This design comes from an exercise in tuning for small area on the open sky130 flow, not from production work.
Where RTL was checked, it was by simulation tests only, not by an equivalence proof against the original.
Some runs may be left out. An edit can pass the tests and still lose a function that they never use.
Only the layout flow was run in runs 4 and 5; the RTL was not checked for function there.
The flow treats the clock pin as an ideal source, which a real chip does not have.

==> run.sh <==
#!/bin/bash
# synth_recipe.tcl (not shown) runs the flow's synth.tcl, then flattens the netlist and writes it again
# the make line also repeats each setting of config.mk as NAME=value (left out here)
make -C /OpenROAD-flow-scripts/flow DESIGN_CONFIG=/design/flow/config.mk WORK_HOME=/design/flow/orfs CLKGATE_MAP_FILE= SYNTH_SCRIPT=/design/flow/synth_recipe.tcl finish
==> config.mk <==
export PLATFORM = sky130hd
export DESIGN_NAME = Top_module
export DESIGN_NICKNAME = Top_module
export VERILOG_FILES = /design/flow/design.v
export SDC_FILE = /design/flow/constraint.sdc
export NUM_CORES = 4
export LEC_CHECK = 0
export CAP_MARGIN = 20
export CORE_MARGIN = 2
export CORE_UTILIZATION = 40
export SLEW_MARGIN = 20
==> constraint.sdc <==
create_clock -name core_clock -period 10.0 [get_ports {clk_i}]
set_input_delay 2.0000 -clock core_clock [delete_from_list [all_inputs] [get_ports {clk_i}]]
set_output_delay 2.0000 -clock core_clock [all_outputs]
set_load 0.01 [all_outputs]
==> design.v <==
`timescale 1ns / 1ps
module Seven_seg_decoder(
    input [3:0] input_digit,
    output reg [7:0] seg_set
    );
    always @(*)
    begin
        case(input_digit)
            0: seg_set = 8'b00000011; 
            1: seg_set = 8'b10011111;
            2: seg_set = 8'b00100101;
            3: seg_set = 8'b00001101;
            4: seg_set = 8'b10011001;
            5: seg_set = 8'b01001001;
            6: seg_set = 8'b11000001;
            7: seg_set = 8'b00011111;
            8: seg_set = 8'b00000001;
            9: seg_set = 8'b00011001;
            default: seg_set = 8'b11111111;
        endcase
    end
endmodule
`timescale 1ns / 1ps
module Debouncer(
    input clk_i,
    input rst_i,
    input button,
    output reg debounced_signal
    );
    integer counter;
    localparam integer bounce_time = 500;
    reg [2:0] state;
    always @(posedge clk_i or posedge rst_i)
    begin
        if(rst_i)
        begin
            counter = 0;
            state <= 0;
            debounced_signal <= 0;
        end
        else
        begin
            case(state)
                0: begin
                    counter = 0;
                    if(button)
                        state <= 1;
                    end
                1: begin 
                    debounced_signal <= 1;
                    if(counter == bounce_time)
                        state <= 2;
                        counter = counter + 1;
                    end
                2: begin
                    counter = 0;
                    if(!button)
                        state <= 3;
                    end    
                3: begin
                    debounced_signal <= 0;
                    if(counter == bounce_time)
                        state <= 4;
                        counter = counter + 1;
                    end
                4: state <= 0;
            endcase
        end
    end
endmodule
`timescale 1ns / 1ps
module Main_clock(
    input clk_i,
    input rst_i,
    input set_hour,
    input set_min,
    input set_test,
    output reg [3:0] hr_left,
    output reg [3:0] hr_right,
    output reg [3:0] min_left,
    output reg [3:0] min_right
    );
    integer counter;
    integer test;
    reg [5:0] seconds;
    reg set_test_state;
    reg new_test_state;
    reg set_hour_state;
    reg new_set_hour_state;
    reg set_min_state;
    reg new_set_min_state;
    reg set_test_d;
    reg set_hour_d;
    reg set_min_d;
    localparam integer TICK_SLOW = 20000;
    localparam integer TICK_FAST = 20;
    always @(posedge clk_i or posedge rst_i)
    begin
        if(rst_i)
        begin
            counter = 1'b0;
            set_test_d <= 1'b0;
            set_hour_d <= 1'b0;
            set_min_d <= 1'b0;
            set_test_state <= 1'b0;
            set_hour_state <= 1'b0;
            set_min_state <= 1'b0;
            test <= TICK_SLOW;
            seconds <= 5'b00000;
            new_test_state <= 1'b0;
            new_set_hour_state <= 1'b0;
            new_set_min_state <= 1'b0;
            hr_left <= 4'b0000;
            hr_right <= 4'b0000;
            min_left <= 4'b0000;
            min_right <= 4'b0000;
        end
        else
        begin
            set_test_d <= set_test;
            set_hour_d <= set_hour;
            set_min_d <= set_min;
            if(set_test && !set_test_d)
                set_test_state <= ~set_test_state;
            if(set_hour && !set_hour_d)
                set_hour_state <= ~set_hour_state;
            if(set_min && !set_min_d)
                set_min_state <= ~set_min_state;
            if(new_test_state != set_test_state)
            begin
                counter = 0;
                new_test_state <= set_test_state;
                if(set_test_state == 1)
                test <= TICK_FAST;
                else if (set_test_state == 0)
                test <= TICK_SLOW;
            end
            else if(new_set_hour_state != set_hour_state)
            begin
                new_set_hour_state <= set_hour_state;
                hr_right <= hr_right + 1;
            end
            else if(new_set_min_state != set_min_state)
            begin
                new_set_min_state <= set_min_state;
                min_right <= min_right + 1;
            end
            if(counter ==  test)
            begin
                counter = 0;
                seconds <= seconds + 1;
            end
            if (seconds == 60)
            begin
                seconds <= 0;
                min_right <= min_right + 1;
            end
            else if (min_right == 10)
            begin
                min_right <= 0;
                min_left <= min_left + 1;
            end
            else if (min_left == 6)
            begin
                min_left <= 0;
                hr_right <= hr_right + 1;
            end
            else if(hr_right == 10)
            begin
                hr_right <= 0;
                hr_left <= hr_left + 1;
            end
            else if(hr_left == 2 && hr_right == 4)
            begin
                hr_right <= 0;
                hr_left <= 0;
            end
            counter = counter + 1;
        end
    end 
endmodule
`timescale 1ns / 1ps
module Display_driver(
    input clk_i,
    input rst_i,
    input [3:0] hr_left,
    input [3:0] hr_right,
    input [3:0] min_left,
    input [3:0] min_right,
    output reg [7:0] led7_an_o,
    output reg [7:0] led7_seg_o    
    );
    localparam LEFT = 2'b00;
    localparam MID_LEFT = 2'b01;
    localparam MID_RIGHT = 2'b10;
    localparam RIGHT = 2'b11;
    localparam integer REFRESH = 50;
    localparam integer BLINK = 20000;
    wire [7:0] seg1, seg2, seg3, seg4;
    reg [1:0] state;
    reg blink;
    integer counter;
    integer counter2;
    always @(posedge clk_i or posedge rst_i)
    begin
        if(rst_i)
        begin
            counter = 1'b0;
            counter2 = 1'b0;
            state <= LEFT;
            blink <= 1'b0;
            led7_seg_o <= 8'b00000000;
            led7_an_o <= 8'b11110000;
        end
        else
        begin
            if(counter == REFRESH)
            begin
                case (state)
                    LEFT: begin
                            led7_seg_o <= seg1;
                            led7_an_o <= 8'b11110111;
                            state <= MID_LEFT;
                        end
                    MID_LEFT: begin
                            led7_seg_o[7:1] <= seg2[7:1];
                            led7_seg_o[0] <= blink;
                            led7_an_o <= 8'b11111011;
                            state <= MID_RIGHT;
                        end
                    MID_RIGHT: begin
                            led7_seg_o <= seg3;
                            led7_an_o <= 8'b11111101;
                            state <= RIGHT;
                        end
                    RIGHT: begin
                            led7_seg_o <= seg4;
                            led7_an_o <= 8'b11111110;
                            state <= LEFT;
                        end
                endcase
                counter = 0;
            end
            if(counter2 == BLINK)
            begin
                blink <= ~blink;
                counter2 = 0;
            end
            counter = counter + 1;
            counter2 = counter2  + 1;
        end
    end 
    Seven_seg_decoder Display1(hr_left, seg1);
    Seven_seg_decoder Display2(hr_right, seg2);
    Seven_seg_decoder Display3(min_left, seg3);
    Seven_seg_decoder Display4(min_right, seg4);
endmodule
`timescale 1ns / 1ps
module Top_module(
    input clk_i,
    input rst_i,
    input button_hr_i,
    input button_min_i,
    input button_test_i,
    output [7:0] led7_an_o,
    output [7:0] led7_seg_o    
    );
    wire [3:0] hr_left;
    wire [3:0] hr_right;
    wire [3:0] min_left;
    wire [3:0] min_right;
    wire set_hour, set_min, set_test;
    Debouncer hr_up(.clk_i(clk_i), .rst_i(rst_i), .button(button_hr_i), .debounced_signal(set_hour));
    Debouncer min_up(.clk_i(clk_i), .rst_i(rst_i), .button(button_min_i), .debounced_signal(set_min));
    Debouncer testing(.clk_i(clk_i), .rst_i(rst_i), .button(button_test_i), .debounced_signal(set_test));
    Main_clock Clock(.clk_i(clk_i), .rst_i(rst_i), .set_hour(set_hour), .set_min(set_min), .set_test(set_test), .hr_left(hr_left), .hr_right(hr_right), .min_left(min_left), .min_right(min_right));
    Display_driver Display(.clk_i(clk_i), .rst_i(rst_i), .hr_left(hr_left), .hr_right(hr_right), .min_left(min_left), .min_right(min_right), .led7_an_o(led7_an_o), .led7_seg_o(led7_seg_o));
endmodule
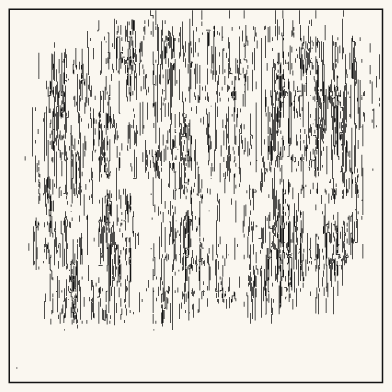
Run 1: met2 routing
Scale: 2 px per µm.
longest straight run: 58.8 µm
main direction: vertical
nets with wire on the layer: 1148

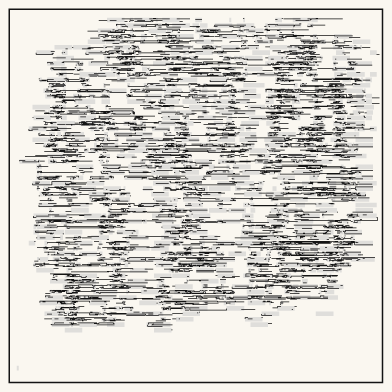
Run 1: the metal 1 layer
Scale: 2 px per µm. Cells faint in the background.
wire length on this layer: 12900 µm
nets with wire on the layer: 1327
longest straight run: 35.4 µm
main direction: horizontal

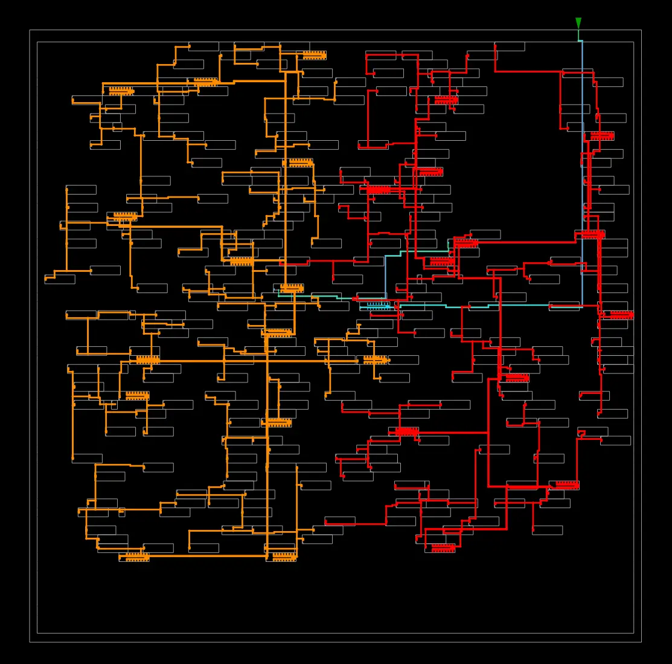
Run 1: the clock tree on the layout
sequential cell count: 251
clk root buf: clkbuf_16
clk sinks: 251

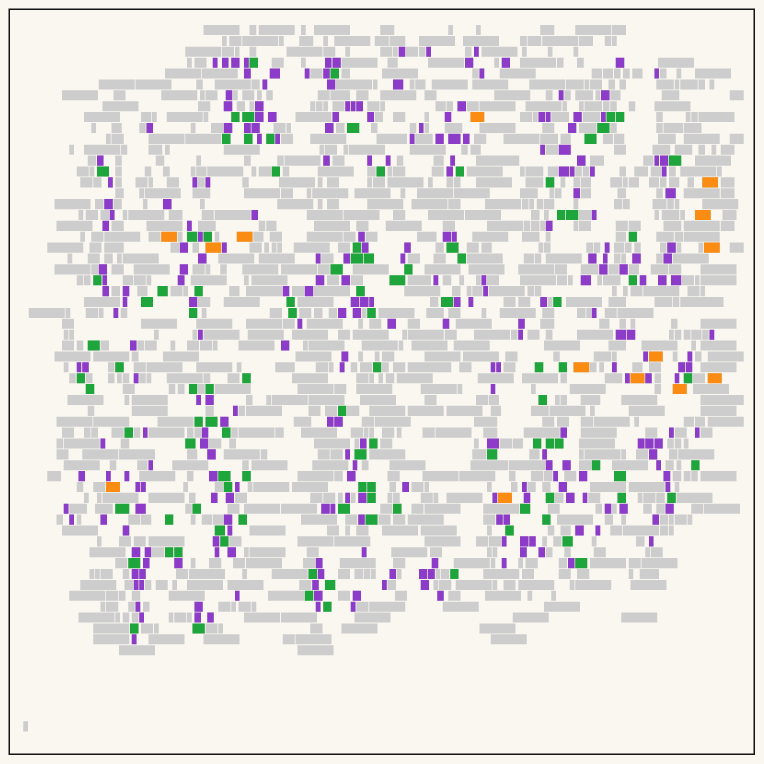
Run 1: gate-type map
Scale: 4 px per µm.
[green] AND and OR gates | cells: 103 | most used: and3_1
[purple] NAND gates | cells: 265 | most used: nand2_1 | where: widely spread
[orange] multiplexers | cells: 14

==> flow_summary_export.csv, run 1 <==
group,metric,value,unit
cells_and_area,area_growth,11.4,%
grt,antenna_found_initial,0,
setup_path,crit_path_max_incr_delay,0.81,ns
floorplan,tapCellCount,442,
clock_network,cts_buffers,27,
clock_network,cts_resized,0,
sta,hold_violations,0,
logic_synthesis,synth-edff-count,0,
logic_synthesis,synth_area_leaders,"dfrtp_1 47%, xnor2_1 6.4%, xor2_1 4.6%, nor2_1 4.1%, ha_1 3.6%",
grt,grt_pass1_vias,9450,
floorplan,rows,66,
setup_path,r2r-end,"Display.counter[18]",
hold_path,holdPathEnd,"Clock.set_min_d",
sta,max_freq,289,MHz
cells_and_area,multi_input_area,6550,µm²
sta,slew_viol_final,0,
cells_and_area,num-nonclk-inverters,51,
logic_synthesis,synth_top_flop_cell,"dfrtp_1",
outcome,status,"finished clean",
floorplan,start_util,0.407,
logic_synthesis,synth_top_family_by_area,"simple AND/OR/NAND/NOR gates",
grt,use_met1,0.216,
logic_synthesis,synth_async_sr_flop_share,1.00,
grt,grtUsageMet2,0.248,
setup_path,crit_fanout,28,
floorplan,die_h,186,µm
clock_network,path_clk_slew,0.06,ns
clock_network,cts_tree,"done",
sta,finClkSkew,0.0151,ns
sta,fin_tns_setup,0,ns
grt,grtUsageMet3,0.0225,
placed_design,pre_cts_ws,5.86,ns
cells_and_area,diodes,0,
hold_path,min_from,"min_up.debounced_signal",
grt,grt_use_total,0.154,
grt,grt_pass1_wl,45000,µm
logic_synthesis,ys_ff_latch,251,
sta,whs,0.400,ns
cells_and_area,regArea,6280,µm²
placed_design,dpl.hpwl,17500,µm
routing,drt_iter0_drc,533,
routing,wl,26100,µm
logic_synthesis,synth_mux_area_frac,0.0113,
grt,grt_overflow_total,0,
sta,rsz0062_at_grt,"false",
sta,max_slew_margin,0.293,
clock_network,htreeDepth,1,
setup_path,rrSetupSlack,6.54,ns
setup_path,cp.arrival,3.92,ns
cells_and_area,mostFrequentLayoutCells,"250 x dfrtp_1, 146 x nor2_1, 103 x nand2_1, 96 x xnor2_1, 76 x nand3_1",
sta,tightest_slew,1.06,ns
setup_path,criticalPathCategory,"reg -> reg",
setup_path,reg2regPathDepth,10,
setup_path,cp.required,10.46,ns
routing,drtAntennaViolNets,0,
logic_synthesis,synth-compound-area-share,0.0872,
floorplan,io-pin-count,21,
setup_path,start_kind,"flop",
cells_and_area,nonClockBufferCount,24,
hold_path,hp-class,"reg -> reg",
setup_path,critPathTopFamily,"simple AND/OR/NAND/NOR gates",
placed_design,postPlaceCellArea,13800,µm²
hold_path,hold_depth,0,
routing,drc_errors,0,
routing,drt_pass1_iterations,6,
cells_and_area,final_util,0.453,
routing,post_drt_via_cell_ratio,5.32,
logic_synthesis,yosys.area_share.simple,0.249,
clock_network,max-clock-path-buffers,3,
logic_synthesis,ys_warn_count,4,
job,timing.max_cap.violations,0,
logic_synthesis,netlist_instances,1380,
routing,wl_met3,782,µm
clock_network,post-cts-setup-buffers,0,
cells_and_area,drive_gt1_frac,0.0520,
cells_and_area,buffer_area_frac,0.0149,
grt,busiest_layer,"met2",
placed_design,gp_congestion,0.809,
setup_path,cp_cell_sequence,"or4_1, or4_4, nor3_4, nor2b_1, ha_1, nand3_1, nor2_1, and2_1, nand4_1, xnor2_1",
cells_and_area,clockBufferCount,38,
setup_path,endpoint_kind,"flop",
logic_synthesis,synthXorXnorAreaFrac,0.109,
sta,setup_ws,6.54,ns
cells_and_area,final_nets,1427,
clock_network,clkLatencyLatePin,0.54,ns
cells_and_area,fillers,3187,
sta,setup_violations,0,
logic_synthesis,synth_adder_area_share,0.0367,
cells_and_area,largestClassByArea,"multi-input combinational cells",
routing,wl_per_cell,14.2,µm
placed_design,dp_cells,1797,
routing,vias,9812,
floorplan,fp.coreArea,32500,µm²
cells_and_area,final-clk-cell-share,0.0640,
setup_path,r2r-start,"Display.counter[12]",
sta,timing.final.crit_share,0.346,
grt,grt_max_degree,106,
clock_network,cts_hold_buffers,0,
cells_and_area,multi_input_area_share,0.444,
logic_synthesis,avgSynthCellArea,9.59,µm²
cells_and_area,multi_input_gates,1029,
run 1: worst max path at each step:
stage,to,startpoint,cells after the start,slack [ns]
6_report,Display.counter[18],Display.counter[12],10,6.54
5_1_grt,Clock.counter[14],rst_i,3,6.22
4_1_cts,Display.counter2[22],rst_i,3,6.44
3_5_place_dp,Clock.counter[23],rst_i,3,5.86
3_3_place_gp,Clock.counter[13],rst_i,3,5.89
2_1_floorplan,Clock.counter[0],rst_i,1,1.10
run 1: synthesized netlist by cell type (all sizes together), types with 9 or more instances:
library cell and number:
nor3 37, xor2 69, nor4b 14, buf 9
clkbuf 43, ha 38, a21oi 43, and4 18
nand2 103, nor4 43, o21ai 66, inv 51
and3 27, or4 10, or3 23, nand3 76
nor2 146, a22o 10, o211ai 13, nand4 55
dfrtp 250, nand2b 20, and2 17, xnor2 96
Run 1, signal wires by layer:
Scale: 4 px per µm. Two of the layers only.
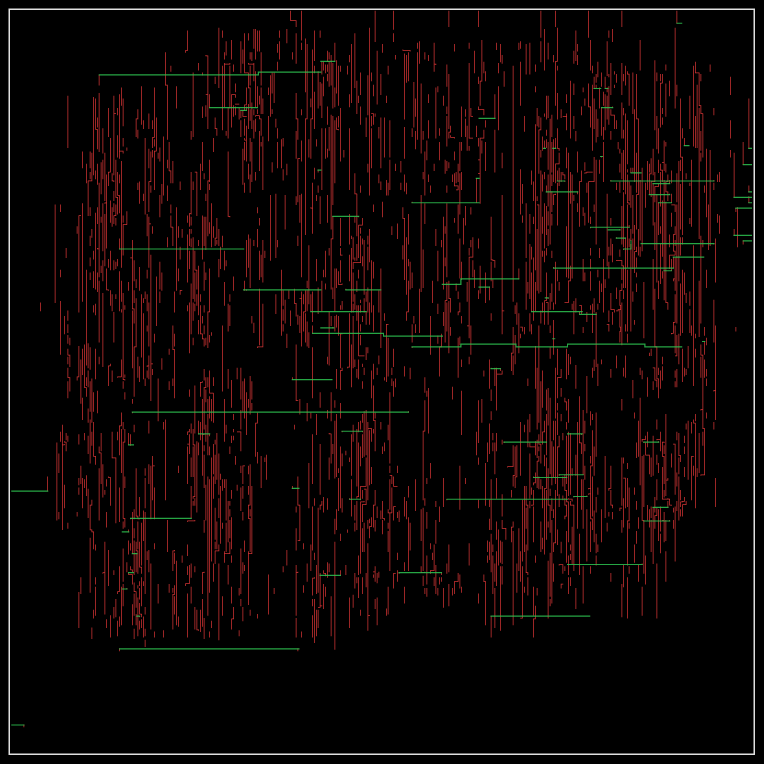

==> run 2: a larger rewrite; changed files in full <==
==> design.v <==
`timescale 1ns / 1ps
module Seven_seg_decoder(
    input [3:0] input_digit,
    output reg [7:1] seg_set
    );
    always @(*)
    begin
        case(input_digit)
            0: seg_set = 7'b0000001;
            1: seg_set = 7'b1001111;
            2: seg_set = 7'b0010010;
            3: seg_set = 7'b0000110;
            4: seg_set = 7'b1001100;
            5: seg_set = 7'b0100100;
            6: seg_set = 7'b1100000;
            7: seg_set = 7'b0001111;
            8: seg_set = 7'b0000000;
            9: seg_set = 7'b0001100;
            default: seg_set = 7'b1111111;
        endcase
    end
endmodule
`timescale 1ns / 1ps
module Debouncer #(parameter [8:0] KV = 9'b000000011) (
    input clk_i,
    input rst_i,
    input button,
    output pulse
    );
    localparam [8:0] TV = 9'b010000111;    
    reg P, C;
    reg [8:0] c;
    wire tc = (c == TV);
    always @(posedge clk_i or posedge rst_i)
    begin
        if(rst_i)
        begin
            P <= 1'b0;
            C <= 1'b0;
        end
        else
        begin
            P <= P ^ (C & tc);
            C <= C ? ~tc : (P ^ button);
        end
    end
    always @(posedge clk_i)
        c <= C ? {c[7:0], ~(c[8] ^ c[4])} : {8'b0, ~P};
    assign pulse = C & ~P & (c == KV);
endmodule
`timescale 1ns / 1ps
module Main_clock(
    input clk_i,
    input rst_i,
    input t_pulse,       
    input h_pulse,       
    input m_pulse,       
    output reg [3:0] hr_left,
    output reg [3:0] hr_right,
    output reg [2:0] min_left,
    output reg [3:0] min_right
    );
    localparam [14:0] TF = 15'b010101010110011;
    localparam [14:0] MF = 15'b000000000101000;
    localparam [14:0] TS = 15'b000001000111100;
    localparam [14:0] MS = 15'b111110111110110;
    reg mode;
    reg ph, pm;
    reg [14:0] tc;
    reg [5:0] seconds;
    wire ht = t_pulse;
    wire hh = ph & ~ht;
    wire hm = pm & ~ht & ~ph;
    wire tick = ~ht & (mode ? ((tc & MF) == (TF & MF)) : ((tc & MS) == (TS & MS)));
    wire A = &seconds[5:2];                        
    wire B = ~A & (min_right == 4'd10);
    wire Cc = ~A & ~B & min_left[2] & min_left[1];  
    wire D = ~A & ~B & ~Cc & (hr_right == 4'd10);
    wire E = ~A & ~B & ~Cc & ~D & (hr_left == 4'd2) & (hr_right == 4'd4);
    always @(posedge clk_i or posedge rst_i)
    begin
        if(rst_i)
        begin
            mode <= 1'b0;
            ph <= 1'b0;
            pm <= 1'b0;
            tc <= 15'd0;
            seconds <= 6'd0;
            hr_left <= 4'd0;
            hr_right <= 4'd0;
            min_left <= 3'd0;
            min_right <= 4'd0;
        end
        else
        begin
            mode <= mode ^ ht;
            ph <= h_pulse | (ph & ht);
            pm <= m_pulse | (pm & (ht | ph));
            tc <= (tick | ht) ? 15'd1 : {tc[13:0], ~(tc[14] ^ tc[0])};
            seconds <= A ? 6'd0 : seconds + {5'd0, tick};
            min_right <= B ? 4'd0 : (A | hm) ? min_right + 4'd1 : min_right;
            min_left <= B ? min_left + 3'd1 : Cc ? 3'd0 : min_left;
            hr_right <= (D | E) ? 4'd0 : (Cc | hh) ? hr_right + 4'd1 : hr_right;
            hr_left <= D ? hr_left + 4'd1 : E ? 4'd0 : hr_left;
        end
    end
endmodule
`timescale 1ns / 1ps
module Display_driver(
    input clk_i,
    input rst_i,
    input [3:0] hr_left,
    input [3:0] hr_right,
    input [2:0] min_left,
    input [3:0] min_right,
    output [7:0] led7_an_o,
    output [7:0] led7_seg_o
    );
    localparam [5:0] T50 = 6'b100111;
    localparam [5:0] M50 = 6'b100111;
    reg [5:0] c50;
    reg [8:0] r;         
    reg blink;
    reg started;
    reg [3:0] d;         
    wire refresh = (c50 & M50) == (T50 & M50);
    wire wrap = &r;
    reg [3:0] dsel;
    always @(*)
        case (r[1:0])
            2'd0: dsel = hr_left;
            2'd1: dsel = hr_right;
            2'd2: dsel = {1'b0, min_left};
            default: dsel = min_right;
        endcase
    always @(posedge clk_i or posedge rst_i)
    begin
        if(rst_i)
        begin
            c50 <= 6'd0;
            r <= 9'd112;
            blink <= 1'b0;
            started <= 1'b0;
        end
        else
        begin
            c50 <= refresh ? 6'd1 : {c50[4:0], ~(c50[5] ^ c50[0])};
            if (refresh)
                r <= wrap ? 9'd112 : r + 9'd1;
            blink <= blink ^ (refresh & wrap);
            started <= started | refresh;
        end
    end
    always @(posedge clk_i)
        if (refresh)
            d <= dsel;
    wire [7:1] seg;
    Seven_seg_decoder dec(d, seg);
    assign led7_an_o[7:4] = 4'b1111;
    assign led7_an_o[3] = started & (r[1:0] != 2'd1);
    assign led7_an_o[2] = started & (r[1:0] != 2'd2);
    assign led7_an_o[1] = started & (r[1:0] != 2'd3);
    assign led7_an_o[0] = started & (r[1:0] != 2'd0);
    assign led7_seg_o[7:1] = started ? seg : 7'd0;
    assign led7_seg_o[0] = started & ((r[1:0] != 2'd2) | blink);
endmodule
`timescale 1ns / 1ps
module Top_module(
    input clk_i,
    input rst_i,
    input button_hr_i,
    input button_min_i,
    input button_test_i,
    output [7:0] led7_an_o,
    output [7:0] led7_seg_o
    );
    wire [3:0] hr_left;
    wire [3:0] hr_right;
    wire [2:0] min_left;
    wire [3:0] min_right;
    wire h_pulse, m_pulse, t_pulse;
    Debouncer #(.KV(9'b000000011)) hr_up(.clk_i(clk_i), .rst_i(rst_i), .button(button_hr_i), .pulse(h_pulse));
    Debouncer #(.KV(9'b000000011)) min_up(.clk_i(clk_i), .rst_i(rst_i), .button(button_min_i), .pulse(m_pulse));
    Debouncer #(.KV(9'b000000111)) testing(.clk_i(clk_i), .rst_i(rst_i), .button(button_test_i), .pulse(t_pulse));
    Main_clock Clock(.clk_i(clk_i), .rst_i(rst_i), .t_pulse(t_pulse), .h_pulse(h_pulse), .m_pulse(m_pulse), .hr_left(hr_left), .hr_right(hr_right), .min_left(min_left), .min_right(min_right));
    Display_driver Display(.clk_i(clk_i), .rst_i(rst_i), .hr_left(hr_left), .hr_right(hr_right), .min_left(min_left), .min_right(min_right), .led7_an_o(led7_an_o), .led7_seg_o(led7_seg_o));
endmodule
==> config.mk <==
export PLATFORM = sky130hd
export DESIGN_NAME = Top_module
export DESIGN_NICKNAME = Top_module
export VERILOG_FILES = /design/flow/design.v
export SDC_FILE = /design/flow/constraint.sdc
export NUM_CORES = 4
export LEC_CHECK = 0
export CAP_MARGIN = 20
export CORE_MARGIN = 2
export CORE_UTILIZATION = 65
export PLACE_DENSITY = 0.75
export SLEW_MARGIN = 20
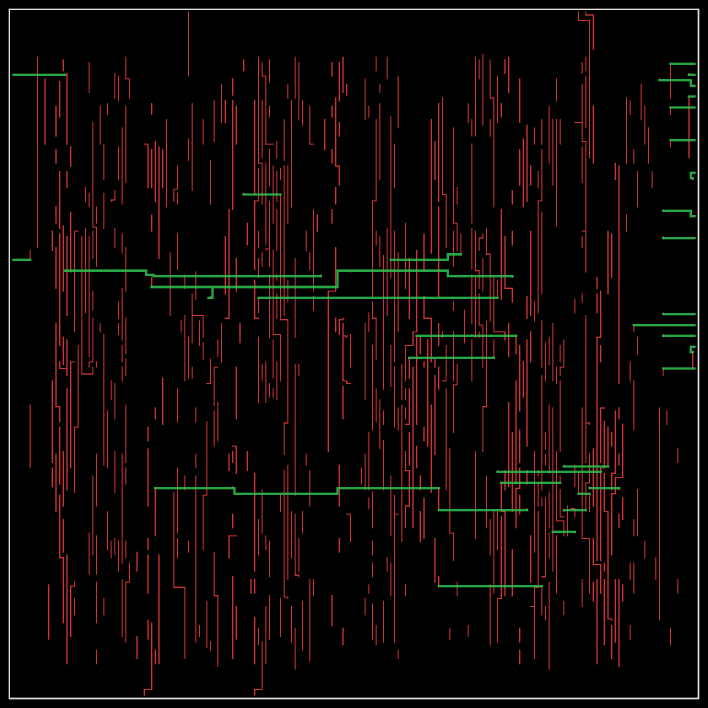
Run 2: signal wires by layer
Scale: 8 px per µm. Two of the layers only.
[red] met2 | wire length: 3350 µm
[green] met3 | wire length: 301 µm

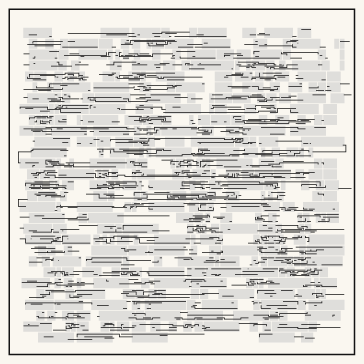
Run 2: the metal 1 layer
Scale: 4 px per µm. Cells faint in the background.
vias: 2831
GRT met1 Usage: 0.284
final wirelength: 7060 µm

==> run 2 against run 1 <==
- core utilization grew 28 points
- fmax shrank 10%
- flip-flop and latch count shrank 151
- final cell count shrank 73%
- clock-buffer cell count shrank 27
- critical path depth shrank 6
- die area shrank 79%
- highest routed layer unchanged
==> flow_summary_export.csv, run 2 <==
group,metric,value,unit
routing,drt_iter0_drc,169,
logic_synthesis,synth_area_leaders,"dfrtp_1 34%, dfxtp_1 16%, and2_1 7.3%, ha_1 6.0%, mux2i_1 3.0%",
clock_network,cts_root_buf,"clkbuf_8",
logic_synthesis,synthXorXnorAreaFrac,0.0361,
grt,antenna_found_initial,0,
routing,post_drt_via_cell_ratio,5.61,
clock_network,path_clk_slew,0.09,ns
cells_and_area,finalInstanceArea,4740,µm²
sta,rsz0062_at_grt,"false",
placed_design,pre_cts_ws,6.52,ns
placed_design,gp_congestion,0.828,
sta,setup_ws,6.15,ns
floorplan,io-pin-count,21,
floorplan,fp.coreArea,6420,µm²
clock_network,clock-sinks,100,
logic_synthesis,synth_top_flop_cell,"dfrtp_1",
grt,grt_overflow_total,0,
logic_synthesis,synth-compound-area-share,0.0860,
routing,drt_pass1_iterations,4,
logic_synthesis,ys_warn_count,5,
logic_synthesis,synth_top_family_by_area,"simple AND/OR/NAND/NOR gates",
cells_and_area,diodes,0,
placed_design,dpl.hpwl,5020,µm
clock_network,cts_hold_buffers,0,
cells_and_area,mostFrequentLayoutCells,"59 x dfrtp_1, 51 x and2_1, 34 x dfxtp_1, 29 x nand2_1, 22 x o21ai_0",
hold_path,hp-class,"reg -> reg",
setup_path,crit_path_max_incr_delay,0.55,ns
logic_synthesis,synth_mux_area_frac,0.0384,
floorplan,rows,29,
logic_synthesis,yosysMostFrequentCell,"dfrtp_1",
outcome,status,"finished clean",
floorplan,die_h,86.0,µm
sta,whs,0.454,ns
grt,grt_pass1_vias,2791,
cells_and_area,final_nets,450,
logic_synthesis,netlist_instances,408,
setup_path,cp_cell_sequence,"inv_1, ha_1, a21boi_0, clkdlybuf4s50_1",
routing,wl_per_cell,14.0,µm
setup_path,endpoint_kind,"output port",
setup_path,critPathTopFamily,"buffers and inverters",
clock_network,clkLatencyLatePin,0.35,ns
clock_network,cts_tree,"done",
setup_path,crit_fanout,5,
floorplan,start_util,0.680,
setup_path,cp.arrival,1.85,ns
sta,tightest_slew,0.749,ns
clock_network,cts_buffers,9,
cells_and_area,final_util,0.738,
routing,drc_errors,0,
sta,fin_tns_setup,0,ns
clock_network,max-clock-path-buffers,2,
cells_and_area,fillers,476,
logic_synthesis,synth_adder_area_share,0.0602,
sta,hold_violations,0,
cells_and_area,area_growth,8.51,%
clock_network,cts_resized,0,
sta,max_freq,260,MHz
logic_synthesis,synth_async_sr_flop_share,0.620,
sta,setup_violations,0,
sta,finClkSkew,0.0109,ns
cells_and_area,drive_gt1_frac,0.0654,
sta,timing.final.crit_share,0.385,
logic_synthesis,synth_commonest_cells,"59 x dfrtp_1, 51 x and2_1, 34 x dfxtp_1, 29 x nand2_1",
grt,grt_pass1_wl,12400,µm
clock_network,htreeDepth,3,
setup_path,start_kind,"flop",
logic_synthesis,avgSynthCellArea,10.7,µm²
grt,grt_max_degree,63,
setup_path,cp.required,8.00,ns
job,timing.max_cap.violations,0,
routing,drtAntennaViolNets,0,
clock_network,post-cts-setup-buffers,0,
sta,slew_viol_final,0,
sta,max_slew_margin,0.501,
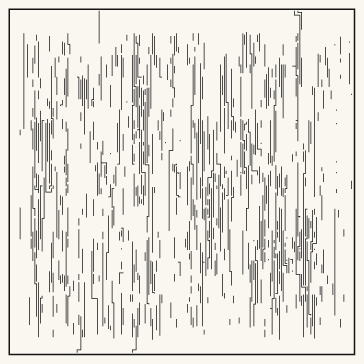
Run 2: met2 routing
Scale: 4 px per µm.
grt met2 use: 0.340

## run 2: worst paths after layout
path                                startpoint                 to  slack (ns)  cells past startpoint
worst max-delay path              Display.r[0]      led7_seg_o[0]        6.15                      4
worst min-delay path               Clock.tc[9]       Clock.tc[10]        0.45                      1
worst max register to register  Display.c50[0]     Display.seg[7]        7.30                      7
worst min register to register     Clock.tc[9]       Clock.tc[10]        0.45                      1
max in group asynchronous                rst_i  Clock.hr_right[0]        7.32                      3
min in group asynchronous                rst_i        Clock.tc[3]        2.19                      3
## run 2: area by class of cell
type                    instances  area (µm²)  share of cell area
clock buffers                  11         131              0.0277
clock inverters                 4        50.0              0.0106
inverters                      22        82.6              0.0174
multi-input cells             274        1850               0.391
flip-flops and latches        100        2360               0.497
well taps                      77        96.3              0.0203
repair buffers                 17         168              0.0354
## run 2: metal layers
| layer | routed length, µm | track usage | vias up |
|---|---|---|---|
| met4 | 48 | 0.0577 | 0 |
| met1 | 3360 | 0.284 | 1357 |
| met5 | 0 | 0 | - |
| li1 | - | - | 1416 |
| met2 | 3350 | 0.340 | 54 |
| met3 | 300 | 0.0645 | 4 |
Run 2, sequential cells grouped by signal name:
Scale: 6 px per µm. Other sequential cells in the stronger grey, the rest of the logic in the fainter grey.
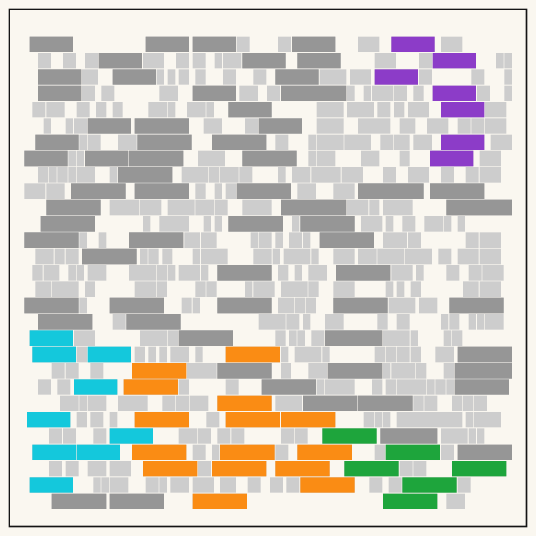

==> run 3, diff against run 2 <==
--- a/config.mk
+++ b/config.mk
@@ -8,5 +8,4 @@
 export CAP_MARGIN = 20
 export CORE_MARGIN = 2
-export CORE_UTILIZATION = 65
-export PLACE_DENSITY = 0.75
+export CORE_UTILIZATION = 40
 export SLEW_MARGIN = 20
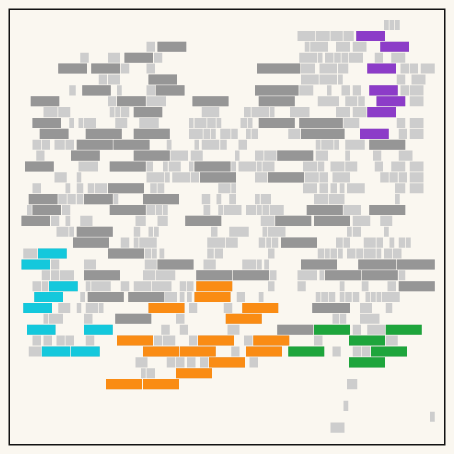
Run 3: sequential cells grouped by signal name
Scale: 4 px per µm. Other sequential cells in the stronger grey, the rest of the logic in the fainter grey.
[green] Display.c50 | placed flops: 6 | where: south-east
[orange] Clock.tc | placed flops: 15 | where: south
[cyan] testing.c | placed flops: 9
[purple] Display.seg | placed flops: 7 | where: north-east
not coloured: 63

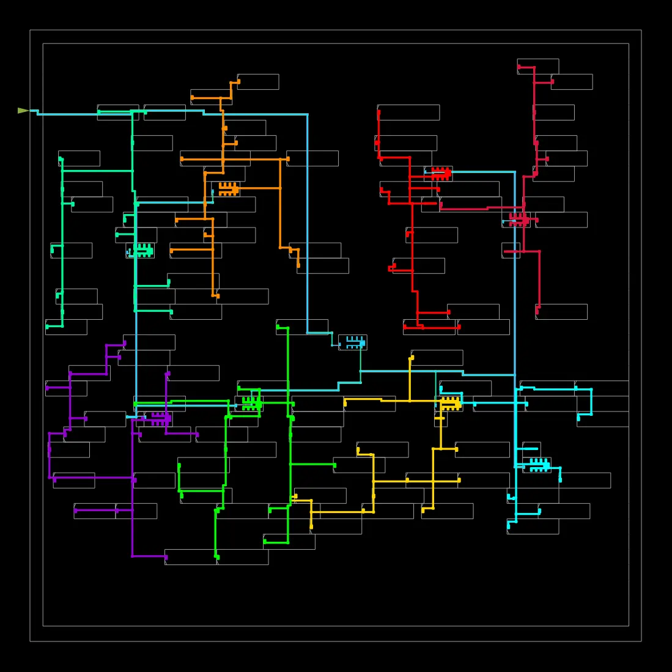
Run 3: the clock tree on the layout
clk root buf: clkbuf_8
CTS Buf Count: 9

==> run 3 against run 2 <==
- fmax decreased by 0.32%
- non-clock buffer count unchanged
- cell area increased by 1.8%
- clock skew about the same
==> flow_summary_export.csv, run 3 <==
group,metric,value,unit
routing,drt_iter0_drc,157,
routing,drtAntennaViolNets,0,
setup_path,cp.required,8.00,ns
sta,rsz0062_at_grt,"false",
sta,tightest_slew,0.762,ns
grt,grt_overflow_total,0,
logic_synthesis,synth_top_flop_cell,"dfrtp_1",
logic_synthesis,netlist_instances,408,
floorplan,io-pin-count,21,
hold_path,hp-class,"reg -> reg",
sta,max_freq,259,MHz
setup_path,crit_fanout,5,
setup_path,r2r-end,"Display.seg[7]",
placed_design,gp_congestion,0.739,
outcome,status,"finished clean",
hold_path,hold_depth,1,
setup_path,cp_cell_sequence,"inv_1, ha_1, a21boi_0, clkdlybuf4s50_1",
cells_and_area,multi_input_area,1850,µm²
grt,grtUsageMet3,0.0392,
grt,grtUsageMet2,0.215,
grt,grt_pass1_vias,2735,
sta,setup_ws,6.13,ns
floorplan,die_h,108,µm
clock_network,cts_resized,0,
grt,busiest_layer,"met2",
logic_synthesis,synth_mux_area_frac,0.0384,
routing,wl_per_cell,12.6,µm
sta,hold_violations,0,
setup_path,critPathTopFamily,"buffers and inverters",
grt,use_met1,0.180,
cells_and_area,fillers,1042,
cells_and_area,finalInstanceArea,4820,µm²
clock_network,max-clock-path-buffers,2,
clock_network,cts_tree,"done",
sta,timing.final.crit_share,0.387,
logic_synthesis,synthXorXnorAreaFrac,0.0361,
clock_network,path_clk_slew,0.09,ns
cells_and_area,diodes,0,
placed_design,pre_cts_ws,6.53,ns
logic_synthesis,synth_async_sr_flop_share,0.620,
sta,max_slew_margin,0.492,
setup_path,reg2regPathDepth,7,
logic_synthesis,synth_adder_area_share,0.0602,
logic_synthesis,synth_area_leaders,"dfrtp_1 34%, dfxtp_1 16%, and2_1 7.3%, ha_1 6.0%, mux2i_1 3.0%",
setup_path,endpoint_kind,"output port",
job,timing.max_cap.violations,0,
logic_synthesis,synth_top_family_by_area,"simple AND/OR/NAND/NOR gates",
clock_network,htreeDepth,3,
routing,vias,2790,
setup_path,crit_path_max_incr_delay,0.55,ns
clock_network,clkLatencyLatePin,0.37,ns
cells_and_area,area_growth,10.5,%
routing,post_drt_via_cell_ratio,4.90,
hold_path,holdPathEnd,"Display.c50[4]",
grt,antenna_found_initial,0,
logic_synthesis,synth_commonest_cells,"59 x dfrtp_1, 51 x and2_1, 34 x dfxtp_1, 29 x nand2_1",
logic_synthesis,yosysMostFrequentCell,"dfrtp_1",
floorplan,fp.coreArea,10700,µm²
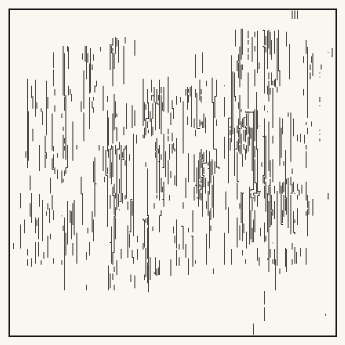
Run 3: met2 routing
Scale: 3 px per µm.
main direction: vertical
nets with wire on the layer: 354

==> run 3: cell counts after synthesis <==
No cell type changed its count.
==> run 3: area by class of cell <==
type / instances / area share
clock buffers: 12 / 0.0322
clock inverters: 4 / 0.00674
inverters: 22 / 0.0171
multi-input cells: 274 / 0.384
flip-flops and latches: 100 / 0.488
well taps: 140 / 0.0363
repair buffers: 17 / 0.0348
==> run 3: metrics by stage <==
| stage | utilization | hold slack [ns] |
|---|---|---|
| floorplan | - | 0.426 |
| global placement | 0.431 | 0.432 |
| detailed placement | 0.431 | 0.442 |
| CTS | 0.449 | 0.462 |
| global route | 0.449 | 0.485 |
| finish | 0.449 | 0.455 |
==> run 3: how the worst max path moves through the flow <==
stage	start	end	depth (start not counted)
final	Display.r[0]	led7_seg_o[0]	4
after global routing	Display.r[0]	led7_an_o[1]	3
after CTS	Display.r[0]	led7_seg_o[0]	4
after detailed placement	Display.r[0]	led7_seg_o[0]	4
after global placement	Display.r[0]	led7_an_o[1]	3
after floorplan	rst_i	Clock.hr_left[0]	1
Run 3, signal wires by layer:
Scale: 6 px per µm. Two of the layers only.
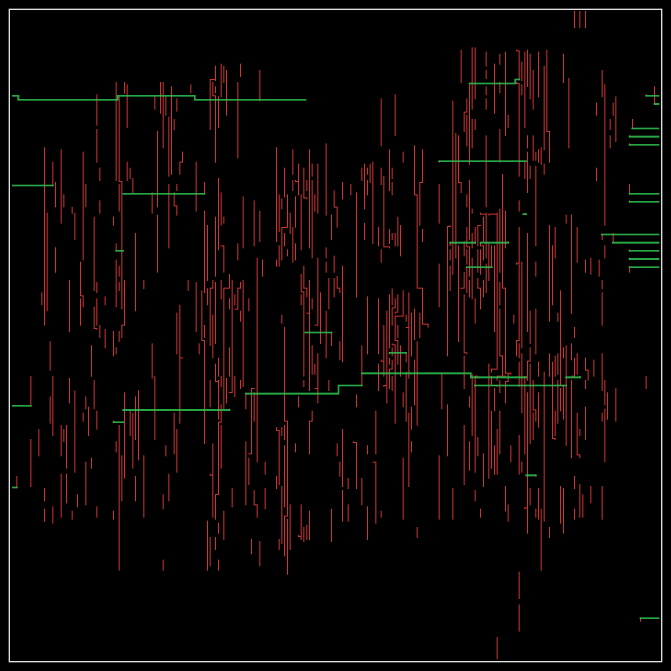

==> run 4, diff against run 3 <==
--- a/design.v
+++ b/design.v
@@ -29,6 +29,8 @@
     );
     localparam [8:0] TV = 9'b010000111;    
+    localparam [8:0] INV = 9'b010101010;
     reg P, C;
-    reg [8:0] c;
+    reg [8:0] q;
+    wire [8:0] c = q ^ INV;
     wire tc = (c == TV);
     always @(posedge clk_i or posedge rst_i)
@@ -46,5 +48,5 @@
     end
     always @(posedge clk_i)
-        c <= C ? {c[7:0], ~(c[8] ^ c[4])} : {8'b0, ~P};
+        q <= (C ? {c[7:0], ~(c[8] ^ c[4])} : {8'b0, ~P}) ^ INV;
     assign pulse = C & ~P & (c == KV);
 endmodule
@@ -61,11 +63,14 @@
     output reg [3:0] min_right
     );
-    localparam [14:0] TF = 15'b010101010110011;
-    localparam [14:0] MF = 15'b000000000101000;
-    localparam [14:0] TS = 15'b000001000111100;
-    localparam [14:0] MS = 15'b111110111110110;
+    localparam [14:0] INV = 15'b010101010101010;
+    localparam [14:0] LV = 15'b101010101010101;
+    localparam [14:0] TF = 15'b111010101001010;
+    localparam [14:0] MF = 15'b000000000110000;
+    localparam [14:0] TS = 15'b101001010010011;
+    localparam [14:0] MS = 15'b101011111111011;
     reg mode;
     reg ph, pm;
-    reg [14:0] tc;
+    reg [14:0] tq;
+    wire [14:0] tc = tq ^ INV;
     reg [5:0] seconds;
     wire ht = t_pulse;
@@ -85,5 +90,5 @@
             ph <= 1'b0;
             pm <= 1'b0;
-            tc <= 15'd0;
+            tq <= 15'd0;
             seconds <= 6'd0;
             hr_left <= 4'd0;
@@ -97,5 +102,5 @@
             ph <= h_pulse | (ph & ht);
             pm <= m_pulse | (pm & (ht | ph));
-            tc <= (tick | ht) ? 15'd1 : {tc[13:0], ~(tc[14] ^ tc[0])};
+            tq <= ((tick | ht) ? LV : {tc[13:0], ~(tc[14] ^ tc[6])}) ^ INV;
             seconds <= A ? 6'd0 : seconds + {5'd0, tick};
             min_right <= B ? 4'd0 : (A | hm) ? min_right + 4'd1 : min_right;
@@ -117,6 +122,6 @@
     output [7:0] led7_seg_o
     );
-    localparam [5:0] T50 = 6'b100111;
-    localparam [5:0] M50 = 6'b100111;
+    localparam [5:0] T50 = 6'b010001;
+    localparam [5:0] R50 = 6'b110001;
     reg [5:0] c50;
     reg [8:0] r;         
@@ -124,5 +129,5 @@
     reg started;
     reg [3:0] d;         
-    wire refresh = (c50 & M50) == (T50 & M50);
+    wire refresh = (c50 == T50);
     wire wrap = &r;
     reg [3:0] dsel;
@@ -138,5 +143,5 @@
         if(rst_i)
         begin
-            c50 <= 6'd0;
+            c50 <= R50;
             r <= 9'd112;
             blink <= 1'b0;
@@ -145,5 +150,5 @@
         else
         begin
-            c50 <= refresh ? 6'd1 : {c50[4:0], ~(c50[5] ^ c50[0])};
+            c50 <= {c50[4:0], ~(c50[5] ^ c50[0]) ^ refresh};
             if (refresh)
                 r <= wrap ? 9'd112 : r + 9'd1;
--- a/config.mk
+++ b/config.mk
@@ -8,4 +8,8 @@
 export CAP_MARGIN = 20
 export CORE_MARGIN = 2
-export CORE_UTILIZATION = 40
+export CORE_UTILIZATION = 50
+export CTS_BUF_LIST = sky130_fd_sc_hd__clkbuf_8
+export CTS_CLUSTER_DIAMETER = 60
+export CTS_CLUSTER_SIZE = 25
+export PLACE_DENSITY = 0.65
 export SLEW_MARGIN = 20
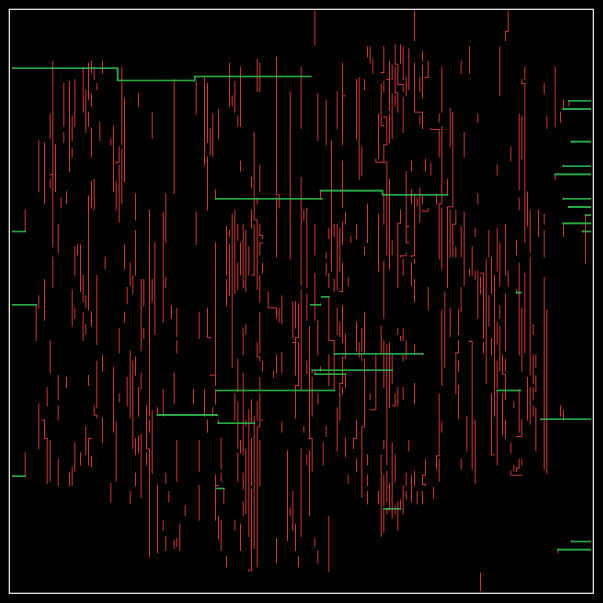
Run 4: signal wires by layer
Scale: 6 px per µm. Two of the layers only.
[green] met3 | wire length: 232 µm
[red] met2 | wire length: 3060 µm

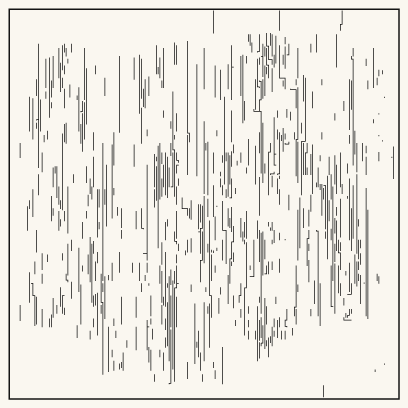
Run 4: met2 routing
Scale: 4 px per µm.
share of all routed wire: 43%
longest straight run: 34.3 µm
nets with wire on the layer: 349
wire length on this layer: 3060 µm
main direction: vertical

==> run 4 against run 3 <==
- still clean on timing, DRC and antenna
- cell area is 2.0% lower
- sequential share of layout area increased by 1.1 points
- fmax fell by 1.8%
- clock-buffer cell count fell by 3
- critical path depth did not move
- highest routed layer unchanged
==> flow_summary_export.csv, run 4 <==
group,metric,value,unit
outcome,status,"finished clean",
setup_path,r2r-start,"Display.r[0]",
clock_network,htreeDepth,3,
hold_path,holdPathEnd,"Display.c50[5]",
routing,drc_errors,0,
logic_synthesis,yosysMostFrequentCell,"dfrtp_1",
cells_and_area,num-nonclk-inverters,20,
floorplan,tapCellCount,105,
sta,fin_crit,3.94,ns
cells_and_area,seq_share,0.499,
grt,grt_overflow_total,0,
cells_and_area,seq_cell_count,100,
sta,rsz0062_at_grt,"false",
setup_path,crit_fanout,8,
placed_design,dp_cells,509,
placed_design,pre_cts_ws,6.45,ns
cells_and_area,nonClockBufferCount,17,
cells_and_area,clockBufferCount,9,
hold_path,hp-class,"reg -> reg",
clock_network,max-clock-path-buffers,2,
setup_path,cp_cell_sequence,"inv_1, ha_1, a21boi_0, clkdlybuf4s50_1",
floorplan,die_h,97.1,µm
setup_path,crit_path_max_incr_delay,0.56,ns
setup_path,critPathTopFamily,"buffers and inverters",
job,timing.max_cap.violations,0,
grt,use_met1,0.219,
setup_path,cp-endpoint,"led7_seg_o[0]",
placed_design,portBuffers,16,
cells_and_area,buffer_area_frac,0.0355,
routing,drtAntennaViolNets,0,
sta,whs,0.372,ns
sta,fin_tns_setup,0,ns
clock_network,cts_buffers,9,
cells_and_area,drive_gt1_frac,0.0762,
clock_network,clkLatencyLatePin,0.36,ns
logic_synthesis,synth_top_flop_cell,"dfrtp_1",
floorplan,start_util,0.522,
clock_network,cts_tree,"done",
setup_path,crit_start,"Display.r[0]",
logic_synthesis,synth-edff-count,4,
cells_and_area,multi_input_area,1800,µm²
sta,setup_ws,6.06,ns
grt,grtUsageMet2,0.230,
cells_and_area,largest_register_ffs,15,
sta,max_slew_margin,0.431,
routing,wl_per_cell,13.5,µm
cells_and_area,largestClassByArea,"sequential cells",
floorplan,fp.coreArea,8300,µm²
cells_and_area,fillers,745,
routing,drt_iter0_drc,106,
logic_synthesis,synth_top_area_share,0.323,
floorplan,die_w,97.1,µm
floorplan,io-pin-count,21,
grt,busiest_layer,"met2",
grt,antenna_found_initial,0,
routing,post_drt_via_cell_ratio,5.17,
routing,vias,2714,
grt,grtUsageMet3,0.0468,
setup_path,reg2regPathDepth,9,
sta,tightest_slew,0.850,ns
setup_path,cp.required,8.00,ns
cells_and_area,area_growth,9.12,%
setup_path,crit_cells,4,
setup_path,r2r-end,"Display.seg[7]",
logic_synthesis,synth_commonest_cells,"56 x dfrtp_1, 48 x nand2_1, 34 x dfxtp_1, 21 x ha_1, 21 x nor2_1",
hold_path,hold_depth,0,
clock_network,cts_root_buf,"clkbuf_8",
sta,timing.final.crit_share,0.394,
cells_and_area,multi_input_area_share,0.380,
sta,hold_violations,0,
sta,max_freq,254,MHz
clock_network,cts_resized,0,
setup_path,endpoint_kind,"output port",
logic_synthesis,netlist_instances,400,
cells_and_area,multi_input_gates,267,
logic_synthesis,synth_async_sr_flop_share,0.620,
logic_synthesis,avgSynthCellArea,10.8,µm²
grt,grt_pass1_vias,2527,
clock_network,path_clk_slew,0.09,ns
logic_synthesis,synth_area_leaders,"dfrtp_1 32%, dfxtp_1 16%, ha_1 6.1%, nand2_1 4.2%, dfstp_2 3.6%",
cells_and_area,final-clk-cell-share,0.0392,
cells_and_area,diodes,0,
placed_design,gp_congestion,0.780,
setup_path,path_buf_inv,2,
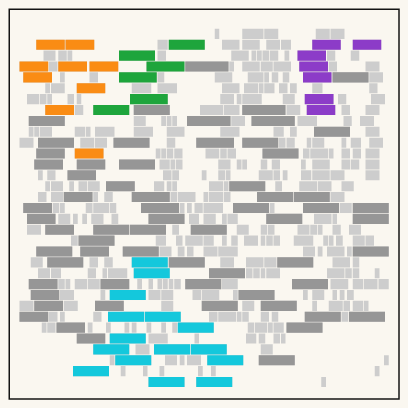
Run 4: sequential cells grouped by signal name
Scale: 4 px per µm. Other sequential cells in the stronger grey, the rest of the logic in the fainter grey.
[cyan] Clock.tq | placed flops: 15
[orange] hr_up.q | placed flops: 9 | where: north-west
[purple] Display.seg | placed flops: 7 | where: north-east
[green] Display.c50 | placed flops: 6
not coloured: 63

-- run 4: changes by cell type after synthesis, sizes merged, moves of 4 or more --
| cell | before | now |
|---|---|---|
| a21oi | 13 | 17 |
| o21ai | 22 | 17 |
| nor2b | 7 | 19 |
| nor4 | 5 | 0 |
| and3 | 4 | 0 |
| nand2 | 29 | 48 |
| and2 | 52 | 10 |
| nor4bb | 0 | 5 |
-- run 4: cell families (layout without fill, tap and decap cells) --
kind of cell | count (synthesis) | in the layout | synth area share
compound gates | 65 | 65 | 0.0976
fa+ha+maj | 21 | 21 | 0.0606
buf+inv | 36 | 53 | 0.0433
flops | 100 | 100 | 0.545
other cells | 1 | 4 | 0.000865
simple gates | 145 | 145 | 0.182
xor+xnor | 17 | 17 | 0.0344
mux | 15 | 15 | 0.0370
-- run 4: per-stage QoR --
step | instance area (µm²) | util
after floorplan | 4340 | -
after global placement | 4540 | 0.547
after detailed placement | 4540 | 0.547
after CTS | 4730 | 0.570
after global routing | 4730 | 0.570
final | 4730 | 0.570
Run 4, the metal 1 layer:
Scale: 4 px per µm. Cells faint in the background.
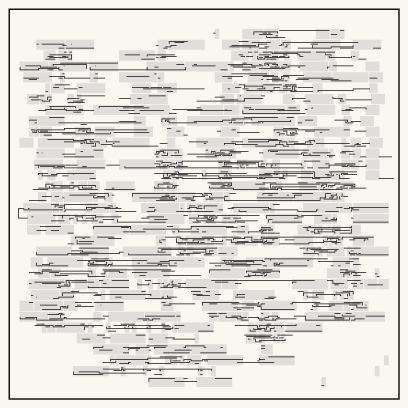

==> run 5, diff against run 4 <==
--- a/config.mk
+++ b/config.mk
@@ -9,7 +9,6 @@
 export CORE_MARGIN = 2
 export CORE_UTILIZATION = 50
-export CTS_BUF_LIST = sky130_fd_sc_hd__clkbuf_8
-export CTS_CLUSTER_DIAMETER = 60
-export CTS_CLUSTER_SIZE = 25
+export CTS_BUF_LIST = sky130_fd_sc_hd__clkbuf_4 sky130_fd_sc_hd__clkbuf_8
+export CTS_CLUSTER_SIZE = 15
 export PLACE_DENSITY = 0.65
 export SLEW_MARGIN = 20
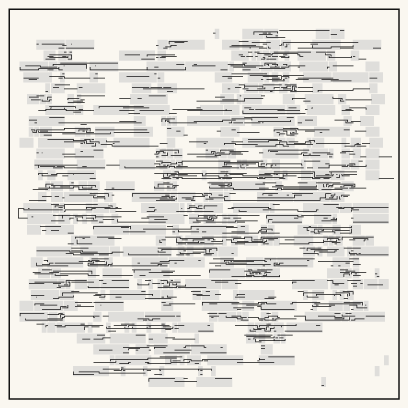
Run 5: the metal 1 layer
Scale: 4 px per µm. Cells faint in the background.
share of all routed wire: 52%
main direction: horizontal
nets with wire on the layer: 399

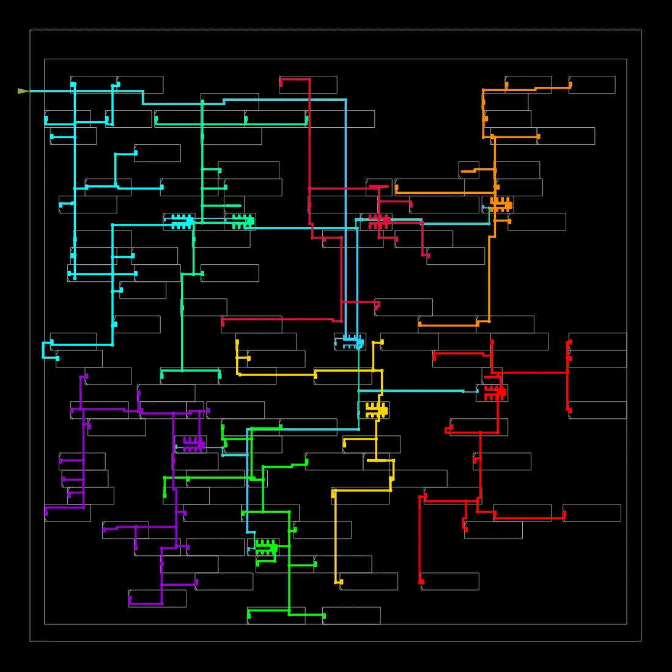
Run 5: the clock tree on the layout
CTS HTree Levels: 3
sequential cell count: 100
clk sinks: 100

==> run 5 against run 4 <==
- synthesized cell count stayed put
- still clean
- die area stayed put
- global-route usage stayed put
- non-clock buffer count stayed put
- fmax hardly changed
- clock-buffer cell count is 1 higher
- sequential share of layout area hardly changed
- synthesized area stayed put
- via count is 0.26% higher
- first-iteration DRC count is 20% higher
- largest cell class unchanged
==> flow_summary_export.csv, run 5 <==
group,metric,value,unit
sta,setup_ws,6.07,ns
grt,grt_overflow_total,0,
logic_synthesis,synth_commonest_cells,"56 x dfrtp_1, 48 x nand2_1, 34 x dfxtp_1, 21 x ha_1, 21 x nor2_1",
placed_design,dp_cells,509,
floorplan,die_h,97.1,µm
logic_synthesis,netlist_instances,400,
routing,drt_iter0_drc,127,
logic_synthesis,yosysMostFrequentCell,"dfrtp_1",
floorplan,die_w,97.1,µm
sta,fin_tns_setup,0,ns
grt,grtUsageMet3,0.0468,
setup_path,start_kind,"flop",
grt,grt_pass1_vias,2524,
outcome,status,"finished clean",
logic_synthesis,synth-edff-count,4,
cells_and_area,largest_register_ffs,15,
logic_synthesis,synth_area_leaders,"dfrtp_1 32%, dfxtp_1 16%, ha_1 6.1%, nand2_1 4.2%, dfstp_2 3.6%",
cells_and_area,finalInstanceArea,4730,µm²
setup_path,cp_cell_sequence,"inv_1, ha_1, a21boi_0, clkdlybuf4s50_1",
setup_path,crit_fanout,8,
routing,drtAntennaViolNets,0,
clock_network,max-clock-path-buffers,2,
cells_and_area,final_util,0.570,
cells_and_area,drive_gt1_frac,0.0786,
sta,max_freq,254,MHz
cells_and_area,area_growth,9.21,%
floorplan,fp.coreArea,8300,µm²
setup_path,critPathTopFamily,"buffers and inverters",
setup_path,cp.required,8.00,ns
clock_network,cts_root_buf,"clkbuf_8",
job,timing.max_cap.violations,0,
logic_synthesis,avgSynthCellArea,10.8,µm²
sta,timing.final.crit_share,0.393,
sta,rsz0062_at_grt,"false",
setup_path,crit_path_max_incr_delay,0.56,ns
grt,use_met1,0.219,
clock_network,cts_buffers,9,
clock_network,path_clk_slew,0.09,ns
logic_synthesis,synth_top_flop_cell,"dfrtp_1",
setup_path,endpoint_kind,"output port",
floorplan,start_util,0.522,
setup_path,path_buf_inv,2,
sta,whs,0.372,ns
floorplan,io-pin-count,21,
sta,hold_violations,0,
placed_design,gp_congestion,0.780,
routing,post_drt_via_cell_ratio,5.18,
clock_network,clkLatencyLatePin,0.36,ns
clock_network,cts_resized,0,
grt,antenna_found_initial,0,
logic_synthesis,synth_async_sr_flop_share,0.620,
placed_design,pre_cts_ws,6.45,ns
hold_path,hp-class,"reg -> reg",
grt,busiest_layer,"met2",
cells_and_area,diodes,0,
placed_design,portBuffers,16,
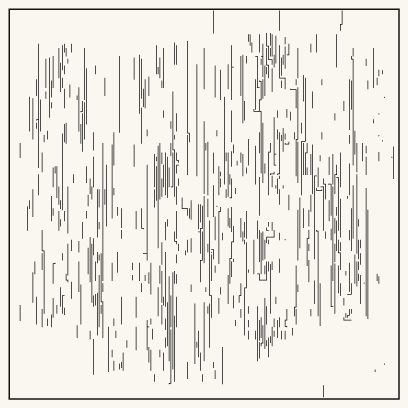
Run 5: met2 routing
Scale: 4 px per µm.
vias: 2721
grt met2 use: 0.229
final wirelength: 7090 µm

-- run 5: path summary, 6_finish.rpt --
kind,cells after the start,from,end
setup / recovery,4,Display.r[0],led7_seg_o[0]
hold / removal,0,Display.c50[4],Display.c50[5]
setup reg to reg,9,Display.r[0],Display.seg[7]
hold reg to reg,0,Display.c50[4],Display.c50[5]
max in group asynchronous,3,rst_i,Display.c50[3]
min in group asynchronous,3,rst_i,Clock.hr_right[2]
-- run 5: cell type report --
type / count / area, µm²
fill: 743 / 3570
sequential: 100 / 2360
multi-input combinational: 267 / 1800
timing repair buffer: 17 / 168
clock buffer: 10 / 131
tap: 105 / 131
inverter: 20 / 87.6
clock inverter: 6 / 57.6
-- run 5: logic make-up after synthesis --
group | share of synthesized area
compound gates | 0.0976
xor+xnor | 0.0344
fa+ha+maj | 0.0606
buf+inv | 0.0433
flops | 0.545
mux | 0.0370
other cells | 0.000865
simple gates | 0.182
Run 5, sequential cells grouped by signal name:
Scale: 4 px per µm. Other sequential cells in the stronger grey, the rest of the logic in the fainter grey.
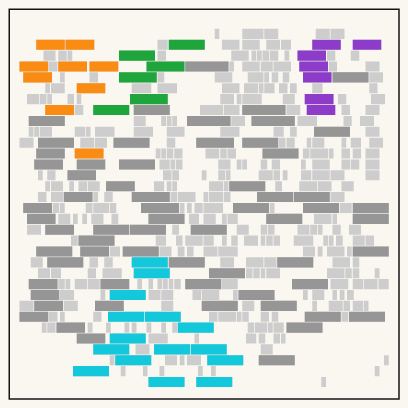

==> run 6, diff against run 5 <==
--- a/design.v
+++ b/design.v
@@ -2,22 +2,15 @@
 module Seven_seg_decoder(
     input [3:0] input_digit,
-    output reg [7:1] seg_set
+    output [7:1] seg_set
     );
-    always @(*)
-    begin
-        case(input_digit)
-            0: seg_set = 7'b0000001;
-            1: seg_set = 7'b1001111;
-            2: seg_set = 7'b0010010;
-            3: seg_set = 7'b0000110;
-            4: seg_set = 7'b1001100;
-            5: seg_set = 7'b0100100;
-            6: seg_set = 7'b1100000;
-            7: seg_set = 7'b0001111;
-            8: seg_set = 7'b0000000;
-            9: seg_set = 7'b0001100;
-            default: seg_set = 7'b1111111;
-        endcase
-    end
+    localparam [15:0] S7 = 16'b1111110001010010;
+    localparam [15:0] S6 = 16'b1111110001100000;
+    localparam [15:0] S5 = 16'b1111110000000100;
+    localparam [15:0] S4 = 16'b1111111010010010;
+    localparam [15:0] S3 = 16'b1111111010111010;
+    localparam [15:0] S2 = 16'b1111110010001110;
+    localparam [15:0] S1 = 16'b1111110010000011;
+    assign seg_set = {S7[input_digit], S6[input_digit], S5[input_digit], S4[input_digit],
+                      S3[input_digit], S2[input_digit], S1[input_digit]};
 endmodule
 `timescale 1ns / 1ps
--- a/config.mk
+++ b/config.mk
@@ -8,7 +8,4 @@
 export CAP_MARGIN = 20
 export CORE_MARGIN = 2
-export CORE_UTILIZATION = 50
-export CTS_BUF_LIST = sky130_fd_sc_hd__clkbuf_4 sky130_fd_sc_hd__clkbuf_8
-export CTS_CLUSTER_SIZE = 15
-export PLACE_DENSITY = 0.65
+export CORE_UTILIZATION = 40
 export SLEW_MARGIN = 20
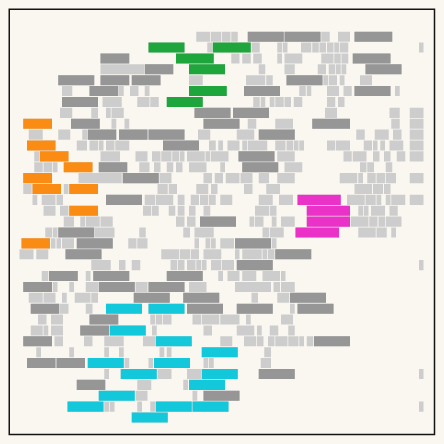
Run 6: sequential cells grouped by signal name
Scale: 4 px per µm. Other sequential cells in the stronger grey, the rest of the logic in the fainter grey.
[green] Display.c50 | placed flops: 6 | where: north
[cyan] Clock.tq | placed flops: 15
[orange] hr_up.q | placed flops: 9 | where: west
[magenta] Display.d | placed flops: 4 | where: east

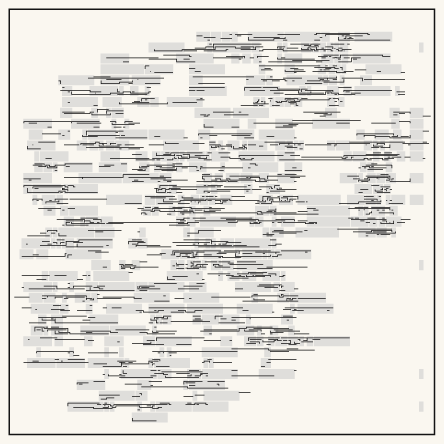
Run 6: the metal 1 layer
Scale: 4 px per µm. Cells faint in the background.
wire length on this layer: 3600 µm
share of all routed wire: 50%
main direction: horizontal
longest straight run: 23.5 µm

==> run 6 against run 5 <==
- routed wire length up 2.7%
- final cell count up 5.7%
- worst hold slack worse by 0.013 ns
- sequential share of layout area down 2.3 points
- core utilization down 11 points
- cell area down 1.4%
- die area up 19%
- critical path type unchanged
- via count up 5.4%
==> flow_summary_export.csv, run 6 <==
group,metric,value,unit
outcome,status,"finished clean",
hold_path,holdPathEnd,"Display.c50[3]",
setup_path,start_kind,"flop",
cells_and_area,final_util,0.458,
logic_synthesis,synth_area_leaders,"dfrtp_1 34%, dfxtp_1 13%, ha_1 6.0%, nand2_1 4.6%, dfstp_2 3.8%",
routing,wl_met1,3600,µm
hold_path,hp-class,"reg -> reg",
setup_path,cp_cell_sequence,"inv_1, ha_1, or2_2, a21boi_0, o221a_2, clkdlybuf4s50_1",
routing,drtAntennaViolNets,0,
logic_synthesis,synth_adder_area_share,0.0602,
setup_path,crit_fanout,6,
grt,grt_overflow_total,0,
clock_network,path_clk_slew,0.10,ns
floorplan,io-pin-count,21,
logic_synthesis,synth_mux_area_frac,0.0120,
routing,drt_iter0_drc,133,
sta,rsz0062_at_grt,"false",
setup_path,crit_path_max_incr_delay,0.47,ns
job,timing.max_cap.violations,0,
sta,setup_ws,5.74,ns
setup_path,crit_start,"Display.d[1]",
setup_path,cp.required,8.00,ns
clock_network,htreeDepth,3,
setup_path,path_buf_inv,2,
clock_network,cts_buffers,9,
logic_synthesis,yosysMostFrequentCell,"dfrtp_1",
clock_network,clock-sinks,93,
logic_synthesis,synth_async_sr_flop_share,0.667,
grt,grtUsageMet3,0.0251,
logic_synthesis,synth_commonest_cells,"56 x dfrtp_1, 51 x nand2_1, 29 x o21ai_0, 27 x dfxtp_1",
logic_synthesis,synthXorXnorAreaFrac,0.0337,
logic_synthesis,syn-cell-area,4160,µm²
floorplan,die_h,106,µm
setup_path,endpoint_kind,"output port",
sta,hold_violations,0,
routing,post_drt_via_cell_ratio,5.17,
setup_path,r2r-end,"Display.r[5]",
floorplan,fp.coreArea,10200,µm²
logic_synthesis,synth_top_flop_cell,"dfrtp_1",
clock_network,max-clock-path-buffers,2,
logic_synthesis,synth-compound-area-share,0.121,
placed_design,dp_cells,539,
logic_synthesis,avgSynthCellArea,10.4,µm²
logic_synthesis,synth_top_family_by_area,"simple AND/OR/NAND/NOR gates",
floorplan,start_util,0.408,
grt,use_met1,0.193,
setup_path,reg2regPathDepth,8,
cells_and_area,diodes,0,
sta,max_freq,234,MHz
clock_network,cts_root_buf,"clkbuf_8",
cells_and_area,drive_gt1_frac,0.0692,
logic_synthesis,synth-edff-count,4,
hold_path,min_from,"Display.c50[2]",
cells_and_area,area_growth,12.2,%
sta,fin_tns_setup,0,ns
setup_path,critPathTopFamily,"buffers and inverters",
sta,timing.final.crit_share,0.426,
grt,busiest_layer,"met2",
placed_design,portBuffers,16,
logic_synthesis,ys_ff_latch,93,
sta,whs,0.359,ns
setup_path,criticalPathCategory,"reg -> out",
logic_synthesis,yosys.area_share.simple,0.204,
clock_network,cts_resized,0,
routing,wl,7280,µm
placed_design,pre_cts_ws,6.12,ns
sta,fin_crit,4.26,ns
clock_network,cts_hold_buffers,0,
hold_path,hold_depth,0,
grt,grtUsageMet2,0.219,
sta,finClkSkew,0.0138,ns
grt,antenna_found_initial,0,
logic_synthesis,netlist_instances,400,
cells_and_area,finalInstanceArea,4670,µm²
clock_network,clkLatencyLatePin,0.36,ns
placed_design,gp_congestion,0.817,
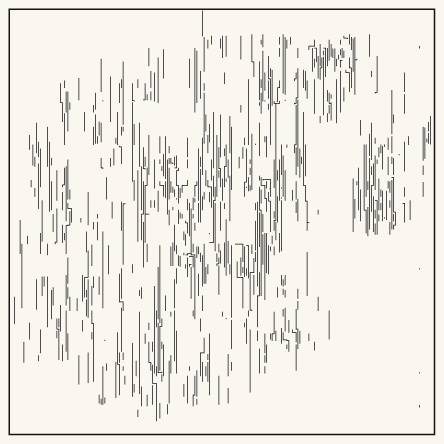
Run 6: met2 routing
Scale: 4 px per µm.
longest straight run: 29.2 µm
main direction: vertical
wire length on this layer: 3260 µm
share of all routed wire: 45%
nets with wire on the layer: 355

## run 6: cell count changes in the layout (fill, tap and decap cells not counted), moves of 5 or more
cell / before / now
o21ai_0: 17 / 29
a21oi_1: 17 / 7
dfxtp_1: 34 / 27
mux2i_1: 12 / 5
nand2b_1: 1 / 8
nor2_1: 21 / 15
and3_1: 0 / 5
## run 6: how the worst max path moves through the flow
stage	end	depth (start not counted)
floorplan	Clock.hr_left[0]	1
global placement	led7_seg_o[4]	6
detailed placement	led7_seg_o[4]	6
CTS	led7_seg_o[4]	6
global route	led7_seg_o[4]	6
finish	led7_seg_o[4]	6
## run 6: area by class of cell
cell class / instances / area (µm²)
tap: 136 / 170
clock inverter: 4 / 75.1
inverter: 16 / 60.1
clock buffer: 12 / 166
sequential: 93 / 2220
fill: 980 / 5520
timing repair buffer: 17 / 168
multi-input combinational: 277 / 1810
Run 6, the clock tree on the layout:
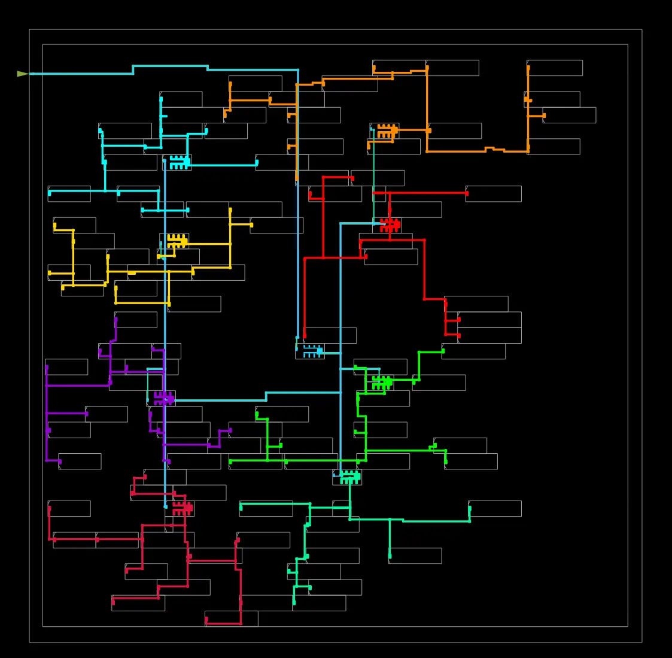

==> run 7, diff against run 6 <==
==> flow/run.sh (new file) <==
#!/bin/bash
# Own layout flow: the standard layout (standard.sh) with three changes:
#  - synthesis maps logic with an area-oriented ABC script (flow/area.abc) and skips the
#    adder extraction; registers are inferred and mapped exactly as in the standard synthesis
#  - ports are buffered with the smallest buffer cell
#  - clock tree synthesis inserts no dummy loads
# make's full output goes to make.log in the work folder; ORFS's per-step logs are under orfs/logs.
set -euo pipefail
HERE=$(pwd)
export MY_ABC_SCRIPT="$HERE/flow/area.abc"
bash standard.sh \
  "SYNTH_SCRIPT=$HERE/flow/synth.tcl" \
  "ADDER_MAP_FILE=" \
  "BUFFER_PORTS_ARGS=-buffer_cell sky130_fd_sc_hd__buf_1" \
  "CTS_ARGS=-sink_clustering_enable -repair_clock_nets -dont_use_dummy_load" \
  finish > "$HERE/make.log" 2>&1
==> flow/area.abc (new file) <==
&get -n
&st
&dch -f
&nf -R 1000
&put
mfs2
strash
&get -n
&dch -f
&nf -R 1000
&put
==> flow/synth.tcl (new file) <==
proc synth {args} { yosys synth -nofsm -noshare {*}$args }
# The standard synthesis (synth_recipe.tcl), with ORFS's ABC mapping script swapped for the
# area-oriented script in MY_ABC_SCRIPT; registers and everything else are as standard.
proc abc {args} {
  set i [lsearch -exact $args -script]
  if {$i >= 0 && [info exists ::env(MY_ABC_SCRIPT)]} {
    set args [lreplace $args $i [expr {$i + 1}] -script $::env(MY_ABC_SCRIPT)]
  }
  yosys abc {*}$args
}
source $::env(SCRIPTS_DIR)/synth.tcl
# left out here: clear keep_hierarchy, flatten, clean up, hide names made inside functions, write 1_2_yosys.v
==> standard.sh (new file) <==
#!/bin/bash
# synth_recipe.tcl (not shown) runs the flow's synth.tcl, then flattens the netlist and writes it again
# the make line also repeats each setting of config.mk as NAME=value (left out here)
make -C /OpenROAD-flow-scripts/flow DESIGN_CONFIG=/design/flow/config.mk WORK_HOME=/design/flow/orfs CLKGATE_MAP_FILE= SYNTH_SCRIPT=/design/flow/synth_recipe.tcl "${@:-finish}"
removed: run.sh
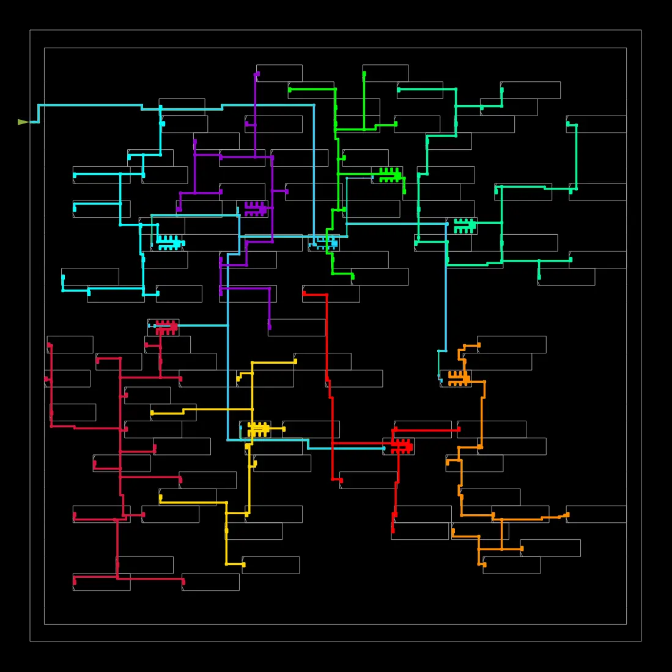
Run 7: the clock tree on the layout
sequential cell count: 93
clk sinks: 93

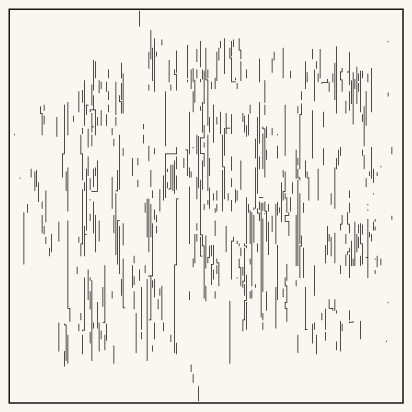
Run 7: met2 routing
Scale: 4 px per µm.
share of all routed wire: 43%
wire length on this layer: 2390 µm

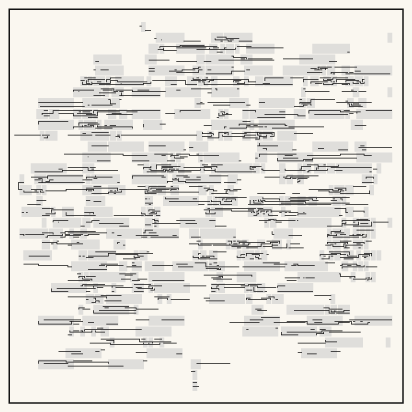
Run 7: the metal 1 layer
Scale: 4 px per µm. Cells faint in the background.
nets with wire on the layer: 331
main direction: horizontal
longest straight run: 22.1 µm

==> run 7 against run 6 <==
- highest routed layer unchanged
- fmax increased by 13%
- non-clock buffer count unchanged
- sequential share of layout area increased by 10 points
- routed wire length decreased by 24%
- register-to-register slack better by 0.04 ns
==> flow_summary_export.csv, run 7 <==
group,metric,value,unit
setup_path,endpoint_kind,"output port",
grt,grtUsageMet3,0.0422,
routing,wl_met1,2750,µm
clock_network,clkLatencyLatePin,0.36,ns
logic_synthesis,avgSynthCellArea,10.7,µm²
placed_design,gp_congestion,0.800,
sta,setup_ws,6.21,ns
logic_synthesis,yosysMostFrequentCell,"dfrtp_1",
cells_and_area,final_cell_count_no_fill,465,
placed_design,pre_cts_ws,6.55,ns
placed_design,dp_cells,456,
sta,whs,0.366,ns
sta,fin_crit,3.79,ns
hold_path,hp-class,"reg -> reg",
logic_synthesis,synth_commonest_cells,"56 x dfrtp_1, 45 x nand2_1, 39 x nor2_1, 27 x dfxtp_1, 21 x nor2b_1",
clock_network,max-clock-path-buffers,2,
logic_synthesis,synth-compound-area-share,0.0859,
sta,fin_tns_setup,0,ns
floorplan,start_util,0.410,
sta,max_freq,264,MHz
hold_path,min_from,"Display.c50[4]",
grt,grtUsageMet2,0.194,
sta,finClkSkew,0.0367,ns
routing,post_drt_via_cell_ratio,4.97,
cells_and_area,final_common_cell,"dfrtp_1",
cells_and_area,finalInstanceArea,3850,µm²
routing,drt_iter0_drc,69,
setup_path,crit_start,"Display.d[1]",
logic_synthesis,synth_async_sr_flop_share,0.667,
placed_design,portBuffers,16,
routing,drtAntennaViolNets,0,
logic_synthesis,ys_ff_latch,93,
setup_path,criticalPathCategory,"reg -> out",
grt,grt_overflow_total,0,
cells_and_area,fillers,848,
sta,hold_violations,0,
logic_synthesis,synth-edff-count,4,
hold_path,holdPathEnd,"Display.c50[5]",
setup_path,reg2regPathDepth,8,
logic_synthesis,synth_area_leaders,"dfrtp_1 40%, dfxtp_1 15%, nand2_1 4.8%, dfstp_2 4.5%, nor2_1 4.1%",
logic_synthesis,netlist_instances,332,
cells_and_area,regArea,2220,µm²
logic_synthesis,synth_top_family_by_area,"simple AND/OR/NAND/NOR gates",
clock_network,cts_hold_buffers,0,
cells_and_area,final_util,0.446,
grt,antenna_found_initial,0,
cells_and_area,drive_gt1_frac,0.0504,
sta,tightest_slew,0.834,ns
outcome,status,"finished clean",
logic_synthesis,synth_top_flop_cell,"dfrtp_1",
logic_synthesis,synthXorXnorAreaFrac,0.0520,
clock_network,path_clk_slew,0.07,ns
routing,wl,5500,µm
placed_design,dpl.hpwl,3760,µm
floorplan,die_h,98.1,µm
floorplan,fp.coreArea,8640,µm²
job,timing.max_cap.violations,0,
cells_and_area,multi_input_area,1290,µm²
setup_path,start_kind,"flop",
setup_path,r2r-end,"Display.r[8]",
clock_network,cts_root_buf,"clkbuf_8",
setup_path,crit_fanout,6,
logic_synthesis,synth.distinct_cells,38,
logic_synthesis,yosys.area_share.simple,0.221,
logic_synthesis,synth_adder_area_share,0,
logic_synthesis,syn-cell-area,3540,µm²
setup_path,cp.required,8.00,ns
sta,rsz0062_at_grt,"false",
logic_synthesis,synth_mux_area_frac,0,
clock_network,cts_resized,0,
grt,use_met1,0.167,
==> run 7: cell count changes in the layout (fill, tap and decap cells not counted), sizes merged, moves of 6 or more <==
cell / before / now
a21oi: 7 / 19
ha: 20 / 0
nor2: 15 / 39
nand2: 51 / 45
inv: 17 / 1
o21a: 1 / 7
o21ai: 30 / 14
buf: 1 / 17
nand2b: 8 / 1
clkdlybuf4s50: 16 / 0
==> run 7: logic make-up (layout without fill, tap and decap cells) <==
family                 after synthesis  count (layout)
flip-flops                          93              93
AND/OR/NAND/NOR                    158             158
other                                1               4
AO/OA/AOI/OAI                       51              51
XOR/XNOR                            21              21
buffers and inverters                8              30
==> run 7: cell type report <==
type	instances	share of cell area
Sequential cell	93	0.576
Multi-Input combinational cell	234	0.335
Tap cell	108	0.0351
Clock buffer	9	0.0321
Timing Repair Buffer	17	0.0175
Inverter	4	0.00390
==> run 7: worst max-delay path, stage by stage (launching register included) <==
cell and delay [ns]:
edfxtp_1 0.44, o21ai_0 0.27, a21boi_0 0.47, a21oi_1 0.13, buf_1 0.15
Run 7, signal wires by layer:
Scale: 6 px per µm. Two of the layers only.
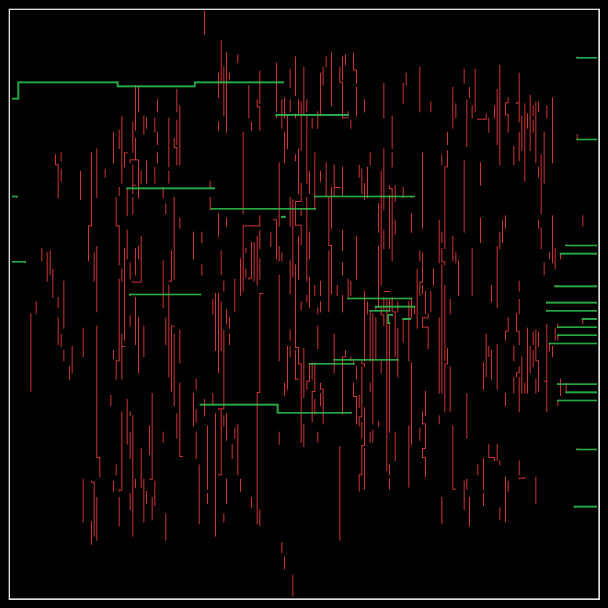

==> run 8: a larger rewrite; changed files in full <==
==> design.v <==
`timescale 1ns / 1ps
module Seven_seg_decoder(
    input [3:0] input_digit,
    output [7:1] seg_set
    );
    localparam [15:0] S7 = 16'b1111110001010010;
    localparam [15:0] S6 = 16'b1111110001100000;
    localparam [15:0] S5 = 16'b1111110000000100;
    localparam [15:0] S4 = 16'b1111111010010010;
    localparam [15:0] S3 = 16'b1111111010111010;
    localparam [15:0] S2 = 16'b1111110010001110;
    localparam [15:0] S1 = 16'b1111110010000011;
    assign seg_set = {S7[input_digit], S6[input_digit], S5[input_digit], S4[input_digit],
                      S3[input_digit], S2[input_digit], S1[input_digit]};
endmodule
`timescale 1ns / 1ps
module Debouncer #(parameter [8:0] KV = 9'b000000011) (
    input clk_i,
    input alive,
    input button,
    output pulse
    );
    localparam [8:0] TV = 9'b010000111;    
    localparam [8:0] INV = 9'b010101010;
    reg P, C;
    reg [8:0] q;
    wire [8:0] c = q ^ INV;
    wire Pe = P & alive;
    wire Ce = C & alive;
    wire tc = (c == TV);
    always @(posedge clk_i)
    begin
        P <= Pe ^ (Ce & tc);
        C <= Ce ? ~tc : (Pe ^ button);
        q <= (Ce ? {c[7:0], ~(c[8] ^ c[4])} : {8'b0, ~Pe}) ^ INV;
    end
    assign pulse = Ce & ~Pe & (c == KV);
endmodule
`timescale 1ns / 1ps
module Main_clock(
    input clk_i,
    input alive,
    input t_pulse,       
    input h_pulse,       
    input m_pulse,       
    output reg [3:0] hr_left,
    output reg [3:0] hr_right,
    output reg [2:0] min_left,
    output reg [3:0] min_right
    );
    localparam [14:0] INV = 15'b010101010101010;
    localparam [14:0] LV = 15'b101010101010101;
    localparam [14:0] TF = 15'b111010101001010;
    localparam [14:0] MF = 15'b000000000110000;
    localparam [14:0] TS = 15'b101001010010011;
    localparam [14:0] MS = 15'b101011111111011;
    reg mode;
    reg ph, pm;
    reg [14:0] tq;
    wire [14:0] tc = tq ^ INV;
    reg [5:0] seconds;
    wire ht = t_pulse;
    wire hh = ph & ~ht;
    wire hm = pm & ~ht & ~ph;
    wire tick = ~ht & (mode ? ((tc & MF) == (TF & MF)) : ((tc & MS) == (TS & MS)));
    wire A = &seconds[5:2];                        
    wire B = ~A & (min_right == 4'd10);
    wire Cc = ~A & ~B & min_left[2] & min_left[1];  
    wire D = ~A & ~B & ~Cc & (hr_right == 4'd10);
    wire E = ~A & ~B & ~Cc & ~D & (hr_left == 4'd2) & (hr_right == 4'd4);
    always @(posedge clk_i)
    begin
        mode <= alive & (mode ^ ht);
        ph <= alive & (h_pulse | (ph & ht));
        pm <= alive & (m_pulse | (pm & (ht | ph)));
        tq <= ((tick | ht | ~alive) ? LV : {tc[13:0], ~(tc[14] ^ tc[6])}) ^ INV;
        seconds <= (A | ~alive) ? 6'd0 : seconds + {5'd0, tick};
        min_right <= (B | ~alive) ? 4'd0 : (A | hm) ? min_right + 4'd1 : min_right;
        min_left <= ~alive ? 3'd0 : B ? min_left + 3'd1 : Cc ? 3'd0 : min_left;
        hr_right <= (D | E | ~alive) ? 4'd0 : (Cc | hh) ? hr_right + 4'd1 : hr_right;
        hr_left <= ~alive ? 4'd0 : D ? hr_left + 4'd1 : E ? 4'd0 : hr_left;
    end
endmodule
`timescale 1ns / 1ps
module Display_driver(
    input clk_i,
    input rst_i,
    input [3:0] hr_left,
    input [3:0] hr_right,
    input [2:0] min_left,
    input [3:0] min_right,
    output alive,
    output [7:0] led7_an_o,
    output [7:0] led7_seg_o
    );
    localparam [5:0] T50 = 6'b010001;
    localparam [5:0] R50 = 6'b110001;
    reg [5:0] c50;
    reg started;
    reg [8:0] r;         
    reg blink;
    reg [3:0] d;         
    wire refresh = (c50 == T50);
    assign alive = (c50 != R50);
    wire wrap = &r;
    reg [3:0] dsel;
    always @(*)
        case (r[1:0])
            2'd0: dsel = hr_left;
            2'd1: dsel = hr_right;
            2'd2: dsel = {1'b0, min_left};
            default: dsel = min_right;
        endcase
    always @(posedge clk_i or posedge rst_i)
    begin
        if(rst_i)
        begin
            c50 <= R50;
            started <= 1'b0;
        end
        else
        begin
            c50 <= {c50[4:0], ~(c50[5] ^ c50[0]) ^ refresh};
            started <= started | refresh;
        end
    end
    always @(posedge clk_i)
    begin
        if (~alive)
            r <= 9'd112;
        else if (refresh)
            r <= wrap ? 9'd112 : r + 9'd1;
        blink <= alive & (blink ^ (refresh & wrap));
        if (refresh)
            d <= dsel;
    end
    wire [7:1] seg;
    Seven_seg_decoder dec(d, seg);
    assign led7_an_o[7:4] = 4'b1111;
    assign led7_an_o[3] = started & (r[1:0] != 2'd1);
    assign led7_an_o[2] = started & (r[1:0] != 2'd2);
    assign led7_an_o[1] = started & (r[1:0] != 2'd3);
    assign led7_an_o[0] = started & (r[1:0] != 2'd0);
    assign led7_seg_o[7:1] = started ? seg : 7'd0;
    assign led7_seg_o[0] = started & ((r[1:0] != 2'd2) | blink);
endmodule
`timescale 1ns / 1ps
module Top_module(
    input clk_i,
    input rst_i,
    input button_hr_i,
    input button_min_i,
    input button_test_i,
    output [7:0] led7_an_o,
    output [7:0] led7_seg_o
    );
    wire [3:0] hr_left;
    wire [3:0] hr_right;
    wire [2:0] min_left;
    wire [3:0] min_right;
    wire h_pulse, m_pulse, t_pulse;
    wire alive;      
    Debouncer #(.KV(9'b000000011)) hr_up(.clk_i(clk_i), .alive(alive), .button(button_hr_i), .pulse(h_pulse));
    Debouncer #(.KV(9'b000000011)) min_up(.clk_i(clk_i), .alive(alive), .button(button_min_i), .pulse(m_pulse));
    Debouncer #(.KV(9'b000000111)) testing(.clk_i(clk_i), .alive(alive), .button(button_test_i), .pulse(t_pulse));
    Main_clock Clock(.clk_i(clk_i), .alive(alive), .t_pulse(t_pulse), .h_pulse(h_pulse), .m_pulse(m_pulse), .hr_left(hr_left), .hr_right(hr_right), .min_left(min_left), .min_right(min_right));
    Display_driver Display(.clk_i(clk_i), .rst_i(rst_i), .hr_left(hr_left), .hr_right(hr_right), .min_left(min_left), .min_right(min_right), .alive(alive), .led7_an_o(led7_an_o), .led7_seg_o(led7_seg_o));
endmodule
==> flow/run.sh <==
#!/bin/bash
# Own layout flow: the standard layout (standard.sh) with three changes:
#  - synthesis maps logic with an area-oriented ABC script (flow/area.abc) and skips the
#    adder extraction; registers are inferred and mapped exactly as in the standard synthesis
#  - ports are buffered with the smallest buffer cell
#  - clock tree synthesis inserts no dummy loads
# make's full output goes to make.log in the work folder; ORFS's per-step logs are under orfs/logs.
set -euo pipefail
HERE=$(pwd)
export MY_ABC_SCRIPT="$HERE/flow/area.abc"
bash standard.sh \
  "SYNTH_SCRIPT=$HERE/flow/synth.tcl" \
  "ADDER_MAP_FILE=" \
  "BUFFER_PORTS_ARGS=-buffer_cell sky130_fd_sc_hd__buf_1" \
  "CTS_ARGS=-buf_list sky130_fd_sc_hd__clkbuf_8 -sink_clustering_enable -sink_clustering_size 30 -sink_clustering_max_diameter 150 -repair_clock_nets -dont_use_dummy_load" \
  finish > "$HERE/make.log" 2>&1
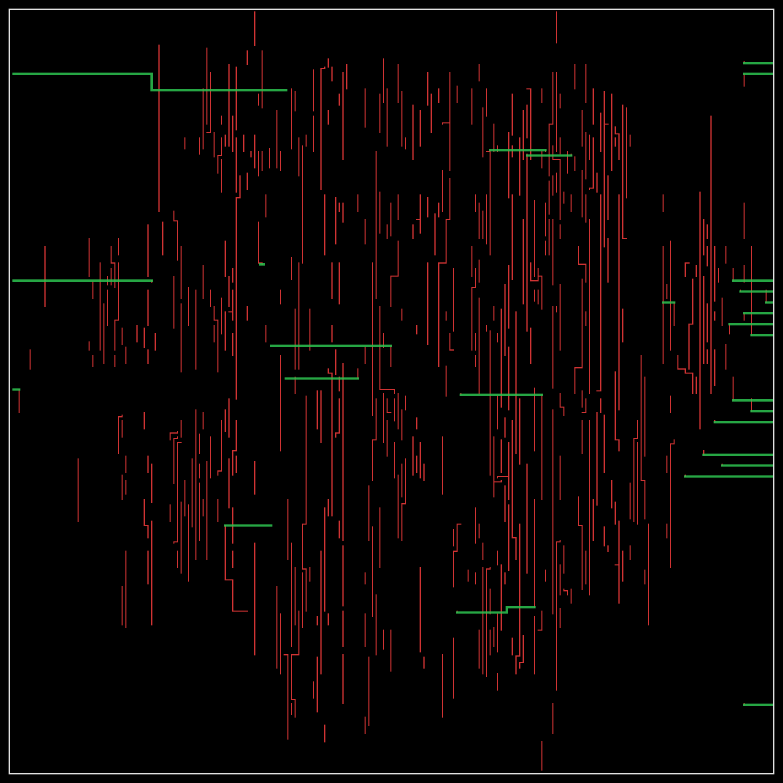
Run 8: signal wires by layer
Scale: 8 px per µm. Two of the layers only.
[green] met3 | wire length: 189 µm
[red] met2 | wire length: 2690 µm

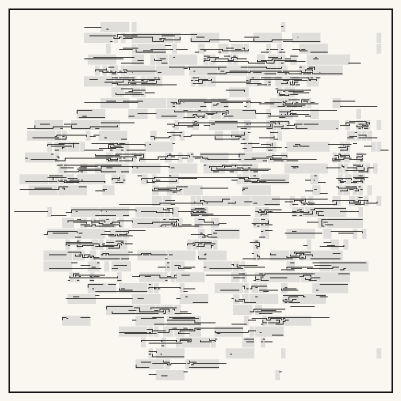
Run 8: the metal 1 layer
Scale: 4 px per µm. Cells faint in the background.
GRT met1 Usage: 0.169
final wirelength: 5760 µm
vias: 2436

==> run 8 against run 7 <==
- via count increased by 5.4%
- critical path depth increased by 2
- synthesized area decreased by 5.7%
- core utilization increased by 0.17 points
- critical endpoint is now led7_seg_o[3]
==> flow_summary_export.csv, run 8 <==
group,metric,value,unit
outcome,status,"finished clean",
logic_synthesis,synth.distinct_cells,37,
routing,post_drt_via_cell_ratio,4.92,
sta,whs,0.373,ns
hold_path,hp-class,"reg -> reg",
cells_and_area,finalInstanceArea,3640,µm²
floorplan,fp.coreArea,8130,µm²
logic_synthesis,synthXorXnorAreaFrac,0.0341,
sta,setup_ws,6.39,ns
logic_synthesis,synth_top_family_by_area,"simple AND/OR/NAND/NOR gates",
placed_design,pre_cts_ws,6.54,ns
cells_and_area,regArea,1940,µm²
setup_path,reg2regPathDepth,12,
logic_synthesis,synth_commonest_cells,"82 x dfxtp_1, 59 x nand2_1, 52 x nor2_1, 32 x a21oi_1, 17 x o21ai_0",
sta,finClkSkew,0.0216,ns
setup_path,cp.required,8.00,ns
sta,fin_tns_setup,0,ns
clock_network,clkLatencyLatePin,0.35,ns
setup_path,endpoint_kind,"output port",
setup_path,crit_cells,6,
grt,grt_overflow_total,0,
logic_synthesis,synth_area_leaders,"dfxtp_1 49%, nand2_1 6.6%, nor2_1 5.8%, a21oi_1 4.8%, edfxtp_1 3.6%",
placed_design,portBuffers,16,
setup_path,cp_cell_sequence,"clkinv_1, a21oi_1, nor2b_1, nor2_1, o21ai_0, buf_1",
sta,fin_crit,3.61,ns
job,timing.max_cap.violations,0,
clock_network,cts_resized,0,
hold_path,holdPathEnd,"Clock.tq[13]",
setup_path,r2r-end,"Clock.min_right[3]",
cells_and_area,fillers,803,
setup_path,path_buf_inv,2,
logic_synthesis,synth_top_flop_cell,"dfxtp_1",
cells_and_area,final_util,0.448,
logic_synthesis,synth_adder_area_share,0,
grt,antenna_found_initial,0,
placed_design,dpl.hpwl,4200,µm
sta,hold_violations,0,
logic_synthesis,syn-cell-area,3340,µm²
logic_synthesis,synth_async_sr_flop_share,0.0753,
clock_network,cts_hold_buffers,0,
placed_design,dp_cells,486,
sta,max_freq,277,MHz
clock_network,cts_root_buf,"clkbuf_8",
floorplan,start_util,0.411,
logic_synthesis,ys_ff_latch,93,
routing,drtAntennaViolNets,0,
setup_path,crit_path_max_incr_delay,0.44,ns
setup_path,slowest_stage,"edfxtp_1",
logic_synthesis,avgSynthCellArea,9.15,µm²
cells_and_area,final_cell_count_no_fill,495,
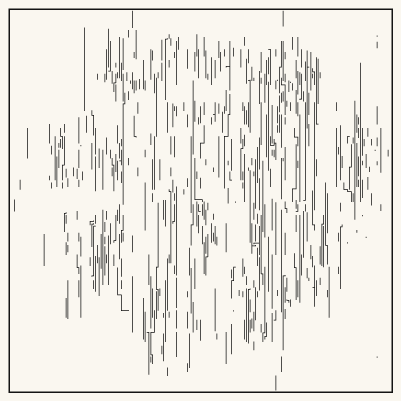
Run 8: met2 routing
Scale: 4 px per µm.
longest straight run: 34.7 µm
wire length on this layer: 2690 µm
main direction: vertical
nets with wire on the layer: 329

==> run 8: cell count changes after synthesis, moves of 9 or more <==
cell and delta:
a21oi_1 +13, dfrtp_1 -52, dfxtp_1 +55, nand2_1 +14, nor2_1 +13, nor2b_1 -13
nor3_1 +9
==> run 8: final cells by class <==
type / count / area share
timing repair buffer: 17 / 0.0185
inverter: 8 / 0.00824
clock buffer: 9 / 0.0340
tap: 105 / 0.0361
sequential: 93 / 0.533
multi-input combinational: 263 / 0.371
==> run 8: logic make-up after synthesis <==
kind of cell / count (synthesis)
DFF: 93
xor gates and xnor gates: 13
and+or+nand+nor: 184
muxes: 1
AOI/OAI and AO/OA: 61
other: 1
buffers and inverters: 12
==> run 8: per-layer routing <==
metal,share of wire,vias up,wire [µm],global-route usage
li1,-,1289,-,-
met1,0.49,1111,2810,0.169
met2,0.47,31,2690,0.228
met3,0.033,5,189,0.0324
met4,0.012,0,69,0.0714
met5,0,-,0,0
==> run 9, diff against run 8 <==
--- a/flow/run.sh
+++ b/flow/run.sh
@@ -13,4 +13,4 @@
   "ADDER_MAP_FILE=" \
   "BUFFER_PORTS_ARGS=-buffer_cell sky130_fd_sc_hd__buf_1" \
-  "CTS_ARGS=-buf_list sky130_fd_sc_hd__clkbuf_8 -sink_clustering_enable -sink_clustering_size 30 -sink_clustering_max_diameter 150 -repair_clock_nets -dont_use_dummy_load" \
+  "CTS_ARGS=-sink_clustering_enable -repair_clock_nets -dont_use_dummy_load" \
   finish > "$HERE/make.log" 2>&1
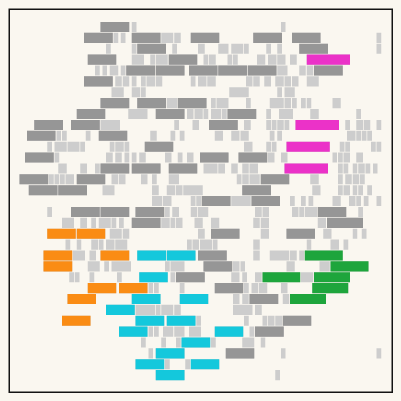
Run 9: sequential cells grouped by signal name
Scale: 4 px per µm. Other sequential cells in the stronger grey, the rest of the logic in the fainter grey.
[green] Display.c50 | placed flops: 6
[magenta] Display.d | placed flops: 4
[orange] hr_up.q | placed flops: 9
[cyan] Clock.tq | placed flops: 15 | where: south

==> run 9 against run 8 <==
- still clean
- clock-buffer cell count unchanged
- final cell count unchanged
- register-to-register slack about the same
- routed wire length unchanged
- flip-flop and latch count unchanged
- cell area unchanged
- fmax unchanged
- die area unchanged
- non-clock buffer count unchanged
- critical path type unchanged
- largest cell class unchanged
==> flow_summary_export.csv, run 9 <==
group,metric,value,unit
outcome,status,"finished clean",
routing,drtAntennaViolNets,0,
logic_synthesis,synth-compound-area-share,0.103,
logic_synthesis,ys_warn_count,4,
clock_network,clkLatencyLatePin,0.35,ns
cells_and_area,mostFrequentLayoutCells,"82 x dfxtp_1, 59 x nand2_1, 52 x nor2_1, 32 x a21oi_1, 17 x o21ai_0",
placed_design,pre_cts_ws,6.54,ns
clock_network,cts_root_buf,"clkbuf_8",
sta,finClkSkew,0.0216,ns
clock_network,cts_hold_buffers,0,
hold_path,hold_depth,1,
setup_path,endpoint_kind,"output port",
logic_synthesis,yosysTopAreaCell,"dfxtp_1",
logic_synthesis,ys_seq_area_frac,0.581,
placed_design,dp_cells,486,
hold_path,holdPathEnd,"Clock.tq[13]",
logic_synthesis,synth.distinct_cells,37,
logic_synthesis,synth_top_flop_cell,"dfxtp_1",
sta,whs,0.373,ns
sta,max_freq,277,MHz
clock_network,cts_resized,0,
grt,antenna_found_initial,0,
floorplan,dieArea,9100,µm²
clock_network,post-cts-setup-buffers,0,
setup_path,slowest_stage,"edfxtp_1",
grt,grtUsageMet3,0.0324,
setup_path,r2r-end,"Clock.min_right[3]",
logic_synthesis,synth_async_sr_flop_share,0.0753,
clock_network,clock-sinks,93,
logic_synthesis,netlist_instances,365,
routing,wl_met3,189,µm
grt,grtUsageMet2,0.228,
clock_network,cts_buffers,9,
routing,post_drt_via_cell_ratio,4.92,
logic_synthesis,synth_area_leaders,"dfxtp_1 49%, nand2_1 6.6%, nor2_1 5.8%, a21oi_1 4.8%, edfxtp_1 3.6%",
logic_synthesis,synth_top_family_by_area,"simple AND/OR/NAND/NOR gates",
sta,fin_tns_setup,0,ns
floorplan,rows,33,
routing,vias,2436,
setup_path,path_buf_inv,2,
logic_synthesis,synth_adder_area_share,0,
sta,setup_ws,6.39,ns
grt,grt_pass1_wl,9760,µm
placed_design,gp_congestion,0.738,
floorplan,start_util,0.411,
setup_path,reg2regPathDepth,12,
routing,drt_pass1_iterations,4,
logic_synthesis,syn-cell-area,3340,µm²
logic_synthesis,synthXorXnorAreaFrac,0.0341,
setup_path,criticalPathCategory,"reg -> out",
routing,wl,5760,µm
sta,max_slew_margin,0.516,
routing,wl_per_cell,11.6,µm
placed_design,dpl.hpwl,4200,µm
sta,rsz0062_at_grt,"false",
logic_synthesis,ys_ff_latch,93,
setup_path,cp_cell_sequence,"clkinv_1, a21oi_1, nor2b_1, nor2_1, o21ai_0, buf_1",
sta,timing.final.crit_share,0.361,
routing,top_layer,"met4",
logic_synthesis,synth_commonest_cells,"82 x dfxtp_1, 59 x nand2_1, 52 x nor2_1, 32 x a21oi_1, 17 x o21ai_0",
setup_path,critPathTopFamily,"flip-flops",
placed_design,portBuffers,16,
hold_path,hp-class,"reg -> reg",
sta,fin_crit,3.61,ns
cells_and_area,final_nets,397,
routing,drc_errors,0,
grt,busiest_layer,"met2",
cells_and_area,largest_register_ffs,15,
sta,hold_violations,0,
setup_path,crit_path_max_incr_delay,0.44,ns
setup_path,crit_fanout,6,
cells_and_area,top_register,"Clock.tq",
setup_path,cp.required,8.00,ns
sta,setup_violations,0,
logic_synthesis,avgSynthCellArea,9.15,µm²
logic_synthesis,synth-edff-count,4,
cells_and_area,area_growth,9.10,%
routing,wl_met1,2810,µm
grt,use_met1,0.169,
floorplan,die_h,95.4,µm
cells_and_area,final_cell_count_no_fill,495,
cells_and_area,fillers,803,
clock_network,path_clk_slew,0.09,ns
cells_and_area,diodes,0,
logic_synthesis,yosys.area_share.simple,0.260,
grt,grt_overflow_total,0,
job,timing.max_cap.violations,0,
floorplan,fp.coreArea,8130,µm²
routing,wl_met2,2690,µm
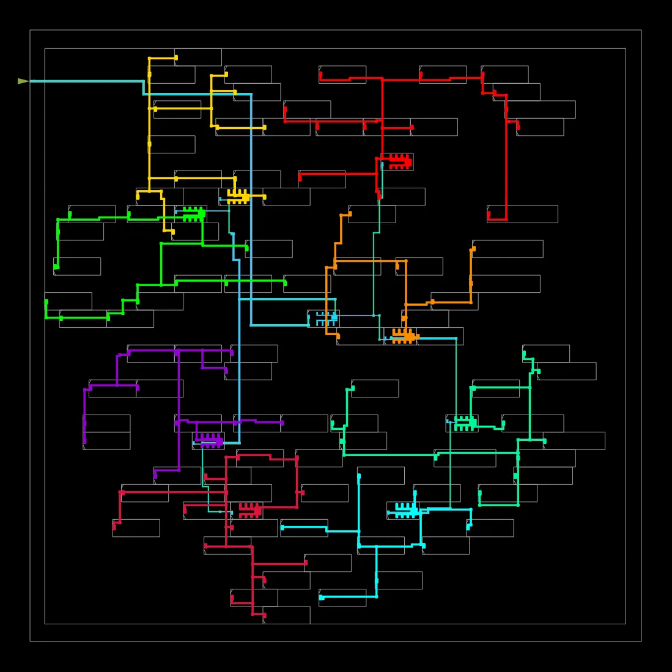
Run 9: the clock tree on the layout

-- run 9: cell counts after synthesis --
No cell type changed its count.
-- run 9: cell type report --
cell class / count / area, µm² / share of cell area
Multi-Input combinational cell: 263 / 1350 / 0.371
Sequential cell: 93 / 1940 / 0.533
Clock buffer: 9 / 124 / 0.0340
Tap cell: 105 / 131 / 0.0361
Inverter: 8 / 30.0 / 0.00824
Timing Repair Buffer: 17 / 67.6 / 0.0185
-- run 9: per-stage QoR --
stage / instance area (µm²) / utilization
2_1_floorplan: 3350 / -
3_3_place_gp: 3520 / 0.433
3_5_place_dp: 3520 / 0.433
4_1_cts: 3640 / 0.448
5_1_grt: 3640 / 0.448
6_report: 3640 / 0.448
-- run 9: worst max path at each step --
stage	to	cells after the start
6_report	led7_seg_o[3]	6
3_3_place_gp	Clock.min_right[3]	12
2_1_floorplan	led7_seg_o[3]	5
4_1_cts	led7_seg_o[3]	6
5_1_grt	Clock.min_right[3]	12
3_5_place_dp	Clock.min_right[3]	12
==> run 10, diff against run 9 <==
==> flow/run.sh (replaced) <==
#!/bin/bash
# Own layout flow: the standard layout (standard.sh) with these changes:
#  - synthesis maps logic with an area-oriented ABC script (flow/area.abc) and skips the
#    adder extraction; registers are inferred and mapped exactly as in the standard synthesis
#  - ports are buffered with the smallest buffer cell
#  - the clock tree is built by flow/cts_pre.tcl before CTS (2^MCT_DEPTH leaf buffers, each
#    driving the registers of one region of the placement, optionally behind one root buffer);
#    TritonCTS then finds the clock already buffered and adds nothing
# make's full output goes to make.log in the work folder; ORFS's per-step logs are under orfs/logs.
set -euo pipefail
HERE=$(pwd)
export MY_ABC_SCRIPT="$HERE/flow/area.abc"
export MCT_CLOCK_PORT=clk_i
export MCT_LEAF=sky130_fd_sc_hd__clkbuf_16
export MCT_DEPTH=2
export MCT_ROOT=
bash standard.sh \
  "SYNTH_SCRIPT=$HERE/flow/synth.tcl" \
  "ADDER_MAP_FILE=" \
  "BUFFER_PORTS_ARGS=-buffer_cell sky130_fd_sc_hd__buf_1" \
  "PRE_CTS_TCL=$HERE/flow/cts_pre.tcl" \
  "CTS_ARGS=-sink_clustering_enable -repair_clock_nets -dont_use_dummy_load" \
  finish > "$HERE/make.log" 2>&1
==> flow/cts_pre.tcl (new file) <==
# Manual clock buffering: the clock sinks are split into groups by position (recursive
# bisection of the placement, alternating x and y), one clock buffer per group at its centroid.
proc mct_split {items axis depth} {
  if {$depth == 0} { return [list $items] }
  set s [lsort -integer -index $axis $items]
  set h [expr {[llength $s] / 2}]
  set na [expr {1 - $axis}]
  return [concat [mct_split [lrange $s 0 [expr {$h - 1}]] $na [expr {$depth - 1}]] \
                 [mct_split [lrange $s $h end] $na [expr {$depth - 1}]]]
}
proc manual_clock_tree {clknet buf depth} {
  set items {}
  foreach p [get_pins -of_objects [get_nets $clknet]] {
    if {[get_property $p direction] != "input"} { continue }
    set loc [[[sta::sta_to_db_pin $p] getInst] getLocation]
    lappend items [list [lindex $loc 0] [lindex $loc 1] [get_full_name $p]]
  }
  # split along the longer side first
  set xs [lsort -integer [lmap it $items {lindex $it 0}]]
  set ys [lsort -integer [lmap it $items {lindex $it 1}]]
  set axis [expr {([lindex $xs end] - [lindex $xs 0]) >= ([lindex $ys end] - [lindex $ys 0]) ? 0 : 1}]
  set g 0
  foreach grp [mct_split $items $axis $depth] {
    set sx 0; set sy 0; set names {}
    foreach it $grp { set sx [expr {$sx + [lindex $it 0]}]; set sy [expr {$sy + [lindex $it 1]}]; lappend names [lindex $it 2] }
    set k [llength $grp]
    set dbu [[ord::get_db_block] getDbUnitsPerMicron]
    set x [expr {double($sx) / $k / $dbu}]; set y [expr {double($sy) / $k / $dbu}]
    insert_buffer -buffer_cell $buf -net $clknet -load_pins [get_pins $names] -location [list $x $y] -buffer_name "clkman_$g" -net_name "clkman_net_$g"
    incr g
  }
}

# MCT_LEAF: leaf clock buffer cell, MCT_DEPTH: 2^depth leaf buffers,
# MCT_ROOT (optional): one root buffer cell between the clock port and the leaf buffers.
set clknet $::env(MCT_CLOCK_PORT)
manual_clock_tree $clknet $::env(MCT_LEAF) $::env(MCT_DEPTH)
if {[info exists ::env(MCT_ROOT)] && $::env(MCT_ROOT) ne ""} {
  set loads {}
  foreach p [get_pins -of_objects [get_nets $clknet]] {
    if {[get_property $p direction] == "input"} { lappend loads $p }
  }
  set sx 0; set sy 0
  foreach p $loads { set loc [[[sta::sta_to_db_pin $p] getInst] getLocation]; set sx [expr {$sx + [lindex $loc 0]}]; set sy [expr {$sy + [lindex $loc 1]}] }
  set dbu [[ord::get_db_block] getDbUnitsPerMicron]
  set k [llength $loads]
  insert_buffer -buffer_cell $::env(MCT_ROOT) -net $clknet -load_pins $loads -location [list [expr {double($sx)/$k/$dbu}] [expr {double($sy)/$k/$dbu}]] -buffer_name clkman_root -net_name clkman_root_net
}
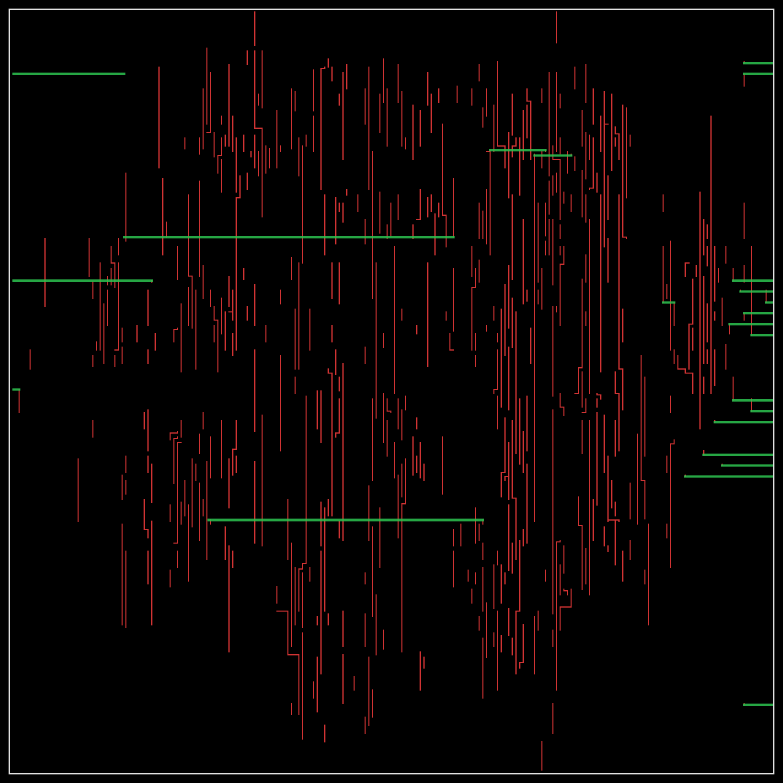
Run 10: signal wires by layer
Scale: 8 px per µm. Two of the layers only.
[green] met3 | wire length: 191 µm
[red] met2 | wire length: 2630 µm

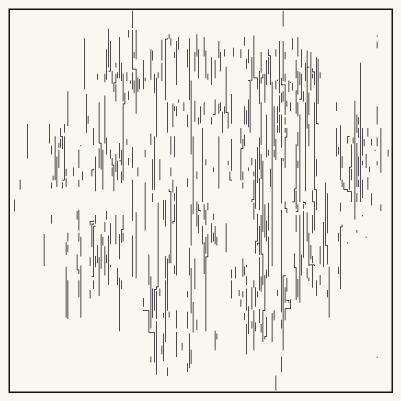
Run 10: met2 routing
Scale: 4 px per µm.
share of all routed wire: 47%
nets with wire on the layer: 322
main direction: vertical
longest straight run: 45.9 µm
wire length on this layer: 2630 µm

==> run 10 against run 9 <==
- largest cell class unchanged
- still clean on timing, DRC and antenna
- final cell count is 1.0% lower
- worst hold slack lost 0.012 ns
- synthesized cell count unchanged
- critical endpoint unchanged
==> flow_summary_export.csv, run 10 <==
group,metric,value,unit
outcome,status,"finished clean",
floorplan,dieArea,9100,µm²
routing,drt_pass1_iterations,4,
grt,grt_overflow_total,0,
routing,wl_met1,2720,µm
cells_and_area,final_nets,392,
grt,use_met1,0.165,
sta,setup_violations,0,
logic_synthesis,synth_area_leaders,"dfxtp_1 49%, nand2_1 6.6%, nor2_1 5.8%, a21oi_1 4.8%, edfxtp_1 3.6%",
sta,max_freq,292,MHz
logic_synthesis,syn-cell-area,3340,µm²
cells_and_area,area_growth,8.39,%
routing,post_drt_via_cell_ratio,4.93,
grt,grtUsageMet3,0.0119,
setup_path,reg2regPathDepth,12,
sta,hold_violations,0,
logic_synthesis,synth_async_sr_flop_share,0.0753,
hold_path,min_from,"Clock.tq[11]",
logic_synthesis,synth_adder_area_share,0,
hold_path,hp-class,"reg -> reg",
logic_synthesis,ys_warn_count,4,
routing,wl_met2,2630,µm
routing,wl_per_cell,11.4,µm
cells_and_area,top_register,"Clock.tq",
sta,rsz0062_at_grt,"false",
logic_synthesis,yosys.area_share.simple,0.260,
cells_and_area,diodes,0,
logic_synthesis,synthXorXnorAreaFrac,0.0341,
routing,top_layer,"met4",
job,timing.max_cap.violations,0,
setup_path,criticalPathCategory,"reg -> out",
grt,grtUsageMet2,0.227,
sta,fin_crit,3.43,ns
logic_synthesis,synth.distinct_cells,37,
routing,wl,5590,µm
sta,timing.final.crit_share,0.343,
logic_synthesis,synth-edff-count,4,
routing,wl_met3,190,µm
logic_synthesis,synth_top_flop_cell,"dfxtp_1",
setup_path,cp_cell_sequence,"clkinv_1, a21oi_1, nor2b_1, nor2_1, o21ai_0, buf_1",
setup_path,cp.arrival,1.43,ns
grt,grt_pass1_wl,9510,µm
grt,antenna_found_initial,0,
logic_synthesis,synth_top_family_by_area,"simple AND/OR/NAND/NOR gates",
setup_path,crit_fanout,6,
floorplan,start_util,0.411,
clock_network,path_clk_slew,0.09,ns
clock_network,clkLatencyLatePin,0.15,ns
setup_path,r2r-end,"Clock.min_right[3]",
hold_path,holdPathEnd,"Clock.tq[12]",
hold_path,hold_depth,1,
sta,fin_tns_setup,0,ns
logic_synthesis,avgSynthCellArea,9.15,µm²
setup_path,cp-endpoint,"led7_seg_o[3]",
clock_network,cts_hold_buffers,0,
routing,drc_errors,0,
setup_path,cp.required,8.00,ns
clock_network,cts_resized,0,
routing,vias,2416,
sta,finClkSkew,0.0101,ns
cells_and_area,mostFrequentLayoutCells,"82 x dfxtp_1, 59 x nand2_1, 52 x nor2_1, 32 x a21oi_1, 17 x o21ai_0",
logic_synthesis,yosysTopAreaCell,"dfxtp_1",
logic_synthesis,synth_commonest_cells,"82 x dfxtp_1, 59 x nand2_1, 52 x nor2_1, 32 x a21oi_1, 17 x o21ai_0",
placed_design,portBuffers,16,
sta,max_slew_margin,0.512,
logic_synthesis,netlist_instances,365,
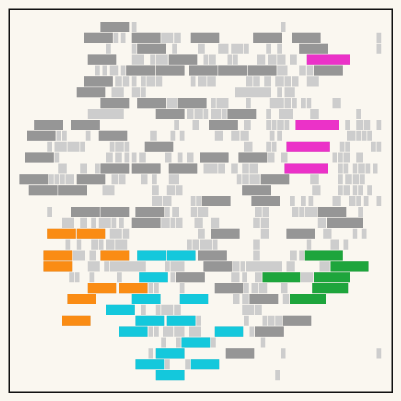
Run 10: sequential cells grouped by signal name
Scale: 4 px per µm. Other sequential cells in the stronger grey, the rest of the logic in the fainter grey.
register area: 1940 µm²
Core Util, Final: 0.445
sequential cell area share: 0.536

[run 10: cell counts after synthesis]
Identical to the previous run, type by type.
[run 10: worst max-delay path, delay by kind of cell, from the launching register on]
family / cells / cell delay [ns]
AND/OR/NAND/NOR: 2 / 0.21
buffers and inverters: 2 / 0.26
AO/OA/AOI/OAI: 2 / 0.35
flip-flops: 1 / 0.45
[run 10: final cells by class, without the clock buffers]
type | instances | area, µm²
fillers | 804 | 4510
repair buffers | 17 | 67.6
flip-flops and latches | 93 | 1940
multi-input cells | 263 | 1350
well taps | 105 | 131
inverters | 8 | 30.0
[run 10: stage by stage]
step                      hold WS (ns)  setup slack (ns)  utilization  cell area, µm²  std cells
final                            0.362              6.57        0.445            3620        490
after detailed placement         0.356              6.54        0.433            3520        486
after global placement           0.344              6.64        0.433            3520        486
after global routing             0.390              6.19        0.445            3620        490
after CTS                        0.350              6.54        0.445            3620        490
after floorplan                  0.343              6.93            -            3350        368

-- separate check: timing with driven ports --
Ports are ideal in the flow. The routed layouts listed here were re-timed in OpenROAD. Step 1 sets driving cells, clkbuf_16 on the clock port and buf_2 on the other inputs (assumed; they add their load-dependent delay and slew). Step 2 moves the port delays by t, midway between the first and last clock arrival at a register: inputs arrive t later, outputs are due t later. That takes back most of the time a late clock gives input paths. Three values: no drivers, after step 1, after step 2; two values: the first two.
| run | shift t [ns] | setup slack, ns | hold slack, ns | worst slew at a driven data input, ns | cell pins on the clock port's net |
|---|---|---|---|---|---|
| run 1 | 0.583 | 6.540 / 6.533 / 6.016 | 0.400 / 0.400 / 0.400 | 0.03 | 1 |
| run 2 | 0.369 | 6.147 / 6.119 / 6.488 | 0.454 / 0.454 / 0.454 | 0.03 | 1 |
| run 3 | 0.400 | 6.135 / 6.101 / 6.501 | 0.455 / 0.455 / 0.455 | 0.03 | 1 |
| run 4 | 0.391 | 6.064 / 6.032 / 6.422 | 0.372 / 0.372 / 0.372 | 0.03 | 1 |
| run 5 | 0.390 | 6.065 / 6.033 / 6.423 | 0.372 / 0.372 / 0.372 | 0.03 | 1 |
| run 6 | 0.390 | 5.735 / 5.702 / 6.092 | 0.359 / 0.359 / 0.359 | 0.03 | 1 |
| run 7 | 0.372 | 6.213 / 6.184 / 6.557 | 0.366 / 0.366 / 0.366 | 0.03 | 1 |
| run 8 | 0.365 | 6.386 / 6.355 / 6.557 | 0.373 / 0.373 / 0.373 | 0.03 | 1 |
| run 9 | 0.365 | 6.386 / 6.355 / 6.557 | 0.373 / 0.373 / 0.373 | 0.03 | 1 |
| run 10 | 0.224 | 6.573 / 6.500 / 6.604 | 0.362 / 0.362 / 0.362 | 0.03 | 4 |
After both steps every run listed still meets setup and hold. For run 1, which loses most, drivers alone change the setup slack by -0.007 ns; drivers and shift together by -0.524 ns. The worst setup slack also covers recovery checks on asynchronous resets.
